From an optimization exercise on the open Yosys and OpenROAD flow, aimed at small area; shortcuts taken in it are not production practice. At most, simulation tests tie the RTL to the original design; equivalence was not proved. The series may have gaps, and a smaller design here may also do less where the tests do not look. The RTL of runs 2 and 3 was laid out without a check of its function.

### Placed cells, one color a class, run 1

Scale: 4 px per µm. Fill, decap, tap and diode cells in gray.
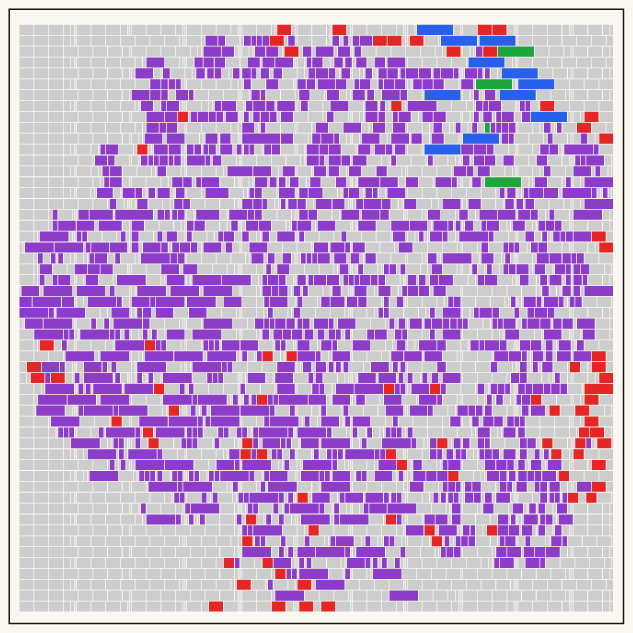
### Placement view, run 1

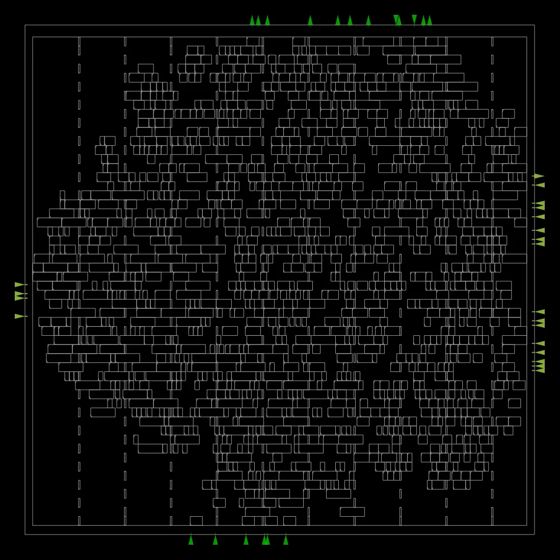
### Drive-strength map, run 1

Scale: 2 px per µm.
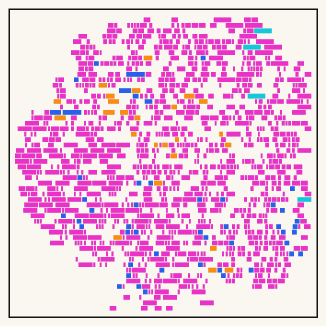
==> run.sh <==
#!/bin/bash
# synth_recipe.tcl (not shown) runs the flow's synth.tcl, then flattens the netlist and writes it again
# the make line also repeats each setting of config.mk as NAME=value (left out here)
make -C /OpenROAD-flow-scripts/flow DESIGN_CONFIG=/design/flow/config.mk WORK_HOME=/design/flow/orfs CLKGATE_MAP_FILE= SYNTH_SCRIPT=/design/flow/synth_recipe.tcl finish
==> config.mk <==
export PLATFORM = sky130hd
export DESIGN_NAME = alu
export DESIGN_NICKNAME = alu
export VERILOG_FILES = /design/flow/design.v
export SDC_FILE = /design/flow/constraint.sdc
export NUM_CORES = 4
export LEC_CHECK = 0
export CAP_MARGIN = 20
export CORE_MARGIN = 2
export CORE_UTILIZATION = 40
export SLEW_MARGIN = 20
==> design.v <==
module alu #(
    parameter INT_W  = 4,
    parameter FRAC_W = 6,
    parameter INST_W = 4,
    parameter DATA_W = INT_W + FRAC_W
)(
    input                     i_clk,
    input                     i_rst_n,
    input                     i_valid,
    input signed [DATA_W-1:0] i_data_a,
    input signed [DATA_W-1:0] i_data_b,
    input        [INST_W-1:0] i_inst,
    output                    o_valid,
    output       [DATA_W-1:0] o_data
);  
reg [DATA_W-1:0] o_data_w, o_data_r;
reg              o_valid_w, o_valid_r;
assign o_valid = o_valid_r;
assign o_data = o_data_r;
reg [9:0] o_data_t;  
wire signed [10:0] sum_temp;
assign sum_temp = {i_data_a[9],i_data_a} + {i_data_b[9],i_data_b};
wire signed [10:0] sub_temp;
assign sub_temp = {i_data_a[9],i_data_a} - {i_data_b[9],i_data_b};
wire signed [19:0] mult_temp;
wire signed [20:0] mult_rnd;
wire signed [14:0] mult_r;
assign mult_temp = i_data_a * i_data_b;
assign mult_rnd = $signed({mult_temp[19],mult_temp}) + $signed(21'd32);  
assign mult_r = mult_rnd[20:6];
wire signed [20:0] i_data_f;
wire signed [20:0] o_data_f;
wire signed [14:0] mult_f;
assign i_data_f = {{5{o_data_r[9]}},o_data_r,6'b0};
assign o_data_f = i_data_f + $signed({mult_temp[19],mult_temp}) + $signed(21'd32);
assign mult_f = o_data_f[20:6];
wire signed [10:0] tanh_pos;
wire signed [10:0] tanh_neg;
assign tanh_pos = ({i_data_a[9],i_data_a} + $signed(11'd33)) >>> 1;
assign tanh_neg = ({i_data_a[9],i_data_a} - $signed(11'd31)) >>> 1;
always@(*)begin
    o_data_t = 10'd0;
    case(i_inst)
        4'd0:begin  
            if (sum_temp > $signed(11'd511)) o_data_t = 10'b0111_1111_11;
            else if (sum_temp < $signed(-11'sd512)) o_data_t = 10'b1000_0000_00;
            else o_data_t = sum_temp[9:0];
        end
        4'd1:begin  
            if (sub_temp > $signed(11'd511)) o_data_t = 10'b0111_1111_11;
            else if (sub_temp < $signed(-11'sd512)) o_data_t = 10'b1000_0000_00;
            else o_data_t = sub_temp[9:0];
        end
        4'd2:begin  
            if (mult_r > $signed(15'd511)) o_data_t = 10'b0111_1111_11;
            else if (mult_r < $signed(-15'sd512)) o_data_t = 10'b1000_0000_00;
            else o_data_t = mult_r[9:0];
        end
        4'd3:begin  
            if (mult_f > $signed(15'd511)) o_data_t = 10'b0111_1111_11;
            else if (mult_f < $signed(-15'sd512)) o_data_t = 10'b1000_0000_00;
            else o_data_t = mult_f[9:0];
        end
        4'd4:begin  
            if(!i_data_a[9])begin
                if(i_data_a >= 10'b0001_1000_00) o_data_t = 10'b0001_0000_00;
                else if(i_data_a >= 10'b0000_1000_00) o_data_t = tanh_pos[9:0];
                else o_data_t = i_data_a;
            end
            else begin
                if(i_data_a >= 10'b1111_100000) o_data_t = i_data_a;
                else if(i_data_a >= 10'b1110_1000_00) o_data_t = tanh_neg[9:0];
                else o_data_t = 10'b1111_0000_00;
            end
        end
        4'd5:begin  
            o_data_t = i_data_a | (~i_data_b);
        end
        4'd6:begin  
            casez(i_data_a)
            10'b1???_????_??: o_data_t = 10'd0;
            10'b01??_????_??: o_data_t = 10'd1;
            10'b001?_????_??: o_data_t = 10'd2;
            10'b0001_????_??: o_data_t = 10'd3;
            10'b0000_1???_??: o_data_t = 10'd4;
            10'b0000_01??_??: o_data_t = 10'd5;
            10'b0000_001?_??: o_data_t = 10'd6;
            10'b0000_0001_??: o_data_t = 10'd7;
            10'b0000_0000_1?: o_data_t = 10'd8;
            10'b0000_0000_01: o_data_t = 10'd9;
            10'd0: o_data_t = 10'd10;
            endcase
        end
        4'd7:begin  
            casez(i_data_a)
            10'd0: o_data_t = 10'd0;
            10'b????_????_?1: o_data_t = 10'd0;
            10'b????_????_10: o_data_t = 10'd1;
            10'b????_???1_00: o_data_t = 10'd2;
            10'b????_??10_00: o_data_t = 10'd3;
            10'b????_?100_00: o_data_t = 10'd4;
            10'b????_1000_00: o_data_t = 10'd5;
            10'b???1_0000_00: o_data_t = 10'd6;
            10'b??10_0000_00: o_data_t = 10'd7;
            10'b?100_0000_00: o_data_t = 10'd8;
            10'b1000_0000_00: o_data_t = 10'd9;
            endcase
        end
        4'd8:begin  
            o_data_t = i_data_a[9] + i_data_a[8] +i_data_a[7] +i_data_a[6] +i_data_a[5] +i_data_a[4] +i_data_a[3] +i_data_a[2] +i_data_a[1] +i_data_a[0];
        end
        4'd9:begin  
            if(i_data_b == 10'd0) o_data_t = i_data_a;
            else if(i_data_b == 10'd1) o_data_t = {i_data_a[8:0],i_data_a[9]};
            else if(i_data_b == 10'd2) o_data_t = {i_data_a[7:0],i_data_a[9:8]};
            else if(i_data_b == 10'd3) o_data_t = {i_data_a[6:0],i_data_a[9:7]};
            else if(i_data_b == 10'd4) o_data_t = {i_data_a[5:0],i_data_a[9:6]};
            else if(i_data_b == 10'd5) o_data_t = {i_data_a[4:0],i_data_a[9:5]};
            else if(i_data_b == 10'd6) o_data_t = {i_data_a[3:0],i_data_a[9:4]};
            else if(i_data_b == 10'd7) o_data_t = {i_data_a[2:0],i_data_a[9:3]};
            else if(i_data_b == 10'd8) o_data_t = {i_data_a[1:0],i_data_a[9:2]};
            else   o_data_t = {i_data_a[0],i_data_a[9:1]};
        end
    endcase
end
always@(*) begin
    o_data_w = o_data_t;
    o_valid_w = (i_valid == 1'b1)? 1'b1:1'b0;
end
always@(posedge i_clk or negedge i_rst_n) begin
    if (!i_rst_n) begin
        o_data_r <= 'b0;
        o_valid_r <= 'b0;
    end 
    else begin
        if (i_valid) o_data_r <= o_data_w;
        o_valid_r <= o_valid_w;
    end
end
endmodule
==> constraint.sdc <==
create_clock -name core_clock -period 11.0 [get_ports {i_clk}]
set_input_delay 2.2000 -clock core_clock [delete_from_list [all_inputs] [get_ports {i_clk}]]
set_output_delay 2.2000 -clock core_clock [all_outputs]
set_load 0.01 [all_outputs]
==> summary.json, run 1 <==
{
  "status": {
    "outcome": "finished clean"
  },
  "cells_and_area": {
    "multi_input_comb_area_um2": 7790,
    "proportion_of_cell_area_occupied_by_multi_input_gates_pct": 79.2,
    "dominant-cell-class": "multi-input combinational cells",
    "num-clock-buffers": 4,
    "layoutNonFillerInstCount": 1484,
    "ant_cells": 0,
    "clk_share_pct": 0.802,
    "final-nonclk-buf-share_pct": 7.26,
    "regArea_um2": 275,
    "multi_input_combinational_gate_total": 942,
    "n_all_buffers": 81,
    "fin_nets": 1428,
    "nonClockInverterCount": 166,
    "post_route_cells_drive_above_1_share_pct": 6.48,
    "syn_to_final_growth_pct": 10.4,
    "final_area_um2": 9830
  },
  "clock_network": {
    "number_of_cts_inserted_buffers": 3,
    "root_buffer": "sky130_fd_sc_hd__clkbuf_16",
    "path_clk_slew_ns": 0.04,
    "cts_tree": "yes",
    "cts_hold_repair.buffers": 0,
    "clock-sinks": 11,
    "clk-insertion-delay-late_ns": 0.24,
    "post-cts-setup-buffer-count": 0,
    "clockBufferDepth": 2,
    "clock_tree.htree_level_count": 1,
    "cts-resized-gates": 0
  },
  "global_routing": {
    "first_global_vias": 8886,
    "grt_pass1_wl_mm": 50.7,
    "grt_max_degree": 28,
    "groute.layer.met2.usage_pct": 43.4,
    "met3_demand_to_capacity_share_in_global_routing_pct": 2.69,
    "grt_overflow_total": 0,
    "global_routing_usage_summed_across_all_routing_layers_pct": 27.2,
    "met1_usage_pct": 38.4,
    "grt_most_used_layer": "met2",
    "grt_antenna_before_repair": 0
  },
  "worst_setup_path": {
    "r2r_slack_ns": 7.31,
    "crit_family": "adder cells",
    "crit_path_frequent_cell": "sky130_fd_sc_hd__inv_1",
    "worst-path-buf-inv": 6,
    "worst_r2r_path_depth": 10,
    "timing.critical_path.required_ns": 11.07,
    "cpPeakStageDelay_ns": 0.74,
    "critical_path.reg2reg.endpoint": "o_data_r[8]",
    "timing.critical_path.fanout_max": 9,
    "critical-path-slowest-cell": "sky130_fd_sc_hd__clkdlybuf4s50_1",
    "r2r-start": "o_data_r[0]",
    "crit_path_start": "i_data_b[3]",
    "worstPathArrival_ns": 10.46,
    "path_class": "primary input to flop",
    "cp-start-kind": "primary input",
    "setup.worst_path.end": "o_data_r[8]",
    "worstSetupEndpointType": "flop",
    "timing.critical_path.depth": 28
  },
  "detailed_routing": {
    "dr.first_iter.drc_count": 790,
    "post_drt_via_cell_ratio": 6.13,
    "post_drt_wl_per_cell_um": 21.7,
    "drt_pass1_iterations": 8,
    "remaining_drc_errors": 0,
    "postRouteAntennaNets": 0,
    "total_wirelength_mm": 32.2,
    "routed_via_count": 9092
  },
  "timing": {
    "highest_achievable_clock_rate_ghz": 0.0963,
    "report.final.slew_viol_count": 0,
    "final_min_period_ns": 10.38,
    "finalClockSkew_ns": 0.00925,
    "worst-slew-pin-transition_ns": 1.06,
    "finalSetupViolations": 0,
    "post-route-period-util_pct": 94.4,
    "post-route-worst-setup-slack_ns": 0.616,
    "slew_headroom_pct": 28.9,
    "final-hold-violation-count": 0,
    "worst_hold_slack_ns": 0.596,
    "setup_total_negative_slack_ns": 0,
    "grt_setup_unrepaired": "false"
  },
  "placed_design": {
    "routabilityCongestion": 0.983,
    "dp_slack_ns": 0.457,
    "placedCellCount": 1480,
    "postPlaceCellArea_um2": 9750,
    "numPortBuffers": 37,
    "hpwlAfterDp_mm": 26.5
  },
  "floorplan": {
    "start_util_pct": 40.8,
    "core-area_um2": 21800,
    "chipHeight_um": 153,
    "tap_cell_instance_count": 280,
    "die-area_um2": 23500,
    "floorplan.io_pins": 38,
    "floorplan.die.width_um": 153
  },
  "synth": {
    "synth_simple_gate_area_share_pct": 20.3,
    "synth-edff-count": 0,
    "mappedNetlistNets": 1396,
    "yosysWarnings": 1,
    "post_synth_main_area_contributors": "sky130_fd_sc_hd__fa_1, sky130_fd_sc_hd__ha_1, sky130_fd_sc_hd__inv_1",
    "synth_most_common_cell": "sky130_fd_sc_hd__inv_1",
    "synth-adder-area-share_pct": 35.9,
    "synth_top_family_by_area": "adder cells",
    "synth_largest_area_cell": "sky130_fd_sc_hd__fa_1",
    "netlist.area_leader.share_pct": 22.3,
    "ffs_latches_synth": 11,
    "yosysSeqAreaShare_pct": 3.09,
    "synth_compound_area_share_pct": 24.4,
    "synth.lib_cells_used.distinct": 92,
    "yosys-top-cells-count": "sky130_fd_sc_hd__inv_1, sky130_fd_sc_hd__nand2_1, sky130_fd_sc_hd__nor2_1",
    "synth_xor_xnor_area_share_pct": 4.88,
    "postSynth.topFlopCell": "sky130_fd_sc_hd__dfrtp_1",
    "share_of_synthesized_registers_carrying_an_async_set_or_reset_pct": 100,
    "synth_area_per_cell_um2": 7.59,
    "synthMuxAreaShare_pct": 1.91,
    "post_synth_inst_count": 1173,
    "synth.cell_area_um2": 8900
  },
  "worst_hold_path": {
    "min_delay_path_depth": 2,
    "hold_class": "flop to flop",
    "holdCritStartpoint": "o_data_r[1]",
    "holdPathEnd": "o_data_r[1]"
  },
  "job": {
    "maxCapViolCount": 0
  }
}
Back to the opening pictures, 'Placed cells, one color a class':
[purple] remaining logic cells | cells: 1,108
[blue] registers | cells: 11
[green] clock drivers and dummy loads | cells: 4
[red] remaining buffers and delay cells | cells: 81

Back to the opening pictures, 'Placement view':
num sequential: 11
final-layout fill cell count: 2,203
sequential share of cell area: 2.80%
final core utilization: 45.0%
placement row count: 54

Back to the opening pictures, 'Drive-strength map':
[orange] x2 | cells: 25 | share: 2.1%
[magenta] x1 and smaller | cells: 1,126 | share: 94%
[blue] x3 and x4 | cells: 49 | share: 4.1%
[cyan] x6 and larger | cells: 4 | share: 0.33%

==> run 1: layout by cell type, fill, tap and decap left out, types with 5 or more instances in the layout <==
| cell | count |
|---|---|
| sky130_fd_sc_hd__o2111ai_1 | 11 |
| sky130_fd_sc_hd__o21ai_0 | 54 |
| sky130_fd_sc_hd__a22oi_1 | 9 |
| sky130_fd_sc_hd__a32oi_1 | 5 |
| sky130_fd_sc_hd__and3_1 | 9 |
| sky130_fd_sc_hd__nand4_1 | 12 |
| sky130_fd_sc_hd__mux2i_1 | 17 |
| sky130_fd_sc_hd__a31oi_1 | 7 |
| sky130_fd_sc_hd__nand3_1 | 23 |
| sky130_fd_sc_hd__ha_1 | 97 |
| sky130_fd_sc_hd__clkinv_1 | 10 |
| sky130_fd_sc_hd__nand2b_1 | 10 |
| sky130_fd_sc_hd__a211oi_1 | 21 |
| sky130_fd_sc_hd__nor4_1 | 9 |
| sky130_fd_sc_hd__clkdlybuf4s50_1 | 37 |
| sky130_fd_sc_hd__dfrtp_1 | 11 |
| sky130_fd_sc_hd__nor2_1 | 109 |
| sky130_fd_sc_hd__fa_1 | 99 |
| sky130_fd_sc_hd__o21bai_1 | 5 |
| sky130_fd_sc_hd__a21o_1 | 12 |
| sky130_fd_sc_hd__a221oi_1 | 10 |
| sky130_fd_sc_hd__xor2_1 | 17 |
| sky130_fd_sc_hd__xnor2_1 | 27 |
| sky130_fd_sc_hd__nor2b_1 | 10 |
| sky130_fd_sc_hd__buf_4 | 43 |
| sky130_fd_sc_hd__o31a_1 | 6 |
| sky130_fd_sc_hd__o31ai_1 | 6 |
| sky130_fd_sc_hd__inv_1 | 156 |
| sky130_fd_sc_hd__o211ai_1 | 12 |
| sky130_fd_sc_hd__o21a_1 | 6 |
| sky130_fd_sc_hd__or4_1 | 5 |
| sky130_fd_sc_hd__o221ai_1 | 7 |
| sky130_fd_sc_hd__nand2_1 | 114 |
| sky130_fd_sc_hd__and2_1 | 5 |
| sky130_fd_sc_hd__a21oi_1 | 66 |
| sky130_fd_sc_hd__o22ai_1 | 19 |
| sky130_fd_sc_hd__nor3_1 | 31 |
==> run 1: flip-flops by register name, indices dropped and copies added, names as in the netlist <==
| signal | flops |
|---|---|
| o_data_r | 10 |
| o_valid_r | 1 |
==> run 1: metal layers <==
layer	up-vias	wire, µm
met5	-	0
met4	0	1230
met3	78	2480
met2	429	14600
met1	4405	13900
li1	4180	-
### Close-up of the layout, run 1

Region (102, 26) to (127, 51) µm. Cells in gray, sequential cells in the stronger gray; small squares are vias.
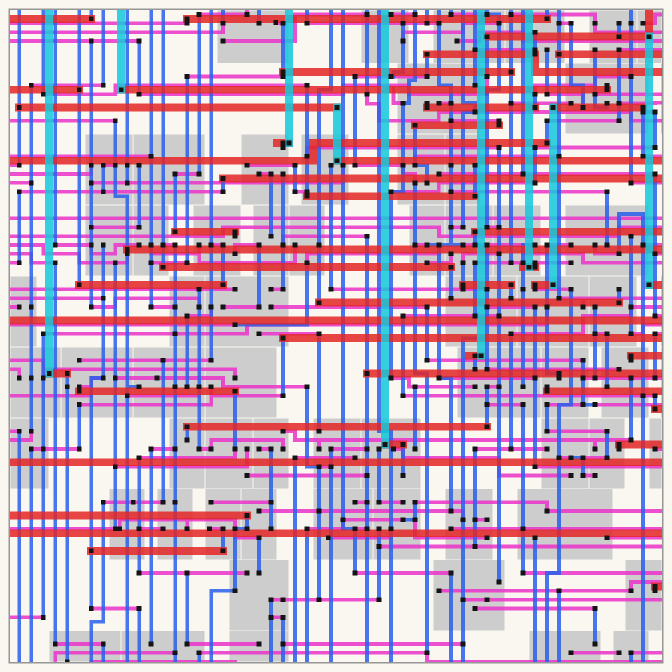

--- run 2 (changed files replaced; the others as in run 1) ---
==> design.v <==
module alu (
    input             i_clk,
    input             i_rst_n,
    input             i_valid,
    input      [9:0]  i_data_a,
    input      [9:0]  i_data_b,
    input      [3:0]  i_inst,
    output            o_valid,
    output     [9:0]  o_data
);
reg [9:0] o_data_r;
reg       o_valid_r;
assign o_valid = o_valid_r;
assign o_data  = o_data_r;
wire [9:0] a = i_data_a;
wire [9:0] b = i_data_b;
wire t_hi = ~a[9] & (a[8] | a[7] | (a[6] & a[5]));      
wire t_pm = ~a[9] & ~t_hi & (a[6] | a[5]);              
wire t_lo =  a[9] & ~(a[8] & a[7] & (a[6] | a[5]));     
wire t_nm =  a[9] & ~t_lo & ~(a[6] & a[5]);             
wire arith = i_valid ? (i_inst <= 4'd4) : 1'b1;
reg  [9:0] bm;
reg  [9:0] x;
reg        cin;
always @(*) begin
    bm = 10'd0; x = 10'd0; cin = 1'b0;
    if (!i_valid) x = o_data_r;        
    else case (i_inst)
        4'd0: begin bm = 10'd64; x = b; end
        4'd1: begin bm = 10'd64; x = ~b; cin = 1'b1; end
        4'd2: begin bm = b; end
        4'd3: begin bm = b; x = o_data_r; end
        4'd4: begin
            if (t_hi)      x = 10'd64;
            else if (t_lo) x = 10'h3c0;           
            else if (t_pm) begin bm = 10'd32; x = 10'd16; end
            else if (t_nm) begin bm = 10'd32; x = 10'h3f0; end    
            else bm = 10'd64;
        end
        default: ;
    endcase
end
wire c1;
wire s2;
wire c3;
wire c4;
wire s5;
wire c6;
wire s7;
wire c8;
wire c9;
wire s10;
wire c11;
wire s12;
wire c13;
wire s14;
wire c15;
wire c16;
wire s17;
wire c18;
wire s19;
wire c20;
wire s21;
wire c22;
wire s23;
wire c24;
wire c25;
wire s26;
wire c27;
wire s28;
wire c29;
wire s30;
wire c31;
wire s32;
wire c33;
wire s34;
wire c35;
wire s36;
wire c37;
wire c38;
wire s39;
wire s40;
wire c41;
wire s42;
wire c43;
wire s44;
wire c45;
wire s46;
wire c47;
wire s48;
wire c49;
wire s50;
wire c51;
wire s52;
wire c53;
wire c54;
wire s55;
wire s56;
wire c57;
wire s58;
wire c59;
wire s60;
wire c61;
wire s62;
wire c63;
wire s64;
wire c65;
wire s66;
wire c67;
wire s68;
wire c69;
wire s70;
wire c71;
wire c72;
wire s73;
wire s74;
wire c75;
wire s76;
wire c77;
wire s78;
wire c79;
wire s80;
wire c81;
wire s82;
wire c83;
wire s84;
wire c85;
wire s86;
wire c87;
wire s88;
wire c89;
wire s90;
wire c91;
wire c92;
wire s93;
wire s94;
wire c95;
wire s96;
wire c97;
wire s98;
wire c99;
wire s100;
wire c101;
wire s102;
wire c103;
wire s104;
wire c105;
wire s106;
wire c107;
wire s108;
wire c109;
wire s110;
wire c111;
wire s112;
wire c113;
wire s114;
wire c115;
wire s116;
wire c117;
wire s118;
wire c119;
wire s120;
wire c121;
wire s122;
wire c123;
wire s124;
wire c125;
wire s126;
wire c127;
wire s128;
wire c129;
wire s130;
wire c131;
wire s132;
wire c133;
wire s134;
wire c135;
wire s136;
wire c137;
wire s138;
wire c139;
wire s140;
wire c141;
wire s142;
wire c143;
wire s144;
wire c145;
wire s146;
wire c147;
wire s148;
wire c149;
wire s150;
wire c151;
wire s152;
wire c153;
wire s154;
wire c155;
wire s156;
wire c157;
wire s158;
wire c159;
wire s160;
wire c161;
wire s162;
wire c163;
wire s164;
wire c165;
wire s166;
wire c167;
wire s168;
wire c169;
wire s170;
wire c171;
wire s172;
wire c173;
wire s174;
wire c175;
wire s176;
wire c177;
wire s178;
wire c179;
wire s180;
wire c181;
wire s182;
wire c183;
wire c184;
wire s185;
wire s186;
wire c187;
wire s188;
wire c189;
wire s190;
wire c191;
wire s192;
wire c193;
wire c194;
wire s195;
wire s196;
wire c197;
wire s198;
wire c199;
wire s200;
wire c201;
wire c202;
wire s203;
wire s204;
wire c205;
wire s206;
wire c207;
wire c208;
wire s209;
wire s210;
wire c211;
wire s212;
wire c213;
assign c1 = (a[0] & bm[1]) & (a[1] & bm[0]);
assign s2 = (a[0] & bm[2]) ^ (a[1] & bm[1]) ^ (a[2] & bm[0]);
assign c3 = ((a[0] & bm[2]) & (a[1] & bm[1])) | ((a[0] & bm[2]) & (a[2] & bm[0])) | ((a[1] & bm[1]) & (a[2] & bm[0]));
assign c4 = c1 & s2;
assign s5 = (a[0] & bm[3]) ^ (a[1] & bm[2]) ^ (a[2] & bm[1]);
assign c6 = ((a[0] & bm[3]) & (a[1] & bm[2])) | ((a[0] & bm[3]) & (a[2] & bm[1])) | ((a[1] & bm[2]) & (a[2] & bm[1]));
assign s7 = (a[3] & bm[0]) ^ c3 ^ s5;
assign c8 = ((a[3] & bm[0]) & c3) | ((a[3] & bm[0]) & s5) | (c3 & s5);
assign c9 = c4 & s7;
assign s10 = (a[0] & bm[4]) ^ (a[1] & bm[3]) ^ (a[2] & bm[2]);
assign c11 = ((a[0] & bm[4]) & (a[1] & bm[3])) | ((a[0] & bm[4]) & (a[2] & bm[2])) | ((a[1] & bm[3]) & (a[2] & bm[2]));
assign s12 = (a[3] & bm[1]) ^ (a[4] & bm[0]) ^ c6;
assign c13 = ((a[3] & bm[1]) & (a[4] & bm[0])) | ((a[3] & bm[1]) & c6) | ((a[4] & bm[0]) & c6);
assign s14 = s10 ^ c8 ^ s12;
assign c15 = (s10 & c8) | (s10 & s12) | (c8 & s12);
assign c16 = c9 & s14;
assign s17 = 1'b1 ^ (a[0] & bm[5]) ^ (a[1] & bm[4]);
assign c18 = (1'b1 & (a[0] & bm[5])) | (1'b1 & (a[1] & bm[4])) | ((a[0] & bm[5]) & (a[1] & bm[4]));
assign s19 = (a[2] & bm[3]) ^ (a[3] & bm[2]) ^ (a[4] & bm[1]);
assign c20 = ((a[2] & bm[3]) & (a[3] & bm[2])) | ((a[2] & bm[3]) & (a[4] & bm[1])) | ((a[3] & bm[2]) & (a[4] & bm[1]));
assign s21 = (a[5] & bm[0]) ^ c11 ^ s17;
assign c22 = ((a[5] & bm[0]) & c11) | ((a[5] & bm[0]) & s17) | (c11 & s17);
assign s23 = s19 ^ c13 ^ s21;
assign c24 = (s19 & c13) | (s19 & s21) | (c13 & s21);
assign c25 = (c15 & s23) | (c15 & c16) | (s23 & c16);
assign s26 = (a[0] & bm[6]) ^ (a[1] & bm[5]) ^ (a[2] & bm[4]);
assign c27 = ((a[0] & bm[6]) & (a[1] & bm[5])) | ((a[0] & bm[6]) & (a[2] & bm[4])) | ((a[1] & bm[5]) & (a[2] & bm[4]));
assign s28 = (a[3] & bm[3]) ^ (a[4] & bm[2]) ^ (a[5] & bm[1]);
assign c29 = ((a[3] & bm[3]) & (a[4] & bm[2])) | ((a[3] & bm[3]) & (a[5] & bm[1])) | ((a[4] & bm[2]) & (a[5] & bm[1]));
assign s30 = (a[6] & bm[0]) ^ x[0] ^ cin;
assign c31 = ((a[6] & bm[0]) & x[0]) | ((a[6] & bm[0]) & cin) | (x[0] & cin);
assign s32 = c18 ^ c20 ^ s26;
assign c33 = (c18 & c20) | (c18 & s26) | (c20 & s26);
assign s34 = s28 ^ s30 ^ c22;
assign c35 = (s28 & s30) | (s28 & c22) | (s30 & c22);
assign s36 = s32 ^ c24 ^ s34;
assign c37 = (s32 & c24) | (s32 & s34) | (c24 & s34);
assign c38 = s36 & c25;
assign s39 = s36 ^ c25;
assign s40 = (a[0] & bm[7]) ^ (a[1] & bm[6]) ^ (a[2] & bm[5]);
assign c41 = ((a[0] & bm[7]) & (a[1] & bm[6])) | ((a[0] & bm[7]) & (a[2] & bm[5])) | ((a[1] & bm[6]) & (a[2] & bm[5]));
assign s42 = (a[3] & bm[4]) ^ (a[4] & bm[3]) ^ (a[5] & bm[2]);
assign c43 = ((a[3] & bm[4]) & (a[4] & bm[3])) | ((a[3] & bm[4]) & (a[5] & bm[2])) | ((a[4] & bm[3]) & (a[5] & bm[2]));
assign s44 = (a[6] & bm[1]) ^ (a[7] & bm[0]) ^ x[1];
assign c45 = ((a[6] & bm[1]) & (a[7] & bm[0])) | ((a[6] & bm[1]) & x[1]) | ((a[7] & bm[0]) & x[1]);
assign s46 = c27 ^ c29 ^ c31;
assign c47 = (c27 & c29) | (c27 & c31) | (c29 & c31);
assign s48 = s40 ^ s42 ^ s44;
assign c49 = (s40 & s42) | (s40 & s44) | (s42 & s44);
assign s50 = c33 ^ s46 ^ s48;
assign c51 = (c33 & s46) | (c33 & s48) | (s46 & s48);
assign s52 = c35 ^ s50 ^ c37;
assign c53 = (c35 & s50) | (c35 & c37) | (s50 & c37);
assign c54 = s52 & c38;
assign s55 = s52 ^ c38;
assign s56 = (a[0] & bm[8]) ^ (a[1] & bm[7]) ^ (a[2] & bm[6]);
assign c57 = ((a[0] & bm[8]) & (a[1] & bm[7])) | ((a[0] & bm[8]) & (a[2] & bm[6])) | ((a[1] & bm[7]) & (a[2] & bm[6]));
assign s58 = (a[3] & bm[5]) ^ (a[4] & bm[4]) ^ (a[5] & bm[3]);
assign c59 = ((a[3] & bm[5]) & (a[4] & bm[4])) | ((a[3] & bm[5]) & (a[5] & bm[3])) | ((a[4] & bm[4]) & (a[5] & bm[3]));
assign s60 = (a[6] & bm[2]) ^ (a[7] & bm[1]) ^ (a[8] & bm[0]);
assign c61 = ((a[6] & bm[2]) & (a[7] & bm[1])) | ((a[6] & bm[2]) & (a[8] & bm[0])) | ((a[7] & bm[1]) & (a[8] & bm[0]));
assign s62 = x[2] ^ c41 ^ c43;
assign c63 = (x[2] & c41) | (x[2] & c43) | (c41 & c43);
assign s64 = c45 ^ s56 ^ s58;
assign c65 = (c45 & s56) | (c45 & s58) | (s56 & s58);
assign s66 = s60 ^ c47 ^ c49;
assign c67 = (s60 & c47) | (s60 & c49) | (c47 & c49);
assign s68 = s62 ^ s64 ^ c51;
assign c69 = (s62 & s64) | (s62 & c51) | (s64 & c51);
assign s70 = s66 ^ s68 ^ c53;
assign c71 = (s66 & s68) | (s66 & c53) | (s68 & c53);
assign c72 = s70 & c54;
assign s73 = s70 ^ c54;
assign s74 = ~(a[0] & bm[9]) ^ (a[1] & bm[8]) ^ (a[2] & bm[7]);
assign c75 = (~(a[0] & bm[9]) & (a[1] & bm[8])) | (~(a[0] & bm[9]) & (a[2] & bm[7])) | ((a[1] & bm[8]) & (a[2] & bm[7]));
assign s76 = (a[3] & bm[6]) ^ (a[4] & bm[5]) ^ (a[5] & bm[4]);
assign c77 = ((a[3] & bm[6]) & (a[4] & bm[5])) | ((a[3] & bm[6]) & (a[5] & bm[4])) | ((a[4] & bm[5]) & (a[5] & bm[4]));
assign s78 = (a[6] & bm[3]) ^ (a[7] & bm[2]) ^ (a[8] & bm[1]);
assign c79 = ((a[6] & bm[3]) & (a[7] & bm[2])) | ((a[6] & bm[3]) & (a[8] & bm[1])) | ((a[7] & bm[2]) & (a[8] & bm[1]));
assign s80 = ~(a[9] & bm[0]) ^ x[3] ^ c57;
assign c81 = (~(a[9] & bm[0]) & x[3]) | (~(a[9] & bm[0]) & c57) | (x[3] & c57);
assign s82 = c59 ^ c61 ^ s74;
assign c83 = (c59 & c61) | (c59 & s74) | (c61 & s74);
assign s84 = s76 ^ s78 ^ c63;
assign c85 = (s76 & s78) | (s76 & c63) | (s78 & c63);
assign s86 = c65 ^ s80 ^ s82;
assign c87 = (c65 & s80) | (c65 & s82) | (s80 & s82);
assign s88 = c67 ^ s84 ^ s86;
assign c89 = (c67 & s84) | (c67 & s86) | (s84 & s86);
assign s90 = c69 ^ s88 ^ c71;
assign c91 = (c69 & s88) | (c69 & c71) | (s88 & c71);
assign c92 = s90 & c72;
assign s93 = s90 ^ c72;
assign s94 = 1'b1 ^ ~(a[1] & bm[9]) ^ (a[2] & bm[8]);
assign c95 = (1'b1 & ~(a[1] & bm[9])) | (1'b1 & (a[2] & bm[8])) | (~(a[1] & bm[9]) & (a[2] & bm[8]));
assign s96 = (a[3] & bm[7]) ^ (a[4] & bm[6]) ^ (a[5] & bm[5]);
assign c97 = ((a[3] & bm[7]) & (a[4] & bm[6])) | ((a[3] & bm[7]) & (a[5] & bm[5])) | ((a[4] & bm[6]) & (a[5] & bm[5]));
assign s98 = (a[6] & bm[4]) ^ (a[7] & bm[3]) ^ (a[8] & bm[2]);
assign c99 = ((a[6] & bm[4]) & (a[7] & bm[3])) | ((a[6] & bm[4]) & (a[8] & bm[2])) | ((a[7] & bm[3]) & (a[8] & bm[2]));
assign s100 = ~(a[9] & bm[1]) ^ x[4] ^ c75;
assign c101 = (~(a[9] & bm[1]) & x[4]) | (~(a[9] & bm[1]) & c75) | (x[4] & c75);
assign s102 = c77 ^ c79 ^ s94;
assign c103 = (c77 & c79) | (c77 & s94) | (c79 & s94);
assign s104 = s96 ^ s98 ^ c81;
assign c105 = (s96 & s98) | (s96 & c81) | (s98 & c81);
assign s106 = c83 ^ s100 ^ s102;
assign c107 = (c83 & s100) | (c83 & s102) | (s100 & s102);
assign s108 = c85 ^ s104 ^ c87;
assign c109 = (c85 & s104) | (c85 & c87) | (s104 & c87);
assign s110 = s106 ^ c89 ^ s108;
assign c111 = (s106 & c89) | (s106 & s108) | (c89 & s108);
assign s112 = s110 ^ c91 ^ c92;
assign c113 = (s110 & c91) | (s110 & c92) | (c91 & c92);
assign s114 = ~(a[2] & bm[9]) ^ (a[3] & bm[8]) ^ (a[4] & bm[7]);
assign c115 = (~(a[2] & bm[9]) & (a[3] & bm[8])) | (~(a[2] & bm[9]) & (a[4] & bm[7])) | ((a[3] & bm[8]) & (a[4] & bm[7]));
assign s116 = (a[5] & bm[6]) ^ (a[6] & bm[5]) ^ (a[7] & bm[4]);
assign c117 = ((a[5] & bm[6]) & (a[6] & bm[5])) | ((a[5] & bm[6]) & (a[7] & bm[4])) | ((a[6] & bm[5]) & (a[7] & bm[4]));
assign s118 = (a[8] & bm[3]) ^ ~(a[9] & bm[2]) ^ x[5];
assign c119 = ((a[8] & bm[3]) & ~(a[9] & bm[2])) | ((a[8] & bm[3]) & x[5]) | (~(a[9] & bm[2]) & x[5]);
assign s120 = c95 ^ c97 ^ c99;
assign c121 = (c95 & c97) | (c95 & c99) | (c97 & c99);
assign s122 = s114 ^ s116 ^ s118;
assign c123 = (s114 & s116) | (s114 & s118) | (s116 & s118);
assign s124 = c101 ^ c103 ^ s120;
assign c125 = (c101 & c103) | (c101 & s120) | (c103 & s120);
assign s126 = s122 ^ c105 ^ c107;
assign c127 = (s122 & c105) | (s122 & c107) | (c105 & c107);
assign s128 = s124 ^ c109 ^ s126;
assign c129 = (s124 & c109) | (s124 & s126) | (c109 & s126);
assign s130 = c111 ^ s128 ^ c113;
assign c131 = (c111 & s128) | (c111 & c113) | (s128 & c113);
assign s132 = ~(a[3] & bm[9]) ^ (a[4] & bm[8]) ^ (a[5] & bm[7]);
assign c133 = (~(a[3] & bm[9]) & (a[4] & bm[8])) | (~(a[3] & bm[9]) & (a[5] & bm[7])) | ((a[4] & bm[8]) & (a[5] & bm[7]));
assign s134 = (a[6] & bm[6]) ^ (a[7] & bm[5]) ^ (a[8] & bm[4]);
assign c135 = ((a[6] & bm[6]) & (a[7] & bm[5])) | ((a[6] & bm[6]) & (a[8] & bm[4])) | ((a[7] & bm[5]) & (a[8] & bm[4]));
assign s136 = ~(a[9] & bm[3]) ^ x[6] ^ c115;
assign c137 = (~(a[9] & bm[3]) & x[6]) | (~(a[9] & bm[3]) & c115) | (x[6] & c115);
assign s138 = c117 ^ c119 ^ s132;
assign c139 = (c117 & c119) | (c117 & s132) | (c119 & s132);
assign s140 = s134 ^ c121 ^ c123;
assign c141 = (s134 & c121) | (s134 & c123) | (c121 & c123);
assign s142 = s136 ^ s138 ^ c125;
assign c143 = (s136 & s138) | (s136 & c125) | (s138 & c125);
assign s144 = s140 ^ c127 ^ s142;
assign c145 = (s140 & c127) | (s140 & s142) | (c127 & s142);
assign s146 = c129 ^ s144 ^ c131;
assign c147 = (c129 & s144) | (c129 & c131) | (s144 & c131);
assign s148 = ~(a[4] & bm[9]) ^ (a[5] & bm[8]) ^ (a[6] & bm[7]);
assign c149 = (~(a[4] & bm[9]) & (a[5] & bm[8])) | (~(a[4] & bm[9]) & (a[6] & bm[7])) | ((a[5] & bm[8]) & (a[6] & bm[7]));
assign s150 = (a[7] & bm[6]) ^ (a[8] & bm[5]) ^ ~(a[9] & bm[4]);
assign c151 = ((a[7] & bm[6]) & (a[8] & bm[5])) | ((a[7] & bm[6]) & ~(a[9] & bm[4])) | ((a[8] & bm[5]) & ~(a[9] & bm[4]));
assign s152 = x[7] ^ c133 ^ c135;
assign c153 = (x[7] & c133) | (x[7] & c135) | (c133 & c135);
assign s154 = s148 ^ s150 ^ c137;
assign c155 = (s148 & s150) | (s148 & c137) | (s150 & c137);
assign s156 = c139 ^ s152 ^ c141;
assign c157 = (c139 & s152) | (c139 & c141) | (s152 & c141);
assign s158 = s154 ^ c143 ^ s156;
assign c159 = (s154 & c143) | (s154 & s156) | (c143 & s156);
assign s160 = c145 ^ s158 ^ c147;
assign c161 = (c145 & s158) | (c145 & c147) | (s158 & c147);
assign s162 = ~(a[5] & bm[9]) ^ (a[6] & bm[8]) ^ (a[7] & bm[7]);
assign c163 = (~(a[5] & bm[9]) & (a[6] & bm[8])) | (~(a[5] & bm[9]) & (a[7] & bm[7])) | ((a[6] & bm[8]) & (a[7] & bm[7]));
assign s164 = (a[8] & bm[6]) ^ ~(a[9] & bm[5]) ^ x[8];
assign c165 = ((a[8] & bm[6]) & ~(a[9] & bm[5])) | ((a[8] & bm[6]) & x[8]) | (~(a[9] & bm[5]) & x[8]);
assign s166 = c149 ^ c151 ^ s162;
assign c167 = (c149 & c151) | (c149 & s162) | (c151 & s162);
assign s168 = s164 ^ c153 ^ s166;
assign c169 = (s164 & c153) | (s164 & s166) | (c153 & s166);
assign s170 = c155 ^ s168 ^ c157;
assign c171 = (c155 & s168) | (c155 & c157) | (s168 & c157);
assign s172 = c159 ^ s170 ^ c161;
assign c173 = (c159 & s170) | (c159 & c161) | (s170 & c161);
assign s174 = 1'b1 ^ ~(a[6] & bm[9]) ^ (a[7] & bm[8]);
assign c175 = (1'b1 & ~(a[6] & bm[9])) | (1'b1 & (a[7] & bm[8])) | (~(a[6] & bm[9]) & (a[7] & bm[8]));
assign s176 = (a[8] & bm[7]) ^ ~(a[9] & bm[6]) ^ ~x[9];
assign c177 = ((a[8] & bm[7]) & ~(a[9] & bm[6])) | ((a[8] & bm[7]) & ~x[9]) | (~(a[9] & bm[6]) & ~x[9]);
assign s178 = c163 ^ c165 ^ s174;
assign c179 = (c163 & c165) | (c163 & s174) | (c165 & s174);
assign s180 = s176 ^ c167 ^ s178;
assign c181 = (s176 & c167) | (s176 & s178) | (c167 & s178);
assign s182 = c169 ^ s180 ^ c171;
assign c183 = (c169 & s180) | (c169 & c171) | (s180 & c171);
assign c184 = s182 & c173;
assign s185 = s182 ^ c173;
assign s186 = 1'b1 ^ ~(a[7] & bm[9]) ^ (a[8] & bm[8]);
assign c187 = (1'b1 & ~(a[7] & bm[9])) | (1'b1 & (a[8] & bm[8])) | (~(a[7] & bm[9]) & (a[8] & bm[8]));
assign s188 = ~(a[9] & bm[7]) ^ c175 ^ c177;
assign c189 = (~(a[9] & bm[7]) & c175) | (~(a[9] & bm[7]) & c177) | (c175 & c177);
assign s190 = s186 ^ c179 ^ s188;
assign c191 = (s186 & c179) | (s186 & s188) | (c179 & s188);
assign s192 = c181 ^ s190 ^ c183;
assign c193 = (c181 & s190) | (c181 & c183) | (s190 & c183);
assign c194 = s192 & c184;
assign s195 = s192 ^ c184;
assign s196 = 1'b1 ^ ~(a[8] & bm[9]) ^ ~(a[9] & bm[8]);
assign c197 = (1'b1 & ~(a[8] & bm[9])) | (1'b1 & ~(a[9] & bm[8])) | (~(a[8] & bm[9]) & ~(a[9] & bm[8]));
assign s198 = c187 ^ s196 ^ c189;
assign c199 = (c187 & s196) | (c187 & c189) | (s196 & c189);
assign s200 = c191 ^ s198 ^ c193;
assign c201 = (c191 & s198) | (c191 & c193) | (s198 & c193);
assign c202 = s200 & c194;
assign s203 = s200 ^ c194;
assign s204 = 1'b1 ^ (a[9] & bm[9]) ^ c197;
assign c205 = (1'b1 & (a[9] & bm[9])) | (1'b1 & c197) | ((a[9] & bm[9]) & c197);
assign s206 = s204 ^ c199 ^ c201;
assign c207 = (s204 & c199) | (s204 & c201) | (c199 & c201);
assign c208 = s206 & c202;
assign s209 = s206 ^ c202;
assign s210 = 1'b1 ^ 1'b1 ^ c205;
assign c211 = (1'b1 & 1'b1) | (1'b1 & c205) | (1'b1 & c205);
assign s212 = s210 ^ c207 ^ c208;
assign c213 = (s210 & c207) | (s210 & c208) | (c207 & c208);
wire [19:6] sum = {s212, s209, s203, s195, s185, s172, s160, s146, s130, s112, s93, s73, s55, s39};
wire ovf = ~((sum[19:15] == 5'b00000) | (sum[19:15] == 5'b11111));
wire [9:0] ares = ovf ? {sum[19], {9{~sum[19]}}} : sum[15:6];
reg [3:0] clz, ctz;
integer k;
always @(*) begin
    clz = 4'd10;
    for (k = 0; k < 10; k = k + 1) if (a[k]) clz = 4'd9 - k;
    ctz = 4'd0;
    for (k = 9; k >= 0; k = k - 1) if (a[k]) ctz = k;
end
wire [3:0] pop = a[0] + a[1] + a[2] + a[3] + a[4] + a[5] + a[6] + a[7] + a[8] + a[9];
wire [3:0] sh = (b > 10'd8) ? 4'd9 : b[3:0];
wire [19:0] dbl = {a, a} << sh;
wire [9:0] rot = dbl[19:10];
reg [9:0] res;
always @(*) begin
    if (arith) res = ares;
    else case (i_inst)
        4'd5: res = a | ~b;
        4'd6: res = {6'd0, clz};
        4'd7: res = {6'd0, ctz};
        4'd8: res = {6'd0, pop};
        4'd9: res = rot;
        default: res = 10'd0;
    endcase
end
always @(posedge i_clk or negedge i_rst_n) begin
    if (!i_rst_n) begin
        o_data_r  <= 10'd0;
        o_valid_r <= 1'b0;
    end else begin
        o_data_r  <= res;
        o_valid_r <= i_valid;
    end
end
endmodule
==> config.mk <==
export PLATFORM = sky130hd
export DESIGN_NAME = alu
export DESIGN_NICKNAME = alu
export VERILOG_FILES = /design/flow/design.v
export SDC_FILE = /design/flow/constraint.sdc
export NUM_CORES = 4
export LEC_CHECK = 0
export ABC_AREA = 1
export CAP_MARGIN = 20
export CORE_MARGIN = 2
export CORE_UTILIZATION = 40
export SLEW_MARGIN = 20
### Close-up of the layout, run 2

Region (74, 16) to (99, 41) µm. Cells in gray, sequential cells in the stronger gray; small squares are vias.
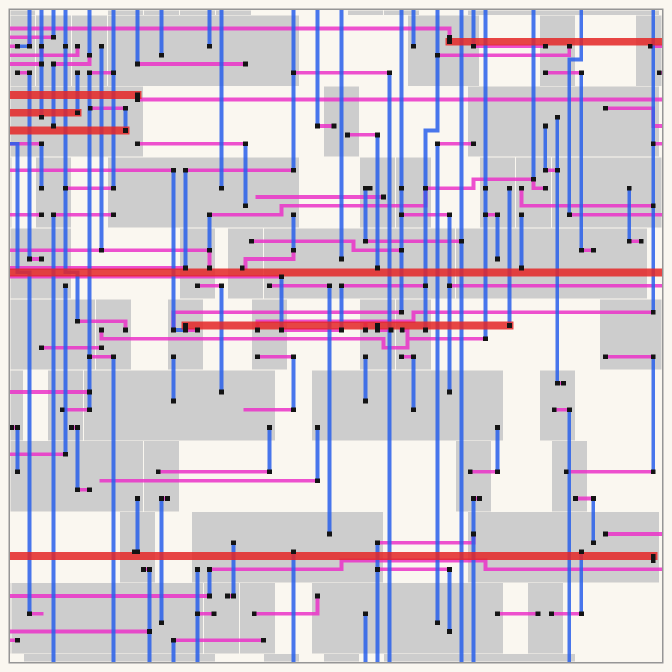
[blue] M2
[magenta] M1
[red] M3
cells with their middle in the window: 43
most frequent: fa_1 (14), nor2_1 (13), inv_1 (13)
sequential cells in the window: 0

### Nets reached from selected ports, run 2

Scale: 4 px per µm.
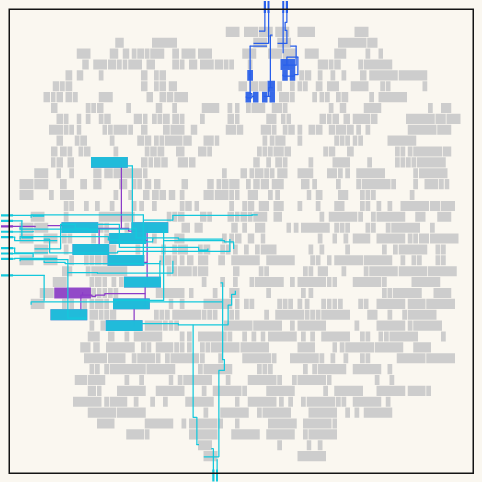
[purple] i_rst_n | direction: input | edge: west | end cells: 11 | buffers: 1 | wire: 104 µm
[blue] i_inst | direction: input | edge: north | end cells: 10 | buffers: 4 | wire: 101 µm
[cyan] o_data | direction: output | edge: 8 west, 2 south | end cells: 10 | buffers: 10 | wire: 672 µm
I/O pin total: 38
Buffers on Ports: 37

==> summary.json, run 2 <==
{
  "status": {
    "outcome": "finished clean"
  },
  "timing": {
    "final_min_period_ns": 10.47,
    "worst-slew-pin-transition_ns": 0.556,
    "setup_total_negative_slack_ns": 0,
    "finalSetupViolations": 0,
    "post-route-period-util_pct": 95.2,
    "report.final.slew_viol_count": 0,
    "final-hold-violation-count": 0,
    "slew_headroom_pct": 62.9,
    "grt_setup_unrepaired": "false",
    "highest_achievable_clock_rate_ghz": 0.0955,
    "worst_hold_slack_ns": 1.92,
    "finalClockSkew_ns": 0.000727
  },
  "cells_and_area": {
    "post_route_cells_drive_above_1_share_pct": 9.49,
    "final_cell_mix": "sky130_fd_sc_hd__nand2_1, sky130_fd_sc_hd__inv_1, sky130_fd_sc_hd__fa_1, sky130_fd_sc_hd__nor2_1, sky130_fd_sc_hd__nand3_1",
    "final_area_um2": 5760,
    "ant_cells": 0,
    "fin_nets": 888,
    "fill_cells": 1275,
    "final_common_cell": "sky130_fd_sc_hd__nand2_1",
    "syn_to_final_growth_pct": 15.5,
    "largest_register_ffs": 10,
    "top_regs": "o_data_r (10), o_valid_r (1)",
    "multi_input_comb_area_um2": 4080,
    "regArea_um2": 275,
    "registers.top_by_ff_count": "o_data_r",
    "postLayoutCoreUtil_pct": 47.5
  },
  "detailed_routing": {
    "post_drt_wl_per_cell_um": 17.6,
    "total_wirelength_mm": 16.2,
    "postRouteAntennaNets": 0,
    "drt_pass1_iterations": 5,
    "routed_via_count": 4870,
    "remaining_drc_errors": 0,
    "post_drt_via_cell_ratio": 5.32,
    "dr.first_iter.drc_count": 385
  },
  "synth": {
    "share_of_synthesized_registers_carrying_an_async_set_or_reset_pct": 100,
    "synth_most_common_cell": "sky130_fd_sc_hd__nand2_1",
    "synth_area_per_cell_um2": 7.13,
    "ffs_latches_synth": 11,
    "netlist.area_leader.share_pct": 37.8,
    "synth.cell_area_um2": 4980,
    "synth.lib_cells_used.distinct": 42,
    "yosysSeqAreaShare_pct": 5.52,
    "yosysWarnings": 1,
    "mappedNetlistNets": 838,
    "post_synth_main_area_contributors": "sky130_fd_sc_hd__fa_1, sky130_fd_sc_hd__nand2_1, sky130_fd_sc_hd__inv_1",
    "yosys-top-cells-count": "sky130_fd_sc_hd__nand2_1, sky130_fd_sc_hd__inv_1, sky130_fd_sc_hd__fa_1",
    "synth_xor_xnor_area_share_pct": 0.678,
    "synth_largest_area_cell": "sky130_fd_sc_hd__fa_1",
    "synth-adder-area-share_pct": 42.3,
    "postSynth.topFlopCell": "sky130_fd_sc_hd__dfrtp_1",
    "synthMuxAreaShare_pct": 0.201,
    "synth-edff-count": 0,
    "post_synth_inst_count": 699,
    "synth_compound_area_share_pct": 8.03,
    "synth_top_family_by_area": "adder cells",
    "synth_simple_gate_area_share_pct": 30.4
  },
  "worst_setup_path": {
    "r2r-start": "o_data_r[0]",
    "r2r_slack_ns": 3.55,
    "cpPeakStageDelay_ns": 0.57,
    "crit_path_start": "i_inst[1]",
    "timing.critical_path.required_ns": 11.13,
    "timing.critical_path.fanout_max": 9,
    "worst_r2r_path_depth": 31,
    "critical_path.reg2reg.endpoint": "o_data_r[5]",
    "worstPathArrival_ns": 10.60,
    "crit_path_frequent_cell": "sky130_fd_sc_hd__fa_1",
    "cp-start-kind": "primary input",
    "worstSetupEndpointType": "flop",
    "path_class": "primary input to flop",
    "critical-path-slowest-cell": "sky130_fd_sc_hd__fa_1"
  },
  "global_routing": {
    "grt_overflow_total": 0,
    "first_global_vias": 4939,
    "grt_pass1_wl_mm": 25.6,
    "grt_antenna_before_repair": 0,
    "grt_max_degree": 14,
    "global_routing_usage_summed_across_all_routing_layers_pct": 24.9
  },
  "worst_hold_path": {
    "holdCritStartpoint": "o_data_r[1]",
    "holdPathEnd": "o_data_r[2]",
    "hold_class": "flop to flop",
    "min_delay_path_depth": 11
  },
  "floorplan": {
    "die-area_um2": 13400,
    "floorplan.die.width_um": 116,
    "core-area_um2": 12100,
    "chipHeight_um": 116,
    "start_util_pct": 41.1,
    "placement_rows": 40
  },
  "clock_network": {
    "cts_hold_repair.buffers": 0,
    "root_buffer": "sky130_fd_sc_hd__clkbuf_16",
    "clock-sinks": 11,
    "clockBufferDepth": 2,
    "clock_tree.htree_level_count": 1,
    "clk-insertion-delay-late_ns": 0.24,
    "number_of_cts_inserted_buffers": 3,
    "path_clk_slew_ns": 0.04,
    "cts_tree": "yes"
  },
  "placed_design": {
    "hpwlAfterDp_mm": 13.5,
    "routabilityCongestion": 0.962,
    "postPlaceCellArea_um2": 5650
  },
  "job": {
    "maxCapViolCount": 0
  }
}
[run 2: worst max-delay path by stage]
| stage | endpoint | slack (ns) | depth (start not counted) |
|---|---|---|---|
| floorplan | o_data_r[4] | 1.27 | 35 |
| global placement | o_data_r[8] | 0.19 | 36 |
| detailed placement | o_data_r[8] | -0.06 | 36 |
| CTS | o_data_r[5] | 0.23 | 36 |
| global route | o_data_r[8] | 0.01 | 39 |
| finish | o_data_r[5] | 0.53 | 36 |
[run 2: cell type report]
class	instances	area share (%)
multi-input cells	526	70.9
repair buffers	64	10.0
inverters	143	9.32
flip-flops and latches	11	4.78
well taps	168	3.65
clock buffers	4	1.37
[run 2: worst max-delay path, delay by kind of cell]
| kind | cells | cell delay, ns |
|---|---|---|
| and+or+nand+nor | 9 | 1.26 |
| adders and majority gates | 16 | 5.47 |
| buffers and inverters | 6 | 0.92 |
| AOI/OAI and AO/OA | 3 | 0.37 |
| xor gates and xnor gates | 2 | 0.34 |
[run 2: logic make-up after synthesis]
logic type	count (synthesis)
simple gates	340
xor+xnor	3
flops	11
compound gates	70
mux	1
fa+ha+maj	112
buf+inv	162
[run 2: per-layer routing]
layer  vias up  GRT usage [%]  routed length (µm)
met5         -              0                   0
met4         0           6.11                 375
met3        31           3.50                1300
met2       207           39.7                7450
met1      2402           36.1                7030
li1       2230              -                   -
[run 2: through the flow]
step / cells / setup slack (ns)
after floorplan: 699 / 1.27
after global placement: 911 / 0.191
after detailed placement: 911 / -0.0567
after CTS: 915 / 0.227
after global routing: 916 / 0.0128
final: 916 / 0.533
[run 2: timing repair]
item                       in CTS  in global routing
setup buffers                   0                  1
gates resized for setup         0                  7
setup endpoints to repair       0                  9
### Drive-strength map, run 2

Scale: 3 px per µm.
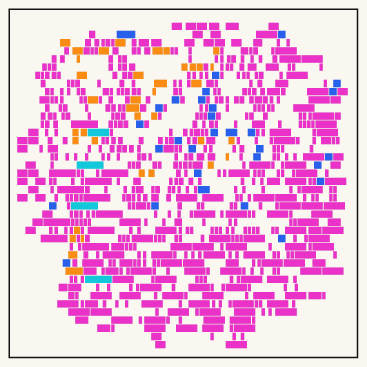

==> run 3: a larger rewrite; changed files in full <==
==> design.v <==
module alu (
    input             i_clk,
    input             i_rst_n,
    input             i_valid,
    input      [9:0]  i_data_a,
    input      [9:0]  i_data_b,
    input      [3:0]  i_inst,
    output            o_valid,
    output     [9:0]  o_data
);
reg [9:0] o_data_r;
reg       o_valid_r;
assign o_valid = o_valid_r;
assign o_data  = o_data_r;
wire [9:0] a = i_data_a;
wire [9:0] b = i_data_b;
wire t_hi = ~a[9] & (a[8] | a[7] | (a[6] & a[5]));      
wire t_pm = ~a[9] & ~t_hi & (a[6] | a[5]);              
wire t_lo =  a[9] & ~(a[8] & a[7] & (a[6] | a[5]));     
wire t_nm =  a[9] & ~t_lo & ~(a[6] & a[5]);             
wire arith = i_valid ? (i_inst <= 4'd4) : 1'b1;
reg  [9:0] bm;
reg  [9:0] x;
reg        cin;
always @(*) begin
    bm = 10'd0; x = 10'd0; cin = 1'b0;
    if (!i_valid) x = o_data_r;        
    else case (i_inst)
        4'd0: begin bm = 10'd64; x = b; end
        4'd1: begin bm = 10'd64; x = ~b; cin = 1'b1; end
        4'd2: begin bm = b; end
        4'd3: begin bm = b; x = o_data_r; end
        4'd4: begin
            if (t_hi)      x = 10'd64;
            else if (t_lo) x = 10'h3c0;           
            else if (t_pm) begin bm = 10'd32; x = 10'd16; end
            else if (t_nm) begin bm = 10'd32; x = 10'h3f0; end    
            else bm = 10'd64;
        end
        default: ;
    endcase
end
wire c1;
wire s2;
wire c3;
wire c4;
wire s5;
wire c6;
wire s7;
wire c8;
wire c9;
wire s10;
wire c11;
wire s12;
wire c13;
wire s14;
wire c15;
wire c16;
wire s17;
wire c18;
wire s19;
wire c20;
wire s21;
wire c22;
wire s23;
wire c24;
wire c25;
wire s26;
wire c27;
wire s28;
wire c29;
wire s30;
wire c31;
wire s32;
wire c33;
wire s34;
wire c35;
wire s36;
wire c37;
wire c38;
wire s39;
wire s40;
wire c41;
wire s42;
wire c43;
wire s44;
wire c45;
wire s46;
wire c47;
wire s48;
wire c49;
wire s50;
wire c51;
wire s52;
wire c53;
wire c54;
wire s55;
wire s56;
wire c57;
wire s58;
wire c59;
wire s60;
wire c61;
wire s62;
wire c63;
wire s64;
wire c65;
wire s66;
wire c67;
wire s68;
wire c69;
wire s70;
wire c71;
wire c72;
wire s73;
wire s74;
wire c75;
wire s76;
wire c77;
wire s78;
wire c79;
wire s80;
wire c81;
wire s82;
wire c83;
wire s84;
wire c85;
wire s86;
wire c87;
wire s88;
wire c89;
wire s90;
wire c91;
wire c92;
wire s93;
wire s94;
wire c95;
wire s96;
wire c97;
wire s98;
wire c99;
wire s100;
wire c101;
wire s102;
wire c103;
wire s104;
wire c105;
wire s106;
wire c107;
wire s108;
wire c109;
wire s110;
wire c111;
wire s112;
wire c113;
wire s114;
wire c115;
wire s116;
wire c117;
wire s118;
wire c119;
wire s120;
wire c121;
wire s122;
wire c123;
wire s124;
wire c125;
wire s126;
wire c127;
wire s128;
wire c129;
wire s130;
wire c131;
wire s132;
wire c133;
wire s134;
wire c135;
wire s136;
wire c137;
wire s138;
wire c139;
wire s140;
wire c141;
wire s142;
wire c143;
wire s144;
wire c145;
wire s146;
wire c147;
wire s148;
wire c149;
wire s150;
wire c151;
wire s152;
wire c153;
wire s154;
wire c155;
wire s156;
wire c157;
wire s158;
wire c159;
wire s160;
wire c161;
wire s162;
wire c163;
wire s164;
wire c165;
wire s166;
wire c167;
wire s168;
wire c169;
wire s170;
wire c171;
wire s172;
wire c173;
wire s174;
wire c175;
wire s176;
wire c177;
wire s178;
wire c179;
wire s180;
wire c181;
wire s182;
wire c183;
wire c184;
wire s185;
wire s186;
wire c187;
wire s188;
wire c189;
wire s190;
wire c191;
wire s192;
wire c193;
wire c194;
wire s195;
wire s196;
wire c197;
wire s198;
wire c199;
wire s200;
wire c201;
wire c202;
wire s203;
wire s204;
wire c205;
wire s206;
wire c207;
wire c208;
wire s209;
wire s210;
wire c211;
wire s212;
wire c213;
assign c1 = (a[0] & bm[1]) & (a[1] & bm[0]);
assign s2 = (a[0] & bm[2]) ^ (a[1] & bm[1]) ^ (a[2] & bm[0]);
assign c3 = ((a[0] & bm[2]) & (a[1] & bm[1])) | ((a[0] & bm[2]) & (a[2] & bm[0])) | ((a[1] & bm[1]) & (a[2] & bm[0]));
assign c4 = c1 & s2;
assign s5 = (a[0] & bm[3]) ^ (a[1] & bm[2]) ^ (a[2] & bm[1]);
assign c6 = ((a[0] & bm[3]) & (a[1] & bm[2])) | ((a[0] & bm[3]) & (a[2] & bm[1])) | ((a[1] & bm[2]) & (a[2] & bm[1]));
assign s7 = (a[3] & bm[0]) ^ c3 ^ s5;
assign c8 = ((a[3] & bm[0]) & c3) | ((a[3] & bm[0]) & s5) | (c3 & s5);
assign c9 = c4 & s7;
assign s10 = (a[0] & bm[4]) ^ (a[1] & bm[3]) ^ (a[2] & bm[2]);
assign c11 = ((a[0] & bm[4]) & (a[1] & bm[3])) | ((a[0] & bm[4]) & (a[2] & bm[2])) | ((a[1] & bm[3]) & (a[2] & bm[2]));
assign s12 = (a[3] & bm[1]) ^ (a[4] & bm[0]) ^ c6;
assign c13 = ((a[3] & bm[1]) & (a[4] & bm[0])) | ((a[3] & bm[1]) & c6) | ((a[4] & bm[0]) & c6);
assign s14 = s10 ^ c8 ^ s12;
assign c15 = (s10 & c8) | (s10 & s12) | (c8 & s12);
assign c16 = c9 & s14;
assign s17 = 1'b1 ^ (a[0] & bm[5]) ^ (a[1] & bm[4]);
assign c18 = (1'b1 & (a[0] & bm[5])) | (1'b1 & (a[1] & bm[4])) | ((a[0] & bm[5]) & (a[1] & bm[4]));
assign s19 = (a[2] & bm[3]) ^ (a[3] & bm[2]) ^ (a[4] & bm[1]);
assign c20 = ((a[2] & bm[3]) & (a[3] & bm[2])) | ((a[2] & bm[3]) & (a[4] & bm[1])) | ((a[3] & bm[2]) & (a[4] & bm[1]));
assign s21 = (a[5] & bm[0]) ^ c11 ^ s17;
assign c22 = ((a[5] & bm[0]) & c11) | ((a[5] & bm[0]) & s17) | (c11 & s17);
assign s23 = s19 ^ c13 ^ s21;
assign c24 = (s19 & c13) | (s19 & s21) | (c13 & s21);
assign c25 = (c15 & s23) | (c15 & c16) | (s23 & c16);
assign s26 = (a[0] & bm[6]) ^ (a[1] & bm[5]) ^ (a[2] & bm[4]);
assign c27 = ((a[0] & bm[6]) & (a[1] & bm[5])) | ((a[0] & bm[6]) & (a[2] & bm[4])) | ((a[1] & bm[5]) & (a[2] & bm[4]));
assign s28 = (a[3] & bm[3]) ^ (a[4] & bm[2]) ^ (a[5] & bm[1]);
assign c29 = ((a[3] & bm[3]) & (a[4] & bm[2])) | ((a[3] & bm[3]) & (a[5] & bm[1])) | ((a[4] & bm[2]) & (a[5] & bm[1]));
assign s30 = (a[6] & bm[0]) ^ x[0] ^ cin;
assign c31 = ((a[6] & bm[0]) & x[0]) | ((a[6] & bm[0]) & cin) | (x[0] & cin);
assign s32 = c18 ^ c20 ^ s26;
assign c33 = (c18 & c20) | (c18 & s26) | (c20 & s26);
assign s34 = s28 ^ s30 ^ c22;
assign c35 = (s28 & s30) | (s28 & c22) | (s30 & c22);
assign s36 = s32 ^ c24 ^ s34;
assign c37 = (s32 & c24) | (s32 & s34) | (c24 & s34);
assign c38 = s36 & c25;
assign s39 = s36 ^ c25;
assign s40 = (a[0] & bm[7]) ^ (a[1] & bm[6]) ^ (a[2] & bm[5]);
assign c41 = ((a[0] & bm[7]) & (a[1] & bm[6])) | ((a[0] & bm[7]) & (a[2] & bm[5])) | ((a[1] & bm[6]) & (a[2] & bm[5]));
assign s42 = (a[3] & bm[4]) ^ (a[4] & bm[3]) ^ (a[5] & bm[2]);
assign c43 = ((a[3] & bm[4]) & (a[4] & bm[3])) | ((a[3] & bm[4]) & (a[5] & bm[2])) | ((a[4] & bm[3]) & (a[5] & bm[2]));
assign s44 = (a[6] & bm[1]) ^ (a[7] & bm[0]) ^ x[1];
assign c45 = ((a[6] & bm[1]) & (a[7] & bm[0])) | ((a[6] & bm[1]) & x[1]) | ((a[7] & bm[0]) & x[1]);
assign s46 = c27 ^ c29 ^ c31;
assign c47 = (c27 & c29) | (c27 & c31) | (c29 & c31);
assign s48 = s40 ^ s42 ^ s44;
assign c49 = (s40 & s42) | (s40 & s44) | (s42 & s44);
assign s50 = c33 ^ s46 ^ s48;
assign c51 = (c33 & s46) | (c33 & s48) | (s46 & s48);
assign s52 = c35 ^ s50 ^ c37;
assign c53 = (c35 & s50) | (c35 & c37) | (s50 & c37);
assign c54 = s52 & c38;
assign s55 = s52 ^ c38;
assign s56 = (a[0] & bm[8]) ^ (a[1] & bm[7]) ^ (a[2] & bm[6]);
assign c57 = ((a[0] & bm[8]) & (a[1] & bm[7])) | ((a[0] & bm[8]) & (a[2] & bm[6])) | ((a[1] & bm[7]) & (a[2] & bm[6]));
assign s58 = (a[3] & bm[5]) ^ (a[4] & bm[4]) ^ (a[5] & bm[3]);
assign c59 = ((a[3] & bm[5]) & (a[4] & bm[4])) | ((a[3] & bm[5]) & (a[5] & bm[3])) | ((a[4] & bm[4]) & (a[5] & bm[3]));
assign s60 = (a[6] & bm[2]) ^ (a[7] & bm[1]) ^ (a[8] & bm[0]);
assign c61 = ((a[6] & bm[2]) & (a[7] & bm[1])) | ((a[6] & bm[2]) & (a[8] & bm[0])) | ((a[7] & bm[1]) & (a[8] & bm[0]));
assign s62 = x[2] ^ c41 ^ c43;
assign c63 = (x[2] & c41) | (x[2] & c43) | (c41 & c43);
assign s64 = c45 ^ s56 ^ s58;
assign c65 = (c45 & s56) | (c45 & s58) | (s56 & s58);
assign s66 = s60 ^ c47 ^ c49;
assign c67 = (s60 & c47) | (s60 & c49) | (c47 & c49);
assign s68 = s62 ^ s64 ^ c51;
assign c69 = (s62 & s64) | (s62 & c51) | (s64 & c51);
assign s70 = s66 ^ s68 ^ c53;
assign c71 = (s66 & s68) | (s66 & c53) | (s68 & c53);
assign c72 = s70 & c54;
assign s73 = s70 ^ c54;
assign s74 = (~(a[0] & bm[9])) ^ (a[1] & bm[8]) ^ (a[2] & bm[7]);
assign c75 = ((~(a[0] & bm[9])) & (a[1] & bm[8])) | ((~(a[0] & bm[9])) & (a[2] & bm[7])) | ((a[1] & bm[8]) & (a[2] & bm[7]));
assign s76 = (a[3] & bm[6]) ^ (a[4] & bm[5]) ^ (a[5] & bm[4]);
assign c77 = ((a[3] & bm[6]) & (a[4] & bm[5])) | ((a[3] & bm[6]) & (a[5] & bm[4])) | ((a[4] & bm[5]) & (a[5] & bm[4]));
assign s78 = (a[6] & bm[3]) ^ (a[7] & bm[2]) ^ (a[8] & bm[1]);
assign c79 = ((a[6] & bm[3]) & (a[7] & bm[2])) | ((a[6] & bm[3]) & (a[8] & bm[1])) | ((a[7] & bm[2]) & (a[8] & bm[1]));
assign s80 = (~(a[9] & bm[0])) ^ x[3] ^ c57;
assign c81 = ((~(a[9] & bm[0])) & x[3]) | ((~(a[9] & bm[0])) & c57) | (x[3] & c57);
assign s82 = c59 ^ c61 ^ s74;
assign c83 = (c59 & c61) | (c59 & s74) | (c61 & s74);
assign s84 = s76 ^ s78 ^ c63;
assign c85 = (s76 & s78) | (s76 & c63) | (s78 & c63);
assign s86 = c65 ^ s80 ^ s82;
assign c87 = (c65 & s80) | (c65 & s82) | (s80 & s82);
assign s88 = c67 ^ s84 ^ s86;
assign c89 = (c67 & s84) | (c67 & s86) | (s84 & s86);
assign s90 = c69 ^ s88 ^ c71;
assign c91 = (c69 & s88) | (c69 & c71) | (s88 & c71);
assign c92 = s90 & c72;
assign s93 = s90 ^ c72;
assign s94 = 1'b1 ^ (~(a[1] & bm[9])) ^ (a[2] & bm[8]);
assign c95 = (1'b1 & (~(a[1] & bm[9]))) | (1'b1 & (a[2] & bm[8])) | ((~(a[1] & bm[9])) & (a[2] & bm[8]));
assign s96 = (a[3] & bm[7]) ^ (a[4] & bm[6]) ^ (a[5] & bm[5]);
assign c97 = ((a[3] & bm[7]) & (a[4] & bm[6])) | ((a[3] & bm[7]) & (a[5] & bm[5])) | ((a[4] & bm[6]) & (a[5] & bm[5]));
assign s98 = (a[6] & bm[4]) ^ (a[7] & bm[3]) ^ (a[8] & bm[2]);
assign c99 = ((a[6] & bm[4]) & (a[7] & bm[3])) | ((a[6] & bm[4]) & (a[8] & bm[2])) | ((a[7] & bm[3]) & (a[8] & bm[2]));
assign s100 = (~(a[9] & bm[1])) ^ x[4] ^ c75;
assign c101 = ((~(a[9] & bm[1])) & x[4]) | ((~(a[9] & bm[1])) & c75) | (x[4] & c75);
assign s102 = c77 ^ c79 ^ s94;
assign c103 = (c77 & c79) | (c77 & s94) | (c79 & s94);
assign s104 = s96 ^ s98 ^ c81;
assign c105 = (s96 & s98) | (s96 & c81) | (s98 & c81);
assign s106 = c83 ^ s100 ^ s102;
assign c107 = (c83 & s100) | (c83 & s102) | (s100 & s102);
assign s108 = c85 ^ s104 ^ c87;
assign c109 = (c85 & s104) | (c85 & c87) | (s104 & c87);
assign s110 = s106 ^ c89 ^ s108;
assign c111 = (s106 & c89) | (s106 & s108) | (c89 & s108);
assign s112 = s110 ^ c91 ^ c92;
assign c113 = (s110 & c91) | (s110 & c92) | (c91 & c92);
assign s114 = (~(a[2] & bm[9])) ^ (a[3] & bm[8]) ^ (a[4] & bm[7]);
assign c115 = ((~(a[2] & bm[9])) & (a[3] & bm[8])) | ((~(a[2] & bm[9])) & (a[4] & bm[7])) | ((a[3] & bm[8]) & (a[4] & bm[7]));
assign s116 = (a[5] & bm[6]) ^ (a[6] & bm[5]) ^ (a[7] & bm[4]);
assign c117 = ((a[5] & bm[6]) & (a[6] & bm[5])) | ((a[5] & bm[6]) & (a[7] & bm[4])) | ((a[6] & bm[5]) & (a[7] & bm[4]));
assign s118 = (a[8] & bm[3]) ^ (~(a[9] & bm[2])) ^ x[5];
assign c119 = ((a[8] & bm[3]) & (~(a[9] & bm[2]))) | ((a[8] & bm[3]) & x[5]) | ((~(a[9] & bm[2])) & x[5]);
assign s120 = c95 ^ c97 ^ c99;
assign c121 = (c95 & c97) | (c95 & c99) | (c97 & c99);
assign s122 = s114 ^ s116 ^ s118;
assign c123 = (s114 & s116) | (s114 & s118) | (s116 & s118);
assign s124 = c101 ^ c103 ^ s120;
assign c125 = (c101 & c103) | (c101 & s120) | (c103 & s120);
assign s126 = s122 ^ c105 ^ c107;
assign c127 = (s122 & c105) | (s122 & c107) | (c105 & c107);
assign s128 = s124 ^ c109 ^ s126;
assign c129 = (s124 & c109) | (s124 & s126) | (c109 & s126);
assign s130 = c111 ^ s128 ^ c113;
assign c131 = (c111 & s128) | (c111 & c113) | (s128 & c113);
assign s132 = (~(a[3] & bm[9])) ^ (a[4] & bm[8]) ^ (a[5] & bm[7]);
assign c133 = ((~(a[3] & bm[9])) & (a[4] & bm[8])) | ((~(a[3] & bm[9])) & (a[5] & bm[7])) | ((a[4] & bm[8]) & (a[5] & bm[7]));
assign s134 = (a[6] & bm[6]) ^ (a[7] & bm[5]) ^ (a[8] & bm[4]);
assign c135 = ((a[6] & bm[6]) & (a[7] & bm[5])) | ((a[6] & bm[6]) & (a[8] & bm[4])) | ((a[7] & bm[5]) & (a[8] & bm[4]));
assign s136 = (~(a[9] & bm[3])) ^ x[6] ^ c115;
assign c137 = ((~(a[9] & bm[3])) & x[6]) | ((~(a[9] & bm[3])) & c115) | (x[6] & c115);
assign s138 = c117 ^ c119 ^ s132;
assign c139 = (c117 & c119) | (c117 & s132) | (c119 & s132);
assign s140 = s134 ^ c121 ^ c123;
assign c141 = (s134 & c121) | (s134 & c123) | (c121 & c123);
assign s142 = s136 ^ s138 ^ c125;
assign c143 = (s136 & s138) | (s136 & c125) | (s138 & c125);
assign s144 = s140 ^ c127 ^ s142;
assign c145 = (s140 & c127) | (s140 & s142) | (c127 & s142);
assign s146 = c129 ^ s144 ^ c131;
assign c147 = (c129 & s144) | (c129 & c131) | (s144 & c131);
assign s148 = (~(a[4] & bm[9])) ^ (a[5] & bm[8]) ^ (a[6] & bm[7]);
assign c149 = ((~(a[4] & bm[9])) & (a[5] & bm[8])) | ((~(a[4] & bm[9])) & (a[6] & bm[7])) | ((a[5] & bm[8]) & (a[6] & bm[7]));
assign s150 = (a[7] & bm[6]) ^ (a[8] & bm[5]) ^ (~(a[9] & bm[4]));
assign c151 = ((a[7] & bm[6]) & (a[8] & bm[5])) | ((a[7] & bm[6]) & (~(a[9] & bm[4]))) | ((a[8] & bm[5]) & (~(a[9] & bm[4])));
assign s152 = x[7] ^ c133 ^ c135;
assign c153 = (x[7] & c133) | (x[7] & c135) | (c133 & c135);
assign s154 = s148 ^ s150 ^ c137;
assign c155 = (s148 & s150) | (s148 & c137) | (s150 & c137);
assign s156 = c139 ^ s152 ^ c141;
assign c157 = (c139 & s152) | (c139 & c141) | (s152 & c141);
assign s158 = s154 ^ c143 ^ s156;
assign c159 = (s154 & c143) | (s154 & s156) | (c143 & s156);
assign s160 = c145 ^ s158 ^ c147;
assign c161 = (c145 & s158) | (c145 & c147) | (s158 & c147);
assign s162 = (~(a[5] & bm[9])) ^ (a[6] & bm[8]) ^ (a[7] & bm[7]);
assign c163 = ((~(a[5] & bm[9])) & (a[6] & bm[8])) | ((~(a[5] & bm[9])) & (a[7] & bm[7])) | ((a[6] & bm[8]) & (a[7] & bm[7]));
assign s164 = (a[8] & bm[6]) ^ (~(a[9] & bm[5])) ^ x[8];
assign c165 = ((a[8] & bm[6]) & (~(a[9] & bm[5]))) | ((a[8] & bm[6]) & x[8]) | ((~(a[9] & bm[5])) & x[8]);
assign s166 = c149 ^ c151 ^ s162;
assign c167 = (c149 & c151) | (c149 & s162) | (c151 & s162);
assign s168 = s164 ^ c153 ^ s166;
assign c169 = (s164 & c153) | (s164 & s166) | (c153 & s166);
assign s170 = c155 ^ s168 ^ c157;
assign c171 = (c155 & s168) | (c155 & c157) | (s168 & c157);
assign s172 = c159 ^ s170 ^ c161;
assign c173 = (c159 & s170) | (c159 & c161) | (s170 & c161);
assign s174 = 1'b1 ^ (~(a[6] & bm[9])) ^ (a[7] & bm[8]);
assign c175 = (1'b1 & (~(a[6] & bm[9]))) | (1'b1 & (a[7] & bm[8])) | ((~(a[6] & bm[9])) & (a[7] & bm[8]));
assign s176 = (a[8] & bm[7]) ^ (~(a[9] & bm[6])) ^ (~x[9]);
assign c177 = ((a[8] & bm[7]) & (~(a[9] & bm[6]))) | ((a[8] & bm[7]) & (~x[9])) | ((~(a[9] & bm[6])) & (~x[9]));
assign s178 = c163 ^ c165 ^ s174;
assign c179 = (c163 & c165) | (c163 & s174) | (c165 & s174);
assign s180 = s176 ^ c167 ^ s178;
assign c181 = (s176 & c167) | (s176 & s178) | (c167 & s178);
assign s182 = c169 ^ s180 ^ c171;
assign c183 = (c169 & s180) | (c169 & c171) | (s180 & c171);
assign c184 = s182 & c173;
assign s185 = s182 ^ c173;
assign s186 = 1'b1 ^ (~(a[7] & bm[9])) ^ (a[8] & bm[8]);
assign c187 = (1'b1 & (~(a[7] & bm[9]))) | (1'b1 & (a[8] & bm[8])) | ((~(a[7] & bm[9])) & (a[8] & bm[8]));
assign s188 = (~(a[9] & bm[7])) ^ c175 ^ c177;
assign c189 = ((~(a[9] & bm[7])) & c175) | ((~(a[9] & bm[7])) & c177) | (c175 & c177);
assign s190 = s186 ^ c179 ^ s188;
assign c191 = (s186 & c179) | (s186 & s188) | (c179 & s188);
assign s192 = c181 ^ s190 ^ c183;
assign c193 = (c181 & s190) | (c181 & c183) | (s190 & c183);
assign c194 = s192 & c184;
assign s195 = s192 ^ c184;
assign s196 = 1'b1 ^ (~(a[8] & bm[9])) ^ (~(a[9] & bm[8]));
assign c197 = (1'b1 & (~(a[8] & bm[9]))) | (1'b1 & (~(a[9] & bm[8]))) | ((~(a[8] & bm[9])) & (~(a[9] & bm[8])));
assign s198 = c187 ^ s196 ^ c189;
assign c199 = (c187 & s196) | (c187 & c189) | (s196 & c189);
assign s200 = c191 ^ s198 ^ c193;
assign c201 = (c191 & s198) | (c191 & c193) | (s198 & c193);
assign c202 = s200 & c194;
assign s203 = s200 ^ c194;
assign s204 = 1'b1 ^ (a[9] & bm[9]) ^ c197;
assign c205 = (1'b1 & (a[9] & bm[9])) | (1'b1 & c197) | ((a[9] & bm[9]) & c197);
assign s206 = s204 ^ c199 ^ c201;
assign c207 = (s204 & c199) | (s204 & c201) | (c199 & c201);
assign c208 = s206 & c202;
assign s209 = s206 ^ c202;
assign s210 = 1'b1 ^ 1'b1 ^ c205;
assign c211 = (1'b1 & 1'b1) | (1'b1 & c205) | (1'b1 & c205);
assign s212 = s210 ^ c207 ^ c208;
assign c213 = (s210 & c207) | (s210 & c208) | (c207 & c208);
wire [19:6] sum = {s212, s209, s203, s195, s185, s172, s160, s146, s130, s112, s93, s73, s55, s39};
wire ovf = ~((sum[19:15] == 5'b00000) | (sum[19:15] == 5'b11111));
wire [9:0] ares = ovf ? {sum[19], {9{~sum[19]}}} : sum[15:6];
wire [9:0] q, p;    
assign q[9] = a[9];
assign p[0] = a[0];
genvar gi;
generate for (gi = 0; gi < 9; gi = gi + 1) begin : g_or
    assign q[gi] = q[gi+1] | a[gi];
    assign p[gi+1] = p[gi] | a[gi+1];
end endgenerate
wire sel_clz = (i_inst == 4'd6);
wire sel_ctz = (i_inst == 4'd7);
wire sel_pop = (i_inst == 4'd8);
wire [9:0] cin_bits = ({10{sel_pop}} & a) | ({10{sel_clz}} & ~q) | ({10{sel_ctz & p[9]}} & ~p);
wire [3:0] pop = cin_bits[0] + cin_bits[1] + cin_bits[2] + cin_bits[3] + cin_bits[4]
               + cin_bits[5] + cin_bits[6] + cin_bits[7] + cin_bits[8] + cin_bits[9];
wire sel_rot = (i_inst == 4'd9);
wire sel_orn = (i_inst == 4'd5);
wire [9:0] rin = a | ({10{sel_orn}} & ~b);
wire [3:0] sh = ~sel_rot ? 4'd0 : (b > 10'd8) ? 4'd9 : b[3:0];
wire [19:0] dbl = {rin, rin} << sh;
wire [9:0] rot = dbl[19:10];
reg [9:0] res;
always @(*) begin
    if (arith) res = ares;
    else if (sel_rot | sel_orn) res = rot;
    else res = {6'd0, pop};
end
always @(posedge i_clk or negedge i_rst_n) begin
    if (!i_rst_n) begin
        o_data_r  <= 10'd0;
        o_valid_r <= 1'b0;
    end else begin
        o_data_r  <= res;
        o_valid_r <= i_valid;
    end
end
endmodule
==> config.mk <==
export PLATFORM = sky130hd
export DESIGN_NAME = alu
export DESIGN_NICKNAME = alu
export VERILOG_FILES = /design/flow/design.v
export SDC_FILE = /design/flow/constraint.sdc
export NUM_CORES = 4
export LEC_CHECK = 0
export ABC_AREA = 1
export CAP_MARGIN = 20
export CORE_MARGIN = 2
export CORE_UTILIZATION = 40
export GPL_TIMING_DRIVEN = 0
export SLEW_MARGIN = 20
### Drive-strength map, run 3

Scale: 3 px per µm.
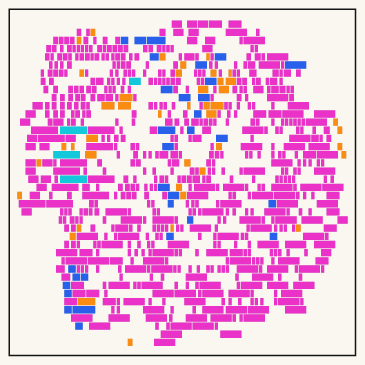
[magenta] x1 and smaller | cells: 656 | share: 89%
[orange] x2 | cells: 42 | share: 5.7%
[blue] x3 and x4 | cells: 31 | share: 4.2%
[cyan] x6 and larger | cells: 4 | share: 0.55%
area of all placed cells without fillers: 5680 µm²
layout overhead on the synthesized area: 15.6%
count of plain and timing-repair buffers: 58
worst-case setup margin in the final layout: 0.455 ns

### Placed cells, one color a class, run 3

Scale: 6 px per µm. Fill, decap, tap and diode cells in gray.
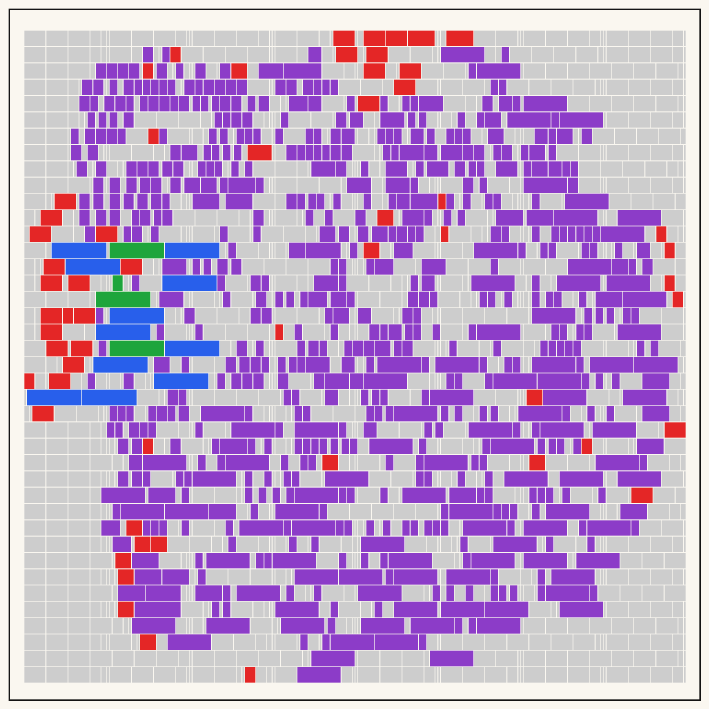
[green] clock drivers and dummy loads | cells: 4
[purple] remaining logic cells | cells: 660
[red] remaining buffers and delay cells | cells: 58
[blue] registers | cells: 11
core area: 12,000 µm²
placement row count: 40
sequential share of cell area: 4.84%
final core utilization: 47.3%

==> summary.json, run 3 <==
{
  "clock_network": {
    "number_of_cts_inserted_buffers": 3,
    "cts_tree": "yes",
    "clk-insertion-delay-late_ns": 0.23,
    "clockBufferDepth": 2,
    "cts_hold_repair.buffers": 0,
    "clock-sinks": 11,
    "path_clk_slew_ns": 0.04,
    "root_buffer": "sky130_fd_sc_hd__clkbuf_16",
    "clock_tree.htree_level_count": 1
  },
  "synth": {
    "synth.lib_cells_used.distinct": 43,
    "synth.cell_area_um2": 4920,
    "mappedNetlistNets": 823,
    "synth_area_per_cell_um2": 7.17,
    "netlist.area_leader.share_pct": 38.3,
    "yosys-top-cells-count": "sky130_fd_sc_hd__inv_1, sky130_fd_sc_hd__nand2_1, sky130_fd_sc_hd__fa_1",
    "yosysSeqAreaShare_pct": 5.60,
    "synth_largest_area_cell": "sky130_fd_sc_hd__fa_1",
    "post_synth_main_area_contributors": "sky130_fd_sc_hd__fa_1, sky130_fd_sc_hd__inv_1, sky130_fd_sc_hd__nand2_1",
    "share_of_synthesized_registers_carrying_an_async_set_or_reset_pct": 100,
    "synth_most_common_cell": "sky130_fd_sc_hd__inv_1",
    "postSynth.topFlopCell": "sky130_fd_sc_hd__dfrtp_1",
    "yosysWarnings": 1,
    "synth-edff-count": 0,
    "post_synth_inst_count": 686,
    "ffs_latches_synth": 11
  },
  "detailed_routing": {
    "remaining_drc_errors": 0,
    "drt_pass1_iterations": 5,
    "total_wirelength_mm": 15.3,
    "post_drt_via_cell_ratio": 5.42,
    "dr.first_iter.drc_count": 404,
    "post_drt_wl_per_cell_um": 17.4,
    "postRouteAntennaNets": 0,
    "routed_via_count": 4769
  },
  "worst_hold_path": {
    "hold_class": "flop to flop",
    "holdCritStartpoint": "o_data_r[1]"
  },
  "timing": {
    "highest_achievable_clock_rate_ghz": 0.0948,
    "final-hold-violation-count": 0,
    "final_min_period_ns": 10.54,
    "slew_headroom_pct": 54.7,
    "finalSetupViolations": 0,
    "report.final.slew_viol_count": 0,
    "finalClockSkew_ns": 0.00315,
    "post-route-period-util_pct": 95.9,
    "worst-slew-pin-transition_ns": 0.679
  },
  "worst_setup_path": {
    "r2r-start": "o_data_r[0]",
    "worstPathArrival_ns": 10.65,
    "crit_family": "adder cells",
    "worstSetupEndpointType": "flop",
    "crit_path_frequent_cell": "sky130_fd_sc_hd__fa_1",
    "path_class": "primary input to flop",
    "crit_path_start": "i_inst[3]",
    "timing.critical_path.fanout_max": 10,
    "worst-path-buf-inv": 6,
    "timing.critical_path.required_ns": 11.11,
    "cp-start-kind": "primary input",
    "cpPeakStageDelay_ns": 0.49,
    "r2r_slack_ns": 3.42,
    "critical-path-slowest-cell": "sky130_fd_sc_hd__fa_1"
  },
  "placed_design": {
    "hpwlAfterDp_mm": 12.9,
    "postPlaceCellArea_um2": 5430,
    "dp_slack_ns": -0.673,
    "numPortBuffers": 33,
    "routabilityCongestion": 0.947
  },
  "global_routing": {
    "grt_max_degree": 12,
    "grt_overflow_total": 0,
    "grt_pass1_wl_mm": 24.6,
    "first_global_vias": 4716,
    "global_routing_usage_summed_across_all_routing_layers_pct": 23.9,
    "grt_antenna_before_repair": 0
  },
  "cells_and_area": {
    "post_route_cells_drive_above_1_share_pct": 10.5,
    "largest_register_ffs": 10,
    "registers.top_by_ff_count": "o_data_r",
    "final_cell_mix": "sky130_fd_sc_hd__inv_1, sky130_fd_sc_hd__nand2_1, sky130_fd_sc_hd__fa_1, sky130_fd_sc_hd__nor2_1, sky130_fd_sc_hd__nand3_1",
    "ant_cells": 0,
    "fill_cells": 1250,
    "top_regs": "o_data_r (10), o_valid_r (1)",
    "final_common_cell": "sky130_fd_sc_hd__inv_1",
    "fin_nets": 871
  },
  "status": {
    "outcome": "finished clean"
  },
  "floorplan": {
    "floorplan.die.width_um": 115,
    "start_util_pct": 40.9,
    "die-area_um2": 13200,
    "floorplan.io_pins": 38,
    "chipHeight_um": 115
  },
  "job": {
    "maxCapViolCount": 0
  }
}
-- run 3: changes by cell type after synthesis, sizes merged, moves of 3 or more --
cell	previous run	this run
nor2	100	91
nand3b	0	3
o21ai	46	41
nand4	12	1
o211ai	3	12
nand3	54	67
inv	138	151
nand2	169	144
clkbuf	9	5
-- run 3: timing repair --
action / in CTS / in global routing
buffers inserted: 7 / 4
resized for setup: 10 / 36
pin swaps: 1 / 2
cloned: 0 / 0
setup endpoints to repair: 9 / 10
-- run 3: final timing paths --
kind	end	cells past startpoint
worst min register to register	o_data_r[1]	10
min in group asynchronous	o_data_r[9]	1
worst min-delay path	o_data_r[1]	10
max in group asynchronous	o_data_r[1]	1
worst max register to register	o_data_r[4]	30
worst max-delay path	o_data_r[4]	35
-- run 3: cell type report --
class,count,area (µm²),share of cell area [%]
multi-input cells,506,4080,71.8
inverters,154,588,10.3
repair buffers,44,398,7.00
flip-flops and latches,11,275,4.84
well taps,147,184,3.24
plain buffers,14,77.6,1.36
clock buffers,3,75.1,1.32
clock inverters,1,5.00,0.0880
-- run 3: per-layer routing --
metal	up-vias	wire length, µm	share of wire, %	GRT usage [%]
met5	-	0	0	0
met4	0	161	1.1	1.85
li1	2201	-	-	-
met3	18	990	6.5	1.95
met1	2351	6830	45	35.3
met2	199	7300	48	40.2
-- run 3: stage by stage --
stage	instances	hold WS (ns)	util (%)	setup TNS, ns
after floorplan	686	1.56	-	0
after global placement	866	1.86	45.2	-3.97
after detailed placement	866	1.92	45.2	-5.00
after CTS	877	1.93	46.4	0
after global routing	880	2.06	47.3	-0.0105
final	880	1.95	47.3	0
-- run 3: worst reg2reg max path: cells and delay by family, from the launching register on --
kind | cells | cell delay (ns)
buf+inv | 5 | 0.43
flops | 1 | 0.40
fa+ha+maj | 16 | 5.37
simple gates | 3 | 0.30
compound gates | 4 | 0.48
xor+xnor | 2 | 0.47
-- run 3: kinds of logic (layout without fill, tap and decap cells) --
| kind of cell | count (synthesis) | count (layout) | synth area share [%] |
|---|---|---|---|
| adder cells (fa/ha/maj) | 110 | 110 | 42.3 |
| AND/OR/NAND/NOR | 313 | 313 | 28.0 |
| buffers and inverters | 169 | 216 | 13.4 |
| flip-flops | 11 | 11 | 5.60 |
| AO/OA/AOI/OAI | 80 | 80 | 10.1 |
| XOR/XNOR | 3 | 3 | 0.534 |
### Nets reached from selected ports, run 3

Scale: 4 px per µm.
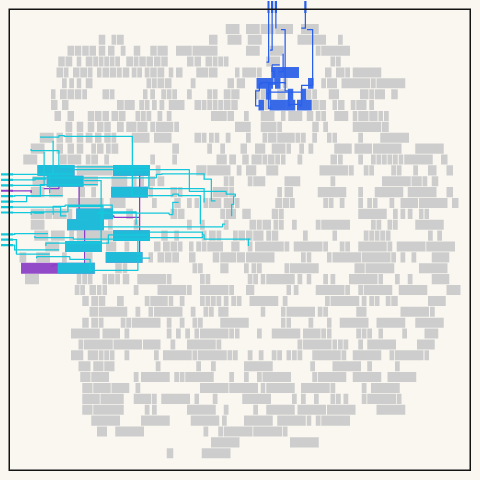

==> run 4: a larger rewrite; changed files in full <==
removed: run.sh
==> design.v <==
module alu (
    input             i_clk,
    input             i_rst_n,
    input             i_valid,
    input      [9:0]  i_data_a,
    input      [9:0]  i_data_b,
    input      [3:0]  i_inst,
    output            o_valid,
    output     [9:0]  o_data
);
reg [9:0] o_data_r;
reg       o_valid_r;
assign o_valid = o_valid_r;
assign o_data  = o_data_r;
wire [9:0] a = i_data_a;
wire [9:0] b = i_data_b;
wire t_hi = ~a[9] & (a[8] | a[7] | (a[6] & a[5]));      
wire t_pm = ~a[9] & ~t_hi & (a[6] | a[5]);              
wire t_lo =  a[9] & ~(a[8] & a[7] & (a[6] | a[5]));     
wire t_nm =  a[9] & ~t_lo & ~(a[6] & a[5]);             
wire arith = i_valid ? (i_inst <= 4'd4) : 1'b1;
reg  [9:0] bm;
reg  [9:0] x;
reg        cin;
always @(*) begin
    bm = 10'd0; x = 10'd0; cin = 1'b0;
    if (!i_valid) x = o_data_r;        
    else case (i_inst)
        4'd0: begin bm = 10'd64; x = b; end
        4'd1: begin bm = 10'd64; x = ~b; cin = 1'b1; end
        4'd2: begin bm = b; end
        4'd3: begin bm = b; x = o_data_r; end
        4'd4: begin
            if (t_hi)      x = 10'd64;
            else if (t_lo) x = 10'h3c0;           
            else if (t_pm) begin bm = 10'd32; x = 10'd16; end
            else if (t_nm) begin bm = 10'd32; x = 10'h3f0; end    
            else bm = 10'd64;
        end
        default: ;
    endcase
end
wire c1;
wire s2;
wire c3;
wire c4;
wire s5;
wire c6;
wire s7;
wire c8;
wire c9;
wire s10;
wire c11;
wire s12;
wire c13;
wire s14;
wire c15;
wire c16;
wire c17;
wire s18;
wire s19;
wire c20;
wire s21;
wire c22;
wire s23;
wire c24;
wire c25;
wire s26;
wire c27;
wire s28;
wire c29;
wire s30;
wire c31;
wire s32;
wire c33;
wire s34;
wire c35;
wire s36;
wire c37;
wire c38;
wire s39;
wire s40;
wire c41;
wire s42;
wire c43;
wire s44;
wire c45;
wire s46;
wire c47;
wire s48;
wire c49;
wire s50;
wire c51;
wire s52;
wire c53;
wire c54;
wire s55;
wire s56;
wire c57;
wire s58;
wire c59;
wire s60;
wire c61;
wire s62;
wire c63;
wire s64;
wire c65;
wire s66;
wire c67;
wire s68;
wire c69;
wire s70;
wire c71;
wire c72;
wire s73;
wire s74;
wire c75;
wire s76;
wire c77;
wire s78;
wire c79;
wire s80;
wire c81;
wire s82;
wire c83;
wire s84;
wire c85;
wire s86;
wire c87;
wire s88;
wire c89;
wire s90;
wire c91;
wire c92;
wire s93;
wire c94;
wire s95;
wire s96;
wire c97;
wire s98;
wire c99;
wire s100;
wire c101;
wire s102;
wire c103;
wire s104;
wire c105;
wire s106;
wire c107;
wire s108;
wire c109;
wire s110;
wire c111;
wire s112;
wire c113;
wire s114;
wire c115;
wire s116;
wire c117;
wire s118;
wire c119;
wire s120;
wire c121;
wire s122;
wire c123;
wire s124;
wire c125;
wire s126;
wire c127;
wire s128;
wire c129;
wire s130;
wire c131;
wire s132;
wire c133;
wire s134;
wire c135;
wire s136;
wire c137;
wire s138;
wire c139;
wire s140;
wire c141;
wire s142;
wire c143;
wire s144;
wire c145;
wire s146;
wire c147;
wire s148;
wire c149;
wire s150;
wire c151;
wire s152;
wire c153;
wire s154;
wire c155;
wire s156;
wire c157;
wire s158;
wire c159;
wire s160;
wire c161;
wire s162;
wire c163;
wire s164;
wire c165;
wire s166;
wire c167;
wire s168;
wire c169;
wire s170;
wire c171;
wire s172;
wire c173;
wire c174;
wire s175;
wire s176;
wire c177;
wire s178;
wire c179;
wire s180;
wire c181;
wire s182;
wire c183;
wire c184;
wire s185;
wire c186;
wire s187;
wire s188;
wire c189;
wire s190;
wire c191;
wire s192;
wire c193;
wire c194;
wire s195;
wire c196;
wire s197;
wire s198;
wire c199;
wire s200;
wire c201;
wire c202;
wire s203;
wire c204;
wire s205;
wire s206;
wire c207;
wire c208;
wire s209;
wire s210;
wire c211;
assign c1 = (~(a[0] & bm[1])) | (~(a[1] & bm[0]));
fa u_s2 (.a((~(a[0] & bm[2]))), .b((~(a[1] & bm[1]))), .c((~(a[2] & bm[0]))), .s(s2), .co(c3));
assign c4 = c1 | s2;
fa u_s5 (.a((~(a[0] & bm[3]))), .b((~(a[1] & bm[2]))), .c((~(a[2] & bm[1]))), .s(s5), .co(c6));
fa u_s7 (.a((~(a[3] & bm[0]))), .b(c3), .c(s5), .s(s7), .co(c8));
assign c9 = c4 | s7;
fa u_s10 (.a((~(a[0] & bm[4]))), .b((~(a[1] & bm[3]))), .c((~(a[2] & bm[2]))), .s(s10), .co(c11));
fa u_s12 (.a((~(a[3] & bm[1]))), .b((~(a[4] & bm[0]))), .c(c6), .s(s12), .co(c13));
fa u_s14 (.a(s10), .b(c8), .c(s12), .s(s14), .co(c15));
assign c16 = c9 | s14;
assign c17 = (~(a[0] & bm[5])) & (~(a[1] & bm[4]));
assign s18 = (~(a[0] & bm[5])) ^ (~(a[1] & bm[4]));
fa u_s19 (.a((~(a[2] & bm[3]))), .b((~(a[3] & bm[2]))), .c((~(a[4] & bm[1]))), .s(s19), .co(c20));
fa u_s21 (.a((~(a[5] & bm[0]))), .b(c11), .c(s18), .s(s21), .co(c22));
fa u_s23 (.a(s19), .b(c13), .c(s21), .s(s23), .co(c24));
assign c25 = (c15 & s23) | (c15 & c16) | (s23 & c16);
fa u_s26 (.a((~(a[0] & bm[6]))), .b((~(a[1] & bm[5]))), .c((~(a[2] & bm[4]))), .s(s26), .co(c27));
fa u_s28 (.a((~(a[3] & bm[3]))), .b((~(a[4] & bm[2]))), .c((~(a[5] & bm[1]))), .s(s28), .co(c29));
fa u_s30 (.a((~(a[6] & bm[0]))), .b((~x[0])), .c((~cin)), .s(s30), .co(c31));
fa u_s32 (.a(c17), .b(c20), .c(s26), .s(s32), .co(c33));
fa u_s34 (.a(s28), .b(s30), .c(c22), .s(s34), .co(c35));
fa u_s36 (.a(s32), .b(c24), .c(s34), .s(s36), .co(c37));
assign c38 = s36 | c25;
assign s39 = ~(s36 ^ c25);
fa u_s40 (.a((~(a[0] & bm[7]))), .b((~(a[1] & bm[6]))), .c((~(a[2] & bm[5]))), .s(s40), .co(c41));
fa u_s42 (.a((~(a[3] & bm[4]))), .b((~(a[4] & bm[3]))), .c((~(a[5] & bm[2]))), .s(s42), .co(c43));
fa u_s44 (.a((~(a[6] & bm[1]))), .b((~(a[7] & bm[0]))), .c((~x[1])), .s(s44), .co(c45));
fa u_s46 (.a(c27), .b(c29), .c(c31), .s(s46), .co(c47));
fa u_s48 (.a(s40), .b(s42), .c(s44), .s(s48), .co(c49));
fa u_s50 (.a(c33), .b(s46), .c(s48), .s(s50), .co(c51));
fa u_s52 (.a(c35), .b(s50), .c(c37), .s(s52), .co(c53));
assign c54 = s52 | c38;
assign s55 = ~(s52 ^ c38);
fa u_s56 (.a((~(a[0] & bm[8]))), .b((~(a[1] & bm[7]))), .c((~(a[2] & bm[6]))), .s(s56), .co(c57));
fa u_s58 (.a((~(a[3] & bm[5]))), .b((~(a[4] & bm[4]))), .c((~(a[5] & bm[3]))), .s(s58), .co(c59));
fa u_s60 (.a((~(a[6] & bm[2]))), .b((~(a[7] & bm[1]))), .c((~(a[8] & bm[0]))), .s(s60), .co(c61));
fa u_s62 (.a((~x[2])), .b(c41), .c(c43), .s(s62), .co(c63));
fa u_s64 (.a(c45), .b(s56), .c(s58), .s(s64), .co(c65));
fa u_s66 (.a(s60), .b(c47), .c(c49), .s(s66), .co(c67));
fa u_s68 (.a(s62), .b(s64), .c(c51), .s(s68), .co(c69));
fa u_s70 (.a(s66), .b(s68), .c(c53), .s(s70), .co(c71));
assign c72 = s70 | c54;
assign s73 = ~(s70 ^ c54);
fa u_s74 (.a((~(~(a[0] & bm[9])))), .b((~(a[1] & bm[8]))), .c((~(a[2] & bm[7]))), .s(s74), .co(c75));
fa u_s76 (.a((~(a[3] & bm[6]))), .b((~(a[4] & bm[5]))), .c((~(a[5] & bm[4]))), .s(s76), .co(c77));
fa u_s78 (.a((~(a[6] & bm[3]))), .b((~(a[7] & bm[2]))), .c((~(a[8] & bm[1]))), .s(s78), .co(c79));
fa u_s80 (.a((~(~(a[9] & bm[0])))), .b((~x[3])), .c(c57), .s(s80), .co(c81));
fa u_s82 (.a(c59), .b(c61), .c(s74), .s(s82), .co(c83));
fa u_s84 (.a(s76), .b(s78), .c(c63), .s(s84), .co(c85));
fa u_s86 (.a(c65), .b(s80), .c(s82), .s(s86), .co(c87));
fa u_s88 (.a(c67), .b(s84), .c(s86), .s(s88), .co(c89));
fa u_s90 (.a(c69), .b(s88), .c(c71), .s(s90), .co(c91));
assign c92 = s90 | c72;
assign s93 = ~(s90 ^ c72);
assign c94 = (~(~(a[1] & bm[9]))) & (~(a[2] & bm[8]));
assign s95 = (~(~(a[1] & bm[9]))) ^ (~(a[2] & bm[8]));
fa u_s96 (.a((~(a[3] & bm[7]))), .b((~(a[4] & bm[6]))), .c((~(a[5] & bm[5]))), .s(s96), .co(c97));
fa u_s98 (.a((~(a[6] & bm[4]))), .b((~(a[7] & bm[3]))), .c((~(a[8] & bm[2]))), .s(s98), .co(c99));
fa u_s100 (.a((~(~(a[9] & bm[1])))), .b((~x[4])), .c(c75), .s(s100), .co(c101));
fa u_s102 (.a(c77), .b(c79), .c(s95), .s(s102), .co(c103));
fa u_s104 (.a(s96), .b(s98), .c(c81), .s(s104), .co(c105));
fa u_s106 (.a(c83), .b(s100), .c(s102), .s(s106), .co(c107));
fa u_s108 (.a(c85), .b(s104), .c(c87), .s(s108), .co(c109));
fa u_s110 (.a(s106), .b(c89), .c(s108), .s(s110), .co(c111));
fa u_s112 (.a(s110), .b(c91), .c(c92), .s(s112), .co(c113));
fa u_s114 (.a((~(~(a[2] & bm[9])))), .b((~(a[3] & bm[8]))), .c((~(a[4] & bm[7]))), .s(s114), .co(c115));
fa u_s116 (.a((~(a[5] & bm[6]))), .b((~(a[6] & bm[5]))), .c((~(a[7] & bm[4]))), .s(s116), .co(c117));
fa u_s118 (.a((~(a[8] & bm[3]))), .b((~(~(a[9] & bm[2])))), .c((~x[5])), .s(s118), .co(c119));
fa u_s120 (.a(c94), .b(c97), .c(c99), .s(s120), .co(c121));
fa u_s122 (.a(s114), .b(s116), .c(s118), .s(s122), .co(c123));
fa u_s124 (.a(c101), .b(c103), .c(s120), .s(s124), .co(c125));
fa u_s126 (.a(s122), .b(c105), .c(c107), .s(s126), .co(c127));
fa u_s128 (.a(s124), .b(c109), .c(s126), .s(s128), .co(c129));
fa u_s130 (.a(c111), .b(s128), .c(c113), .s(s130), .co(c131));
fa u_s132 (.a((~(~(a[3] & bm[9])))), .b((~(a[4] & bm[8]))), .c((~(a[5] & bm[7]))), .s(s132), .co(c133));
fa u_s134 (.a((~(a[6] & bm[6]))), .b((~(a[7] & bm[5]))), .c((~(a[8] & bm[4]))), .s(s134), .co(c135));
fa u_s136 (.a((~(~(a[9] & bm[3])))), .b((~x[6])), .c(c115), .s(s136), .co(c137));
fa u_s138 (.a(c117), .b(c119), .c(s132), .s(s138), .co(c139));
fa u_s140 (.a(s134), .b(c121), .c(c123), .s(s140), .co(c141));
fa u_s142 (.a(s136), .b(s138), .c(c125), .s(s142), .co(c143));
fa u_s144 (.a(s140), .b(c127), .c(s142), .s(s144), .co(c145));
fa u_s146 (.a(c129), .b(s144), .c(c131), .s(s146), .co(c147));
fa u_s148 (.a((~(~(a[4] & bm[9])))), .b((~(a[5] & bm[8]))), .c((~(a[6] & bm[7]))), .s(s148), .co(c149));
fa u_s150 (.a((~(a[7] & bm[6]))), .b((~(a[8] & bm[5]))), .c((~(~(a[9] & bm[4])))), .s(s150), .co(c151));
fa u_s152 (.a((~x[7])), .b(c133), .c(c135), .s(s152), .co(c153));
fa u_s154 (.a(s148), .b(s150), .c(c137), .s(s154), .co(c155));
fa u_s156 (.a(c139), .b(s152), .c(c141), .s(s156), .co(c157));
fa u_s158 (.a(s154), .b(c143), .c(s156), .s(s158), .co(c159));
fa u_s160 (.a(c145), .b(s158), .c(c147), .s(s160), .co(c161));
fa u_s162 (.a((~(~(a[5] & bm[9])))), .b((~(a[6] & bm[8]))), .c((~(a[7] & bm[7]))), .s(s162), .co(c163));
fa u_s164 (.a((~(a[8] & bm[6]))), .b((~(~(a[9] & bm[5])))), .c((~x[8])), .s(s164), .co(c165));
fa u_s166 (.a(c149), .b(c151), .c(s162), .s(s166), .co(c167));
fa u_s168 (.a(s164), .b(c153), .c(s166), .s(s168), .co(c169));
fa u_s170 (.a(c155), .b(s168), .c(c157), .s(s170), .co(c171));
fa u_s172 (.a(c159), .b(s170), .c(c161), .s(s172), .co(c173));
assign c174 = (~(~(a[6] & bm[9]))) & (~(a[7] & bm[8]));
assign s175 = (~(~(a[6] & bm[9]))) ^ (~(a[7] & bm[8]));
fa u_s176 (.a((~(a[8] & bm[7]))), .b((~(~(a[9] & bm[6])))), .c((~(~x[9]))), .s(s176), .co(c177));
fa u_s178 (.a(c163), .b(c165), .c(s175), .s(s178), .co(c179));
fa u_s180 (.a(s176), .b(c167), .c(s178), .s(s180), .co(c181));
fa u_s182 (.a(c169), .b(s180), .c(c171), .s(s182), .co(c183));
assign c184 = s182 | c173;
assign s185 = ~(s182 ^ c173);
assign c186 = (~(~(a[7] & bm[9]))) & (~(a[8] & bm[8]));
assign s187 = (~(~(a[7] & bm[9]))) ^ (~(a[8] & bm[8]));
fa u_s188 (.a((~(~(a[9] & bm[7])))), .b(c174), .c(c177), .s(s188), .co(c189));
fa u_s190 (.a(s187), .b(c179), .c(s188), .s(s190), .co(c191));
fa u_s192 (.a(c181), .b(s190), .c(c183), .s(s192), .co(c193));
assign c194 = s192 | c184;
assign s195 = ~(s192 ^ c184);
assign c196 = (~(~(a[8] & bm[9]))) & (~(~(a[9] & bm[8])));
assign s197 = (~(~(a[8] & bm[9]))) ^ (~(~(a[9] & bm[8])));
fa u_s198 (.a(c186), .b(s197), .c(c189), .s(s198), .co(c199));
fa u_s200 (.a(c191), .b(s198), .c(c193), .s(s200), .co(c201));
assign c202 = s200 | c194;
assign s203 = ~(s200 ^ c194);
assign c204 = (~(a[9] & bm[9])) & c196;
assign s205 = (~(a[9] & bm[9])) ^ c196;
fa u_s206 (.a(s205), .b(c199), .c(c201), .s(s206), .co(c207));
assign c208 = s206 | c202;
assign s209 = ~(s206 ^ c202);
fa u_s210 (.a(c204), .b(c207), .c(c208), .s(s210), .co(c211));
wire [19:6] sum = {~s210, ~s209, ~s203, ~s195, ~s185, ~s172, ~s160, ~s146, ~s130, ~s112, ~s93, ~s73, ~s55, ~s39};
wire ovf = ~((sum[19:15] == 5'b00000) | (sum[19:15] == 5'b11111));
wire [9:0] ares = ovf ? {sum[19], {9{~sum[19]}}} : sum[15:6];
wire [9:0] q, p;    
assign q[9] = a[9];
assign p[0] = a[0];
genvar gi;
generate for (gi = 0; gi < 9; gi = gi + 1) begin : g_or
    assign q[gi] = q[gi+1] | a[gi];
    assign p[gi+1] = p[gi] | a[gi+1];
end endgenerate
wire sel_clz = (i_inst == 4'd6);
wire sel_ctz = (i_inst == 4'd7);
wire sel_pop = (i_inst == 4'd8);
wire [9:0] cin_bits = ({10{sel_pop}} & a) | ({10{sel_clz}} & ~q) | ({10{sel_ctz & p[9]}} & ~p);
wire [3:0] pop = cin_bits[0] + cin_bits[1] + cin_bits[2] + cin_bits[3] + cin_bits[4]
               + cin_bits[5] + cin_bits[6] + cin_bits[7] + cin_bits[8] + cin_bits[9];
wire sel_rot = (i_inst == 4'd9);
wire sel_orn = (i_inst == 4'd5);
wire [9:0] rin = a | ({10{sel_orn}} & ~b);
wire [3:0] sh = ~sel_rot ? 4'd0 : (b > 10'd8) ? 4'd9 : b[3:0];
wire [19:0] dbl = {rin, rin} << sh;
wire [9:0] rot = dbl[19:10];
reg [9:0] res;
always @(*) begin
    if (arith) res = ares;
    else if (sel_rot | sel_orn) res = rot;
    else res = {6'd0, pop};
end
always @(posedge i_clk or negedge i_rst_n) begin
    if (!i_rst_n) begin
        o_data_r  <= 10'd0;
        o_valid_r <= 1'b0;
    end else begin
        o_data_r  <= res;
        o_valid_r <= i_valid;
    end
end
endmodule
module fa (input a, input b, input c, output s, output co);
assign s  = a ^ b ^ c;
assign co = (a & b) | (a & c) | (b & c);
endmodule
==> flow/run.sh <==
#!/bin/bash
# Standard layout; keeps the full log of each step.
set -e
bash standard.sh > standard.log 2>&1
==> standard.sh <==
#!/bin/bash
# synth_recipe.tcl (not shown) runs the flow's synth.tcl, then flattens the netlist and writes it again
# the make line also repeats each setting of config.mk as NAME=value (left out here)
make -C /OpenROAD-flow-scripts/flow DESIGN_CONFIG=/design/flow/config.mk WORK_HOME=/design/flow/orfs CLKGATE_MAP_FILE= SYNTH_SCRIPT=/design/flow/synth_recipe.tcl "${@:-finish}"
==> config.mk <==
export PLATFORM = sky130hd
export DESIGN_NAME = alu
export DESIGN_NICKNAME = alu
export VERILOG_FILES = /design/flow/design.v
export SDC_FILE = /design/flow/constraint.sdc
export NUM_CORES = 4
export LEC_CHECK = 0
export ABC_AREA = 1
export CAP_MARGIN = 20
export CORE_MARGIN = 2
export CORE_UTILIZATION = 40
export CTS_BUF_LIST = sky130_fd_sc_hd__clkbuf_2
export GPL_TIMING_DRIVEN = 0
export SLEW_MARGIN = 20
export SYNTH_HIERARCHICAL = 1
export SYNTH_MINIMUM_KEEP_SIZE = 0
### Nets reached from selected ports, run 4

Scale: 4 px per µm.
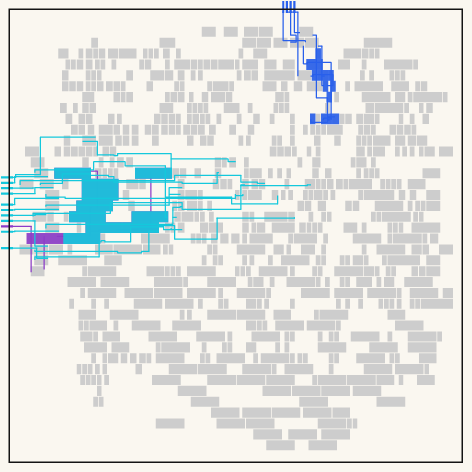
[cyan] o_data | direction: output | edge: west | end cells: 10 | buffers: 10 | wire: 721 µm
[blue] i_inst | direction: input | edge: north | end cells: 13 | buffers: 4 | wire: 133 µm
[purple] i_rst_n | direction: input | edge: west | end cells: 11 | buffers: 1 | wire: 72.8 µm

### Placed cells, one color a class, run 4

Scale: 6 px per µm. Fill, decap, tap and diode cells in gray.
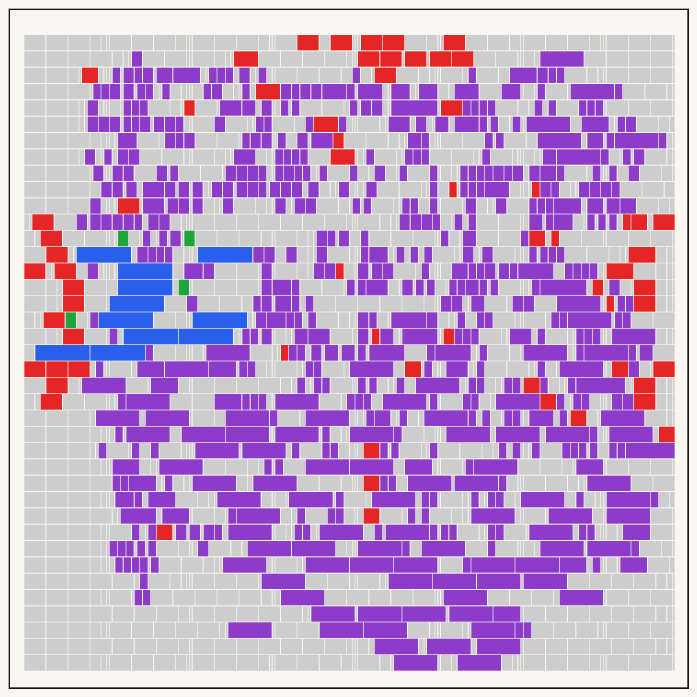
[purple] remaining logic cells | cells: 594
[green] clock drivers and dummy loads | cells: 4
[red] remaining buffers and delay cells | cells: 64
[blue] registers | cells: 11

==> summary.json, run 4 <==
{
  "status": {
    "outcome": "finished clean"
  },
  "synth": {
    "ffs_latches_synth": 11,
    "post_synth_main_area_contributors": "sky130_fd_sc_hd__fa_1, sky130_fd_sc_hd__nand2_1, sky130_fd_sc_hd__nand3_1",
    "postSynth.topFlopCell": "sky130_fd_sc_hd__dfrtp_1",
    "mappedNetlistNets": 764,
    "yosysSeqAreaShare_pct": 5.80,
    "yosys-top-cells-count": "sky130_fd_sc_hd__nand2_1, sky130_fd_sc_hd__fa_1, sky130_fd_sc_hd__inv_1",
    "synth_area_per_cell_um2": 7.58,
    "post_synth_inst_count": 626,
    "synth.lib_cells_used.distinct": 42,
    "yosysWarnings": 7,
    "share_of_synthesized_registers_carrying_an_async_set_or_reset_pct": 100,
    "synth-edff-count": 0,
    "netlist.area_leader.share_pct": 40.1,
    "synth_most_common_cell": "sky130_fd_sc_hd__nand2_1",
    "synth.cell_area_um2": 4740,
    "synth_largest_area_cell": "sky130_fd_sc_hd__fa_1"
  },
  "timing": {
    "post-route-period-util_pct": 97.2,
    "final-hold-violation-count": 0,
    "finalClockSkew_ns": 0.00351,
    "finalSetupViolations": 0,
    "worst-slew-pin-transition_ns": 0.770,
    "slew_headroom_pct": 48.0,
    "setup_total_negative_slack_ns": 0,
    "final_min_period_ns": 10.70,
    "report.final.slew_viol_count": 0,
    "post-route-worst-setup-slack_ns": 0.305,
    "highest_achievable_clock_rate_ghz": 0.0935
  },
  "clock_network": {
    "clk-insertion-delay-late_ns": 0.26,
    "cts_hold_repair.buffers": 0,
    "cts_tree": "yes",
    "clock-sinks": 11,
    "clock_tree.htree_level_count": 1,
    "number_of_cts_inserted_buffers": 3,
    "clockBufferDepth": 2,
    "root_buffer": "sky130_fd_sc_hd__clkbuf_2",
    "path_clk_slew_ns": 0.10
  },
  "floorplan": {
    "start_util_pct": 41.2,
    "placement_rows": 39,
    "die-area_um2": 12700,
    "chipHeight_um": 113,
    "core-area_um2": 11500,
    "floorplan.io_pins": 38,
    "floorplan.die.width_um": 113
  },
  "global_routing": {
    "global_routing_usage_summed_across_all_routing_layers_pct": 24.4,
    "grt_antenna_before_repair": 0,
    "grt_pass1_wl_mm": 24.4,
    "first_global_vias": 4661,
    "grt_overflow_total": 0,
    "grt_max_degree": 12
  },
  "detailed_routing": {
    "drt_pass1_iterations": 16,
    "dr.first_iter.drc_count": 446,
    "postRouteAntennaNets": 0,
    "post_drt_via_cell_ratio": 5.56,
    "routed_via_count": 4536,
    "remaining_drc_errors": 0,
    "post_drt_wl_per_cell_um": 18.5,
    "total_wirelength_mm": 15.1
  },
  "worst_setup_path": {
    "worstSetupEndpointType": "flop",
    "cp-start-kind": "primary input",
    "crit_family": "adder cells",
    "path_class": "primary input to flop",
    "worstPathArrival_ns": 10.89,
    "timing.critical_path.fanout_max": 8,
    "timing.critical_path.required_ns": 11.19,
    "crit_path_frequent_cell": "sky130_fd_sc_hd__fa_1",
    "cpPeakStageDelay_ns": 0.51,
    "critical-path-slowest-cell": "sky130_fd_sc_hd__clkdlybuf4s50_1",
    "worst-path-buf-inv": 12
  },
  "cells_and_area": {
    "multi_input_comb_area_um2": 4100,
    "ant_cells": 0,
    "final_common_cell": "sky130_fd_sc_hd__nand2_1",
    "fill_cells": 1172,
    "final_cell_mix": "sky130_fd_sc_hd__nand2_1, sky130_fd_sc_hd__fa_1, sky130_fd_sc_hd__nand3_1, sky130_fd_sc_hd__inv_1, sky130_fd_sc_hd__nor2_1",
    "registers.top_by_ff_count": "o_data_r",
    "syn_to_final_growth_pct": 15.0,
    "regArea_um2": 275,
    "post_route_cells_drive_above_1_share_pct": 11.3,
    "top_regs": "o_data_r (10), o_valid_r (1)",
    "largest_register_ffs": 10,
    "fin_nets": 812
  },
  "placed_design": {
    "hpwlAfterDp_mm": 12.8,
    "dp_slack_ns": -0.444,
    "routabilityCongestion": 0.970,
    "numPortBuffers": 35
  },
  "worst_hold_path": {
    "hold_class": "flop to flop"
  },
  "job": {
    "maxCapViolCount": 0
  }
}
## run 4: cell types whose count changed after synthesis, sizes merged, moves of 7 or more
cell,before,now
a21oi,11,26
inv,151,80
nand2,144,182
nand3,67,74
nor2,91,46
o21ai,41,33
## run 4: logic make-up after synthesis
group                    Yosys count  synth area share (%)
XOR/XNOR                           1                 0.185
AO/OA/AOI/OAI                     76                  9.37
adder cells (fa/ha/maj)          111                  44.3
AND/OR/NAND/NOR                  322                  30.8
buffers and inverters            105                  9.55
flip-flops                        11                  5.80
## run 4: cell type report
class | instances | area share (%)
plain buffers | 21 | 2.43
clock buffers | 4 | 0.367
inverters | 84 | 5.99
multi-input cells | 510 | 75.3
flip-flops and latches | 11 | 5.05
well taps | 143 | 3.28
repair buffers | 43 | 7.62
## run 4: final timing paths
kind | startpoint | endpoint | slack [ns] | depth (start not counted)
worst max-delay path | i_data_a[8] | o_data_r[6] | 0.30 | 41
worst min-delay path | o_data_r[9] | o_data_r[9] | 1.68 | 10
worst max register to register | o_data_r[1] | o_data_r[6] | 3.47 | 31
worst min register to register | o_data_r[9] | o_data_r[9] | 1.68 | 10
max in group asynchronous | i_rst_n | o_data_r[3] | 8.44 | 1
min in group asynchronous | i_rst_n | o_valid_r | 2.24 | 1
## run 4: routing by layer
metal / share of wire (%) / routed length (µm) / track usage (%)
met1: 44 / 6660 / 35.8
met2: 47 / 7110 / 39.6
met3: 6.7 / 1010 / 3.00
met4: 2.0 / 295 / 4.63
met5: 0 / 0 / 0
## run 4: modules after synthesis (local to each module, per instance)
module / area (µm²) / times used / cells inside / flops+latches
alu: 2960 / 1 / 537 / 11
fa: 20.0 / 89 / 1 / 0
## run 4: metrics by stage
step                cell area (µm²)  hold slack (ns)  cells  utilization (%)
floorplan                      4740             1.49    626                -
global placement               5270             1.66    804             45.8
detailed placement             5270             1.69    804             45.8
CTS                            5310             1.70    808             46.1
global route                   5450             1.82    816             47.3
finish                         5450             1.68    816             47.3
## run 4: what timing repair did
item	4_1_cts	5_1_grt
resized for setup	3	24
buffers inserted	0	8
pin swaps	0	3
endpoints found under the setup margin	6	9
endpoints found under the hold margin	0	0
==> run 4 -> run 5 <==
==> run.sh (new file) <==
#!/bin/bash
# synth_recipe.tcl (not shown) runs the flow's synth.tcl, then flattens the netlist and writes it again
# the make line also repeats each setting of config.mk as NAME=value (left out here)
make -C /OpenROAD-flow-scripts/flow DESIGN_CONFIG=/design/flow/config.mk WORK_HOME=/design/flow/orfs CLKGATE_MAP_FILE= SYNTH_SCRIPT=/design/flow/synth_recipe.tcl finish
removed: flow/run.sh
removed: standard.sh
### Placement view, run 5

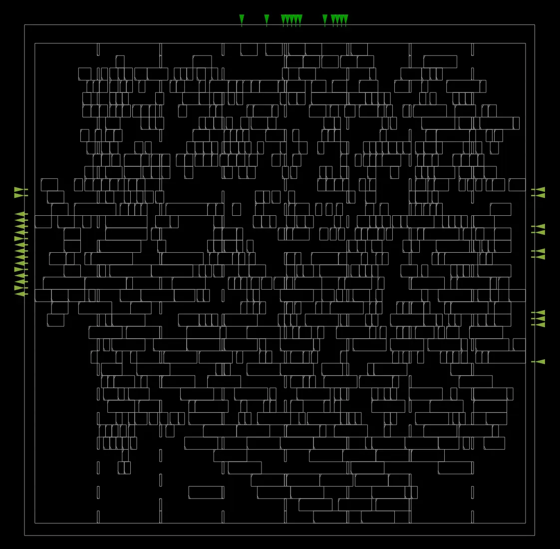
final core utilization: 47.3%
core area: 11,500 µm²
sequential share of cell area: 5.05%

==> summary.json, run 5 <==
{
  "synth": {
    "post_synth_inst_count": 626,
    "yosysWarnings": 7,
    "synth_largest_area_cell": "sky130_fd_sc_hd__fa_1",
    "yosys-top-cells-count": "sky130_fd_sc_hd__nand2_1, sky130_fd_sc_hd__fa_1, sky130_fd_sc_hd__inv_1",
    "synth-edff-count": 0,
    "yosysSeqAreaShare_pct": 5.80,
    "netlist.area_leader.share_pct": 40.1,
    "postSynth.topFlopCell": "sky130_fd_sc_hd__dfrtp_1",
    "ffs_latches_synth": 11
  },
  "cells_and_area": {
    "top_regs": "o_data_r (10), o_valid_r (1)",
    "final_common_cell": "sky130_fd_sc_hd__nand2_1",
    "post_route_cells_drive_above_1_share_pct": 11.3,
    "ant_cells": 0,
    "largest_register_ffs": 10,
    "layoutNonFillerInstCount": 816
  },
  "global_routing": {
    "grt_max_degree": 12,
    "grt_overflow_total": 0,
    "grt_antenna_before_repair": 0,
    "global_routing_usage_summed_across_all_routing_layers_pct": 24.4,
    "grt_pass1_wl_mm": 24.4
  },
  "placed_design": {
    "numPortBuffers": 35,
    "routabilityCongestion": 0.970,
    "hpwlAfterDp_mm": 12.8
  },
  "worst_setup_path": {
    "worst_r2r_path_depth": 31,
    "cpPeakStageDelay_ns": 0.51,
    "worstPathArrival_ns": 10.89,
    "critical_path.reg2reg.endpoint": "o_data_r[6]",
    "timing.critical_path.fanout_max": 8,
    "setup.worst_path.end": "o_data_r[6]",
    "timing.critical_path.required_ns": 11.19,
    "timing.critical_path.depth": 41,
    "crit_path_start": "i_data_a[8]",
    "worstSetupEndpointType": "flop",
    "cp-start-kind": "primary input"
  },
  "timing": {
    "finalSetupViolations": 0,
    "report.final.slew_viol_count": 0,
    "final-hold-violation-count": 0,
    "final_min_period_ns": 10.70,
    "highest_achievable_clock_rate_ghz": 0.0935,
    "setup_total_negative_slack_ns": 0,
    "slew_headroom_pct": 48.0,
    "post-route-period-util_pct": 97.2,
    "worst-slew-pin-transition_ns": 0.770
  },
  "floorplan": {
    "die-area_um2": 12700,
    "floorplan.die.width_um": 113,
    "placement_rows": 39
  },
  "detailed_routing": {
    "remaining_drc_errors": 0,
    "dr.first_iter.drc_count": 446,
    "drt_pass1_iterations": 16,
    "post_drt_wl_per_cell_um": 18.5,
    "total_wirelength_mm": 15.1,
    "post_drt_via_cell_ratio": 5.56,
    "routed_via_count": 4536
  },
  "clock_network": {
    "path_clk_slew_ns": 0.10,
    "clk-insertion-delay-late_ns": 0.26,
    "root_buffer": "sky130_fd_sc_hd__clkbuf_2",
    "cts_tree": "yes"
  },
  "worst_hold_path": {
    "min_delay_path_depth": 10,
    "holdCritStartpoint": "o_data_r[9]"
  },
  "status": {
    "outcome": "finished clean"
  }
}
### Close-up of the layout, run 5

Region (72, 16) to (97, 41) µm. Cells in gray, sequential cells in the stronger gray; small squares are vias.
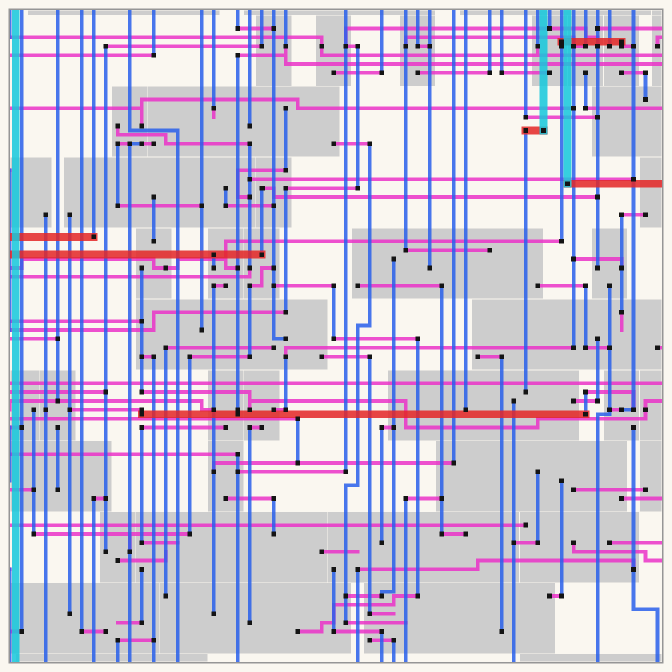
[blue] M2
[cyan] M4
[magenta] M1
[red] M3
most frequent: nand2_1 (20), fa_1 (13), ha_1 (2)
cells with their middle in the window: 35
sequential cells in the window: 0

-- run 5: per-stage QoR --
| step | utilization [%] | instance area (µm²) | worst slack [ns] | hold WS (ns) |
|---|---|---|---|---|
| floorplan | - | 4740 | 1.06 | 1.49 |
| global placement | 45.8 | 5270 | -0.337 | 1.66 |
| detailed placement | 45.8 | 5270 | -0.444 | 1.69 |
| CTS | 46.1 | 5310 | 0.0301 | 1.70 |
| global route | 47.3 | 5450 | -0.00731 | 1.82 |
| finish | 47.3 | 5450 | 0.305 | 1.68 |
-- run 5: repair_timing --
| action | CTS | global route |
|---|---|---|
| gates resized for setup | 3 | 24 |
| setup buffers | 0 | 8 |
| cloned | 0 | 0 |
| endpoints found under the setup margin | 6 | 9 |
| pin swaps | 0 | 3 |
-- run 5: worst reg2reg max path, delay by kind of cell (launching register included) --
| kind | cells | cell delay [ns] |
|---|---|---|
| simple gates | 3 | 0.29 |
| flops | 1 | 0.43 |
| compound gates | 3 | 0.38 |
| buf+inv | 8 | 0.58 |
| fa+ha+maj | 17 | 5.80 |
-- run 5: logic make-up (layout without fill, tap and decap cells) --
group	after synthesis	in the layout	share of synthesized area (%)
buffers and inverters	105	152	9.55
adder cells (fa/ha/maj)	111	111	44.3
flip-flops	11	11	5.80
AND/OR/NAND/NOR	322	322	30.8
XOR/XNOR	1	1	0.185
AO/OA/AOI/OAI	76	76	9.37
-- run 5: layer usage --
metal / vias up / part of all wire (%) / global-route usage (%) / wire, µm
met5: - / 0 / 0 / 0
met4: 0 / 2.0 / 4.63 / 295
met3: 26 / 6.7 / 3.00 / 1010
met2: 187 / 47 / 39.6 / 7110
met1: 2230 / 44 / 35.8 / 6660
li1: 2093 / - / - / -
-- run 5: final cells by class --
| type | instances | area [µm²] |
|---|---|---|
| fill | 1172 | 6060 |
| buffer | 21 | 133 |
| timing repair buffer | 43 | 415 |
| sequential | 11 | 275 |
| multi-input combinational | 510 | 4100 |
| tap | 143 | 179 |
| clock buffer | 4 | 20.0 |
| inverter | 84 | 327 |

[what the ideal ports hide]
Ports are ideal in the flow. The routed layouts listed here were re-timed in OpenROAD. Step 1 (the two cells are an assumption about what drives the block):
set clk [get_ports {i_clk}]
set_driving_cell -lib_cell sky130_fd_sc_hd__clkbuf_16 $clk
set_driving_cell -lib_cell sky130_fd_sc_hd__buf_2 [delete_from_list [all_inputs] $clk]
Step 2 also shifts input and output timing later by t, the mid clock arrival at the registers, as if the neighbouring blocks saw the same clock. Slacks: ideal / step 1 / step 2; pairs: ideal / step 1.
run | t (ns) | setup WS [ns] | worst slew at a driven data input, ns
run 1 | 0.265 | 0.616 / 0.618 / 0.354 | 0.06
run 2 | 0.269 | 0.533 / 0.533 / 0.264 | 0.03
run 3 | 0.259 | 0.455 / 0.457 / 0.199 | 0.03
run 4 | 0.278 | 0.305 / 0.294 / 0.016 | 0.03
run 5 | 0.278 | 0.305 / 0.294 / 0.016 | 0.03
After both steps every run listed still meets setup and hold.
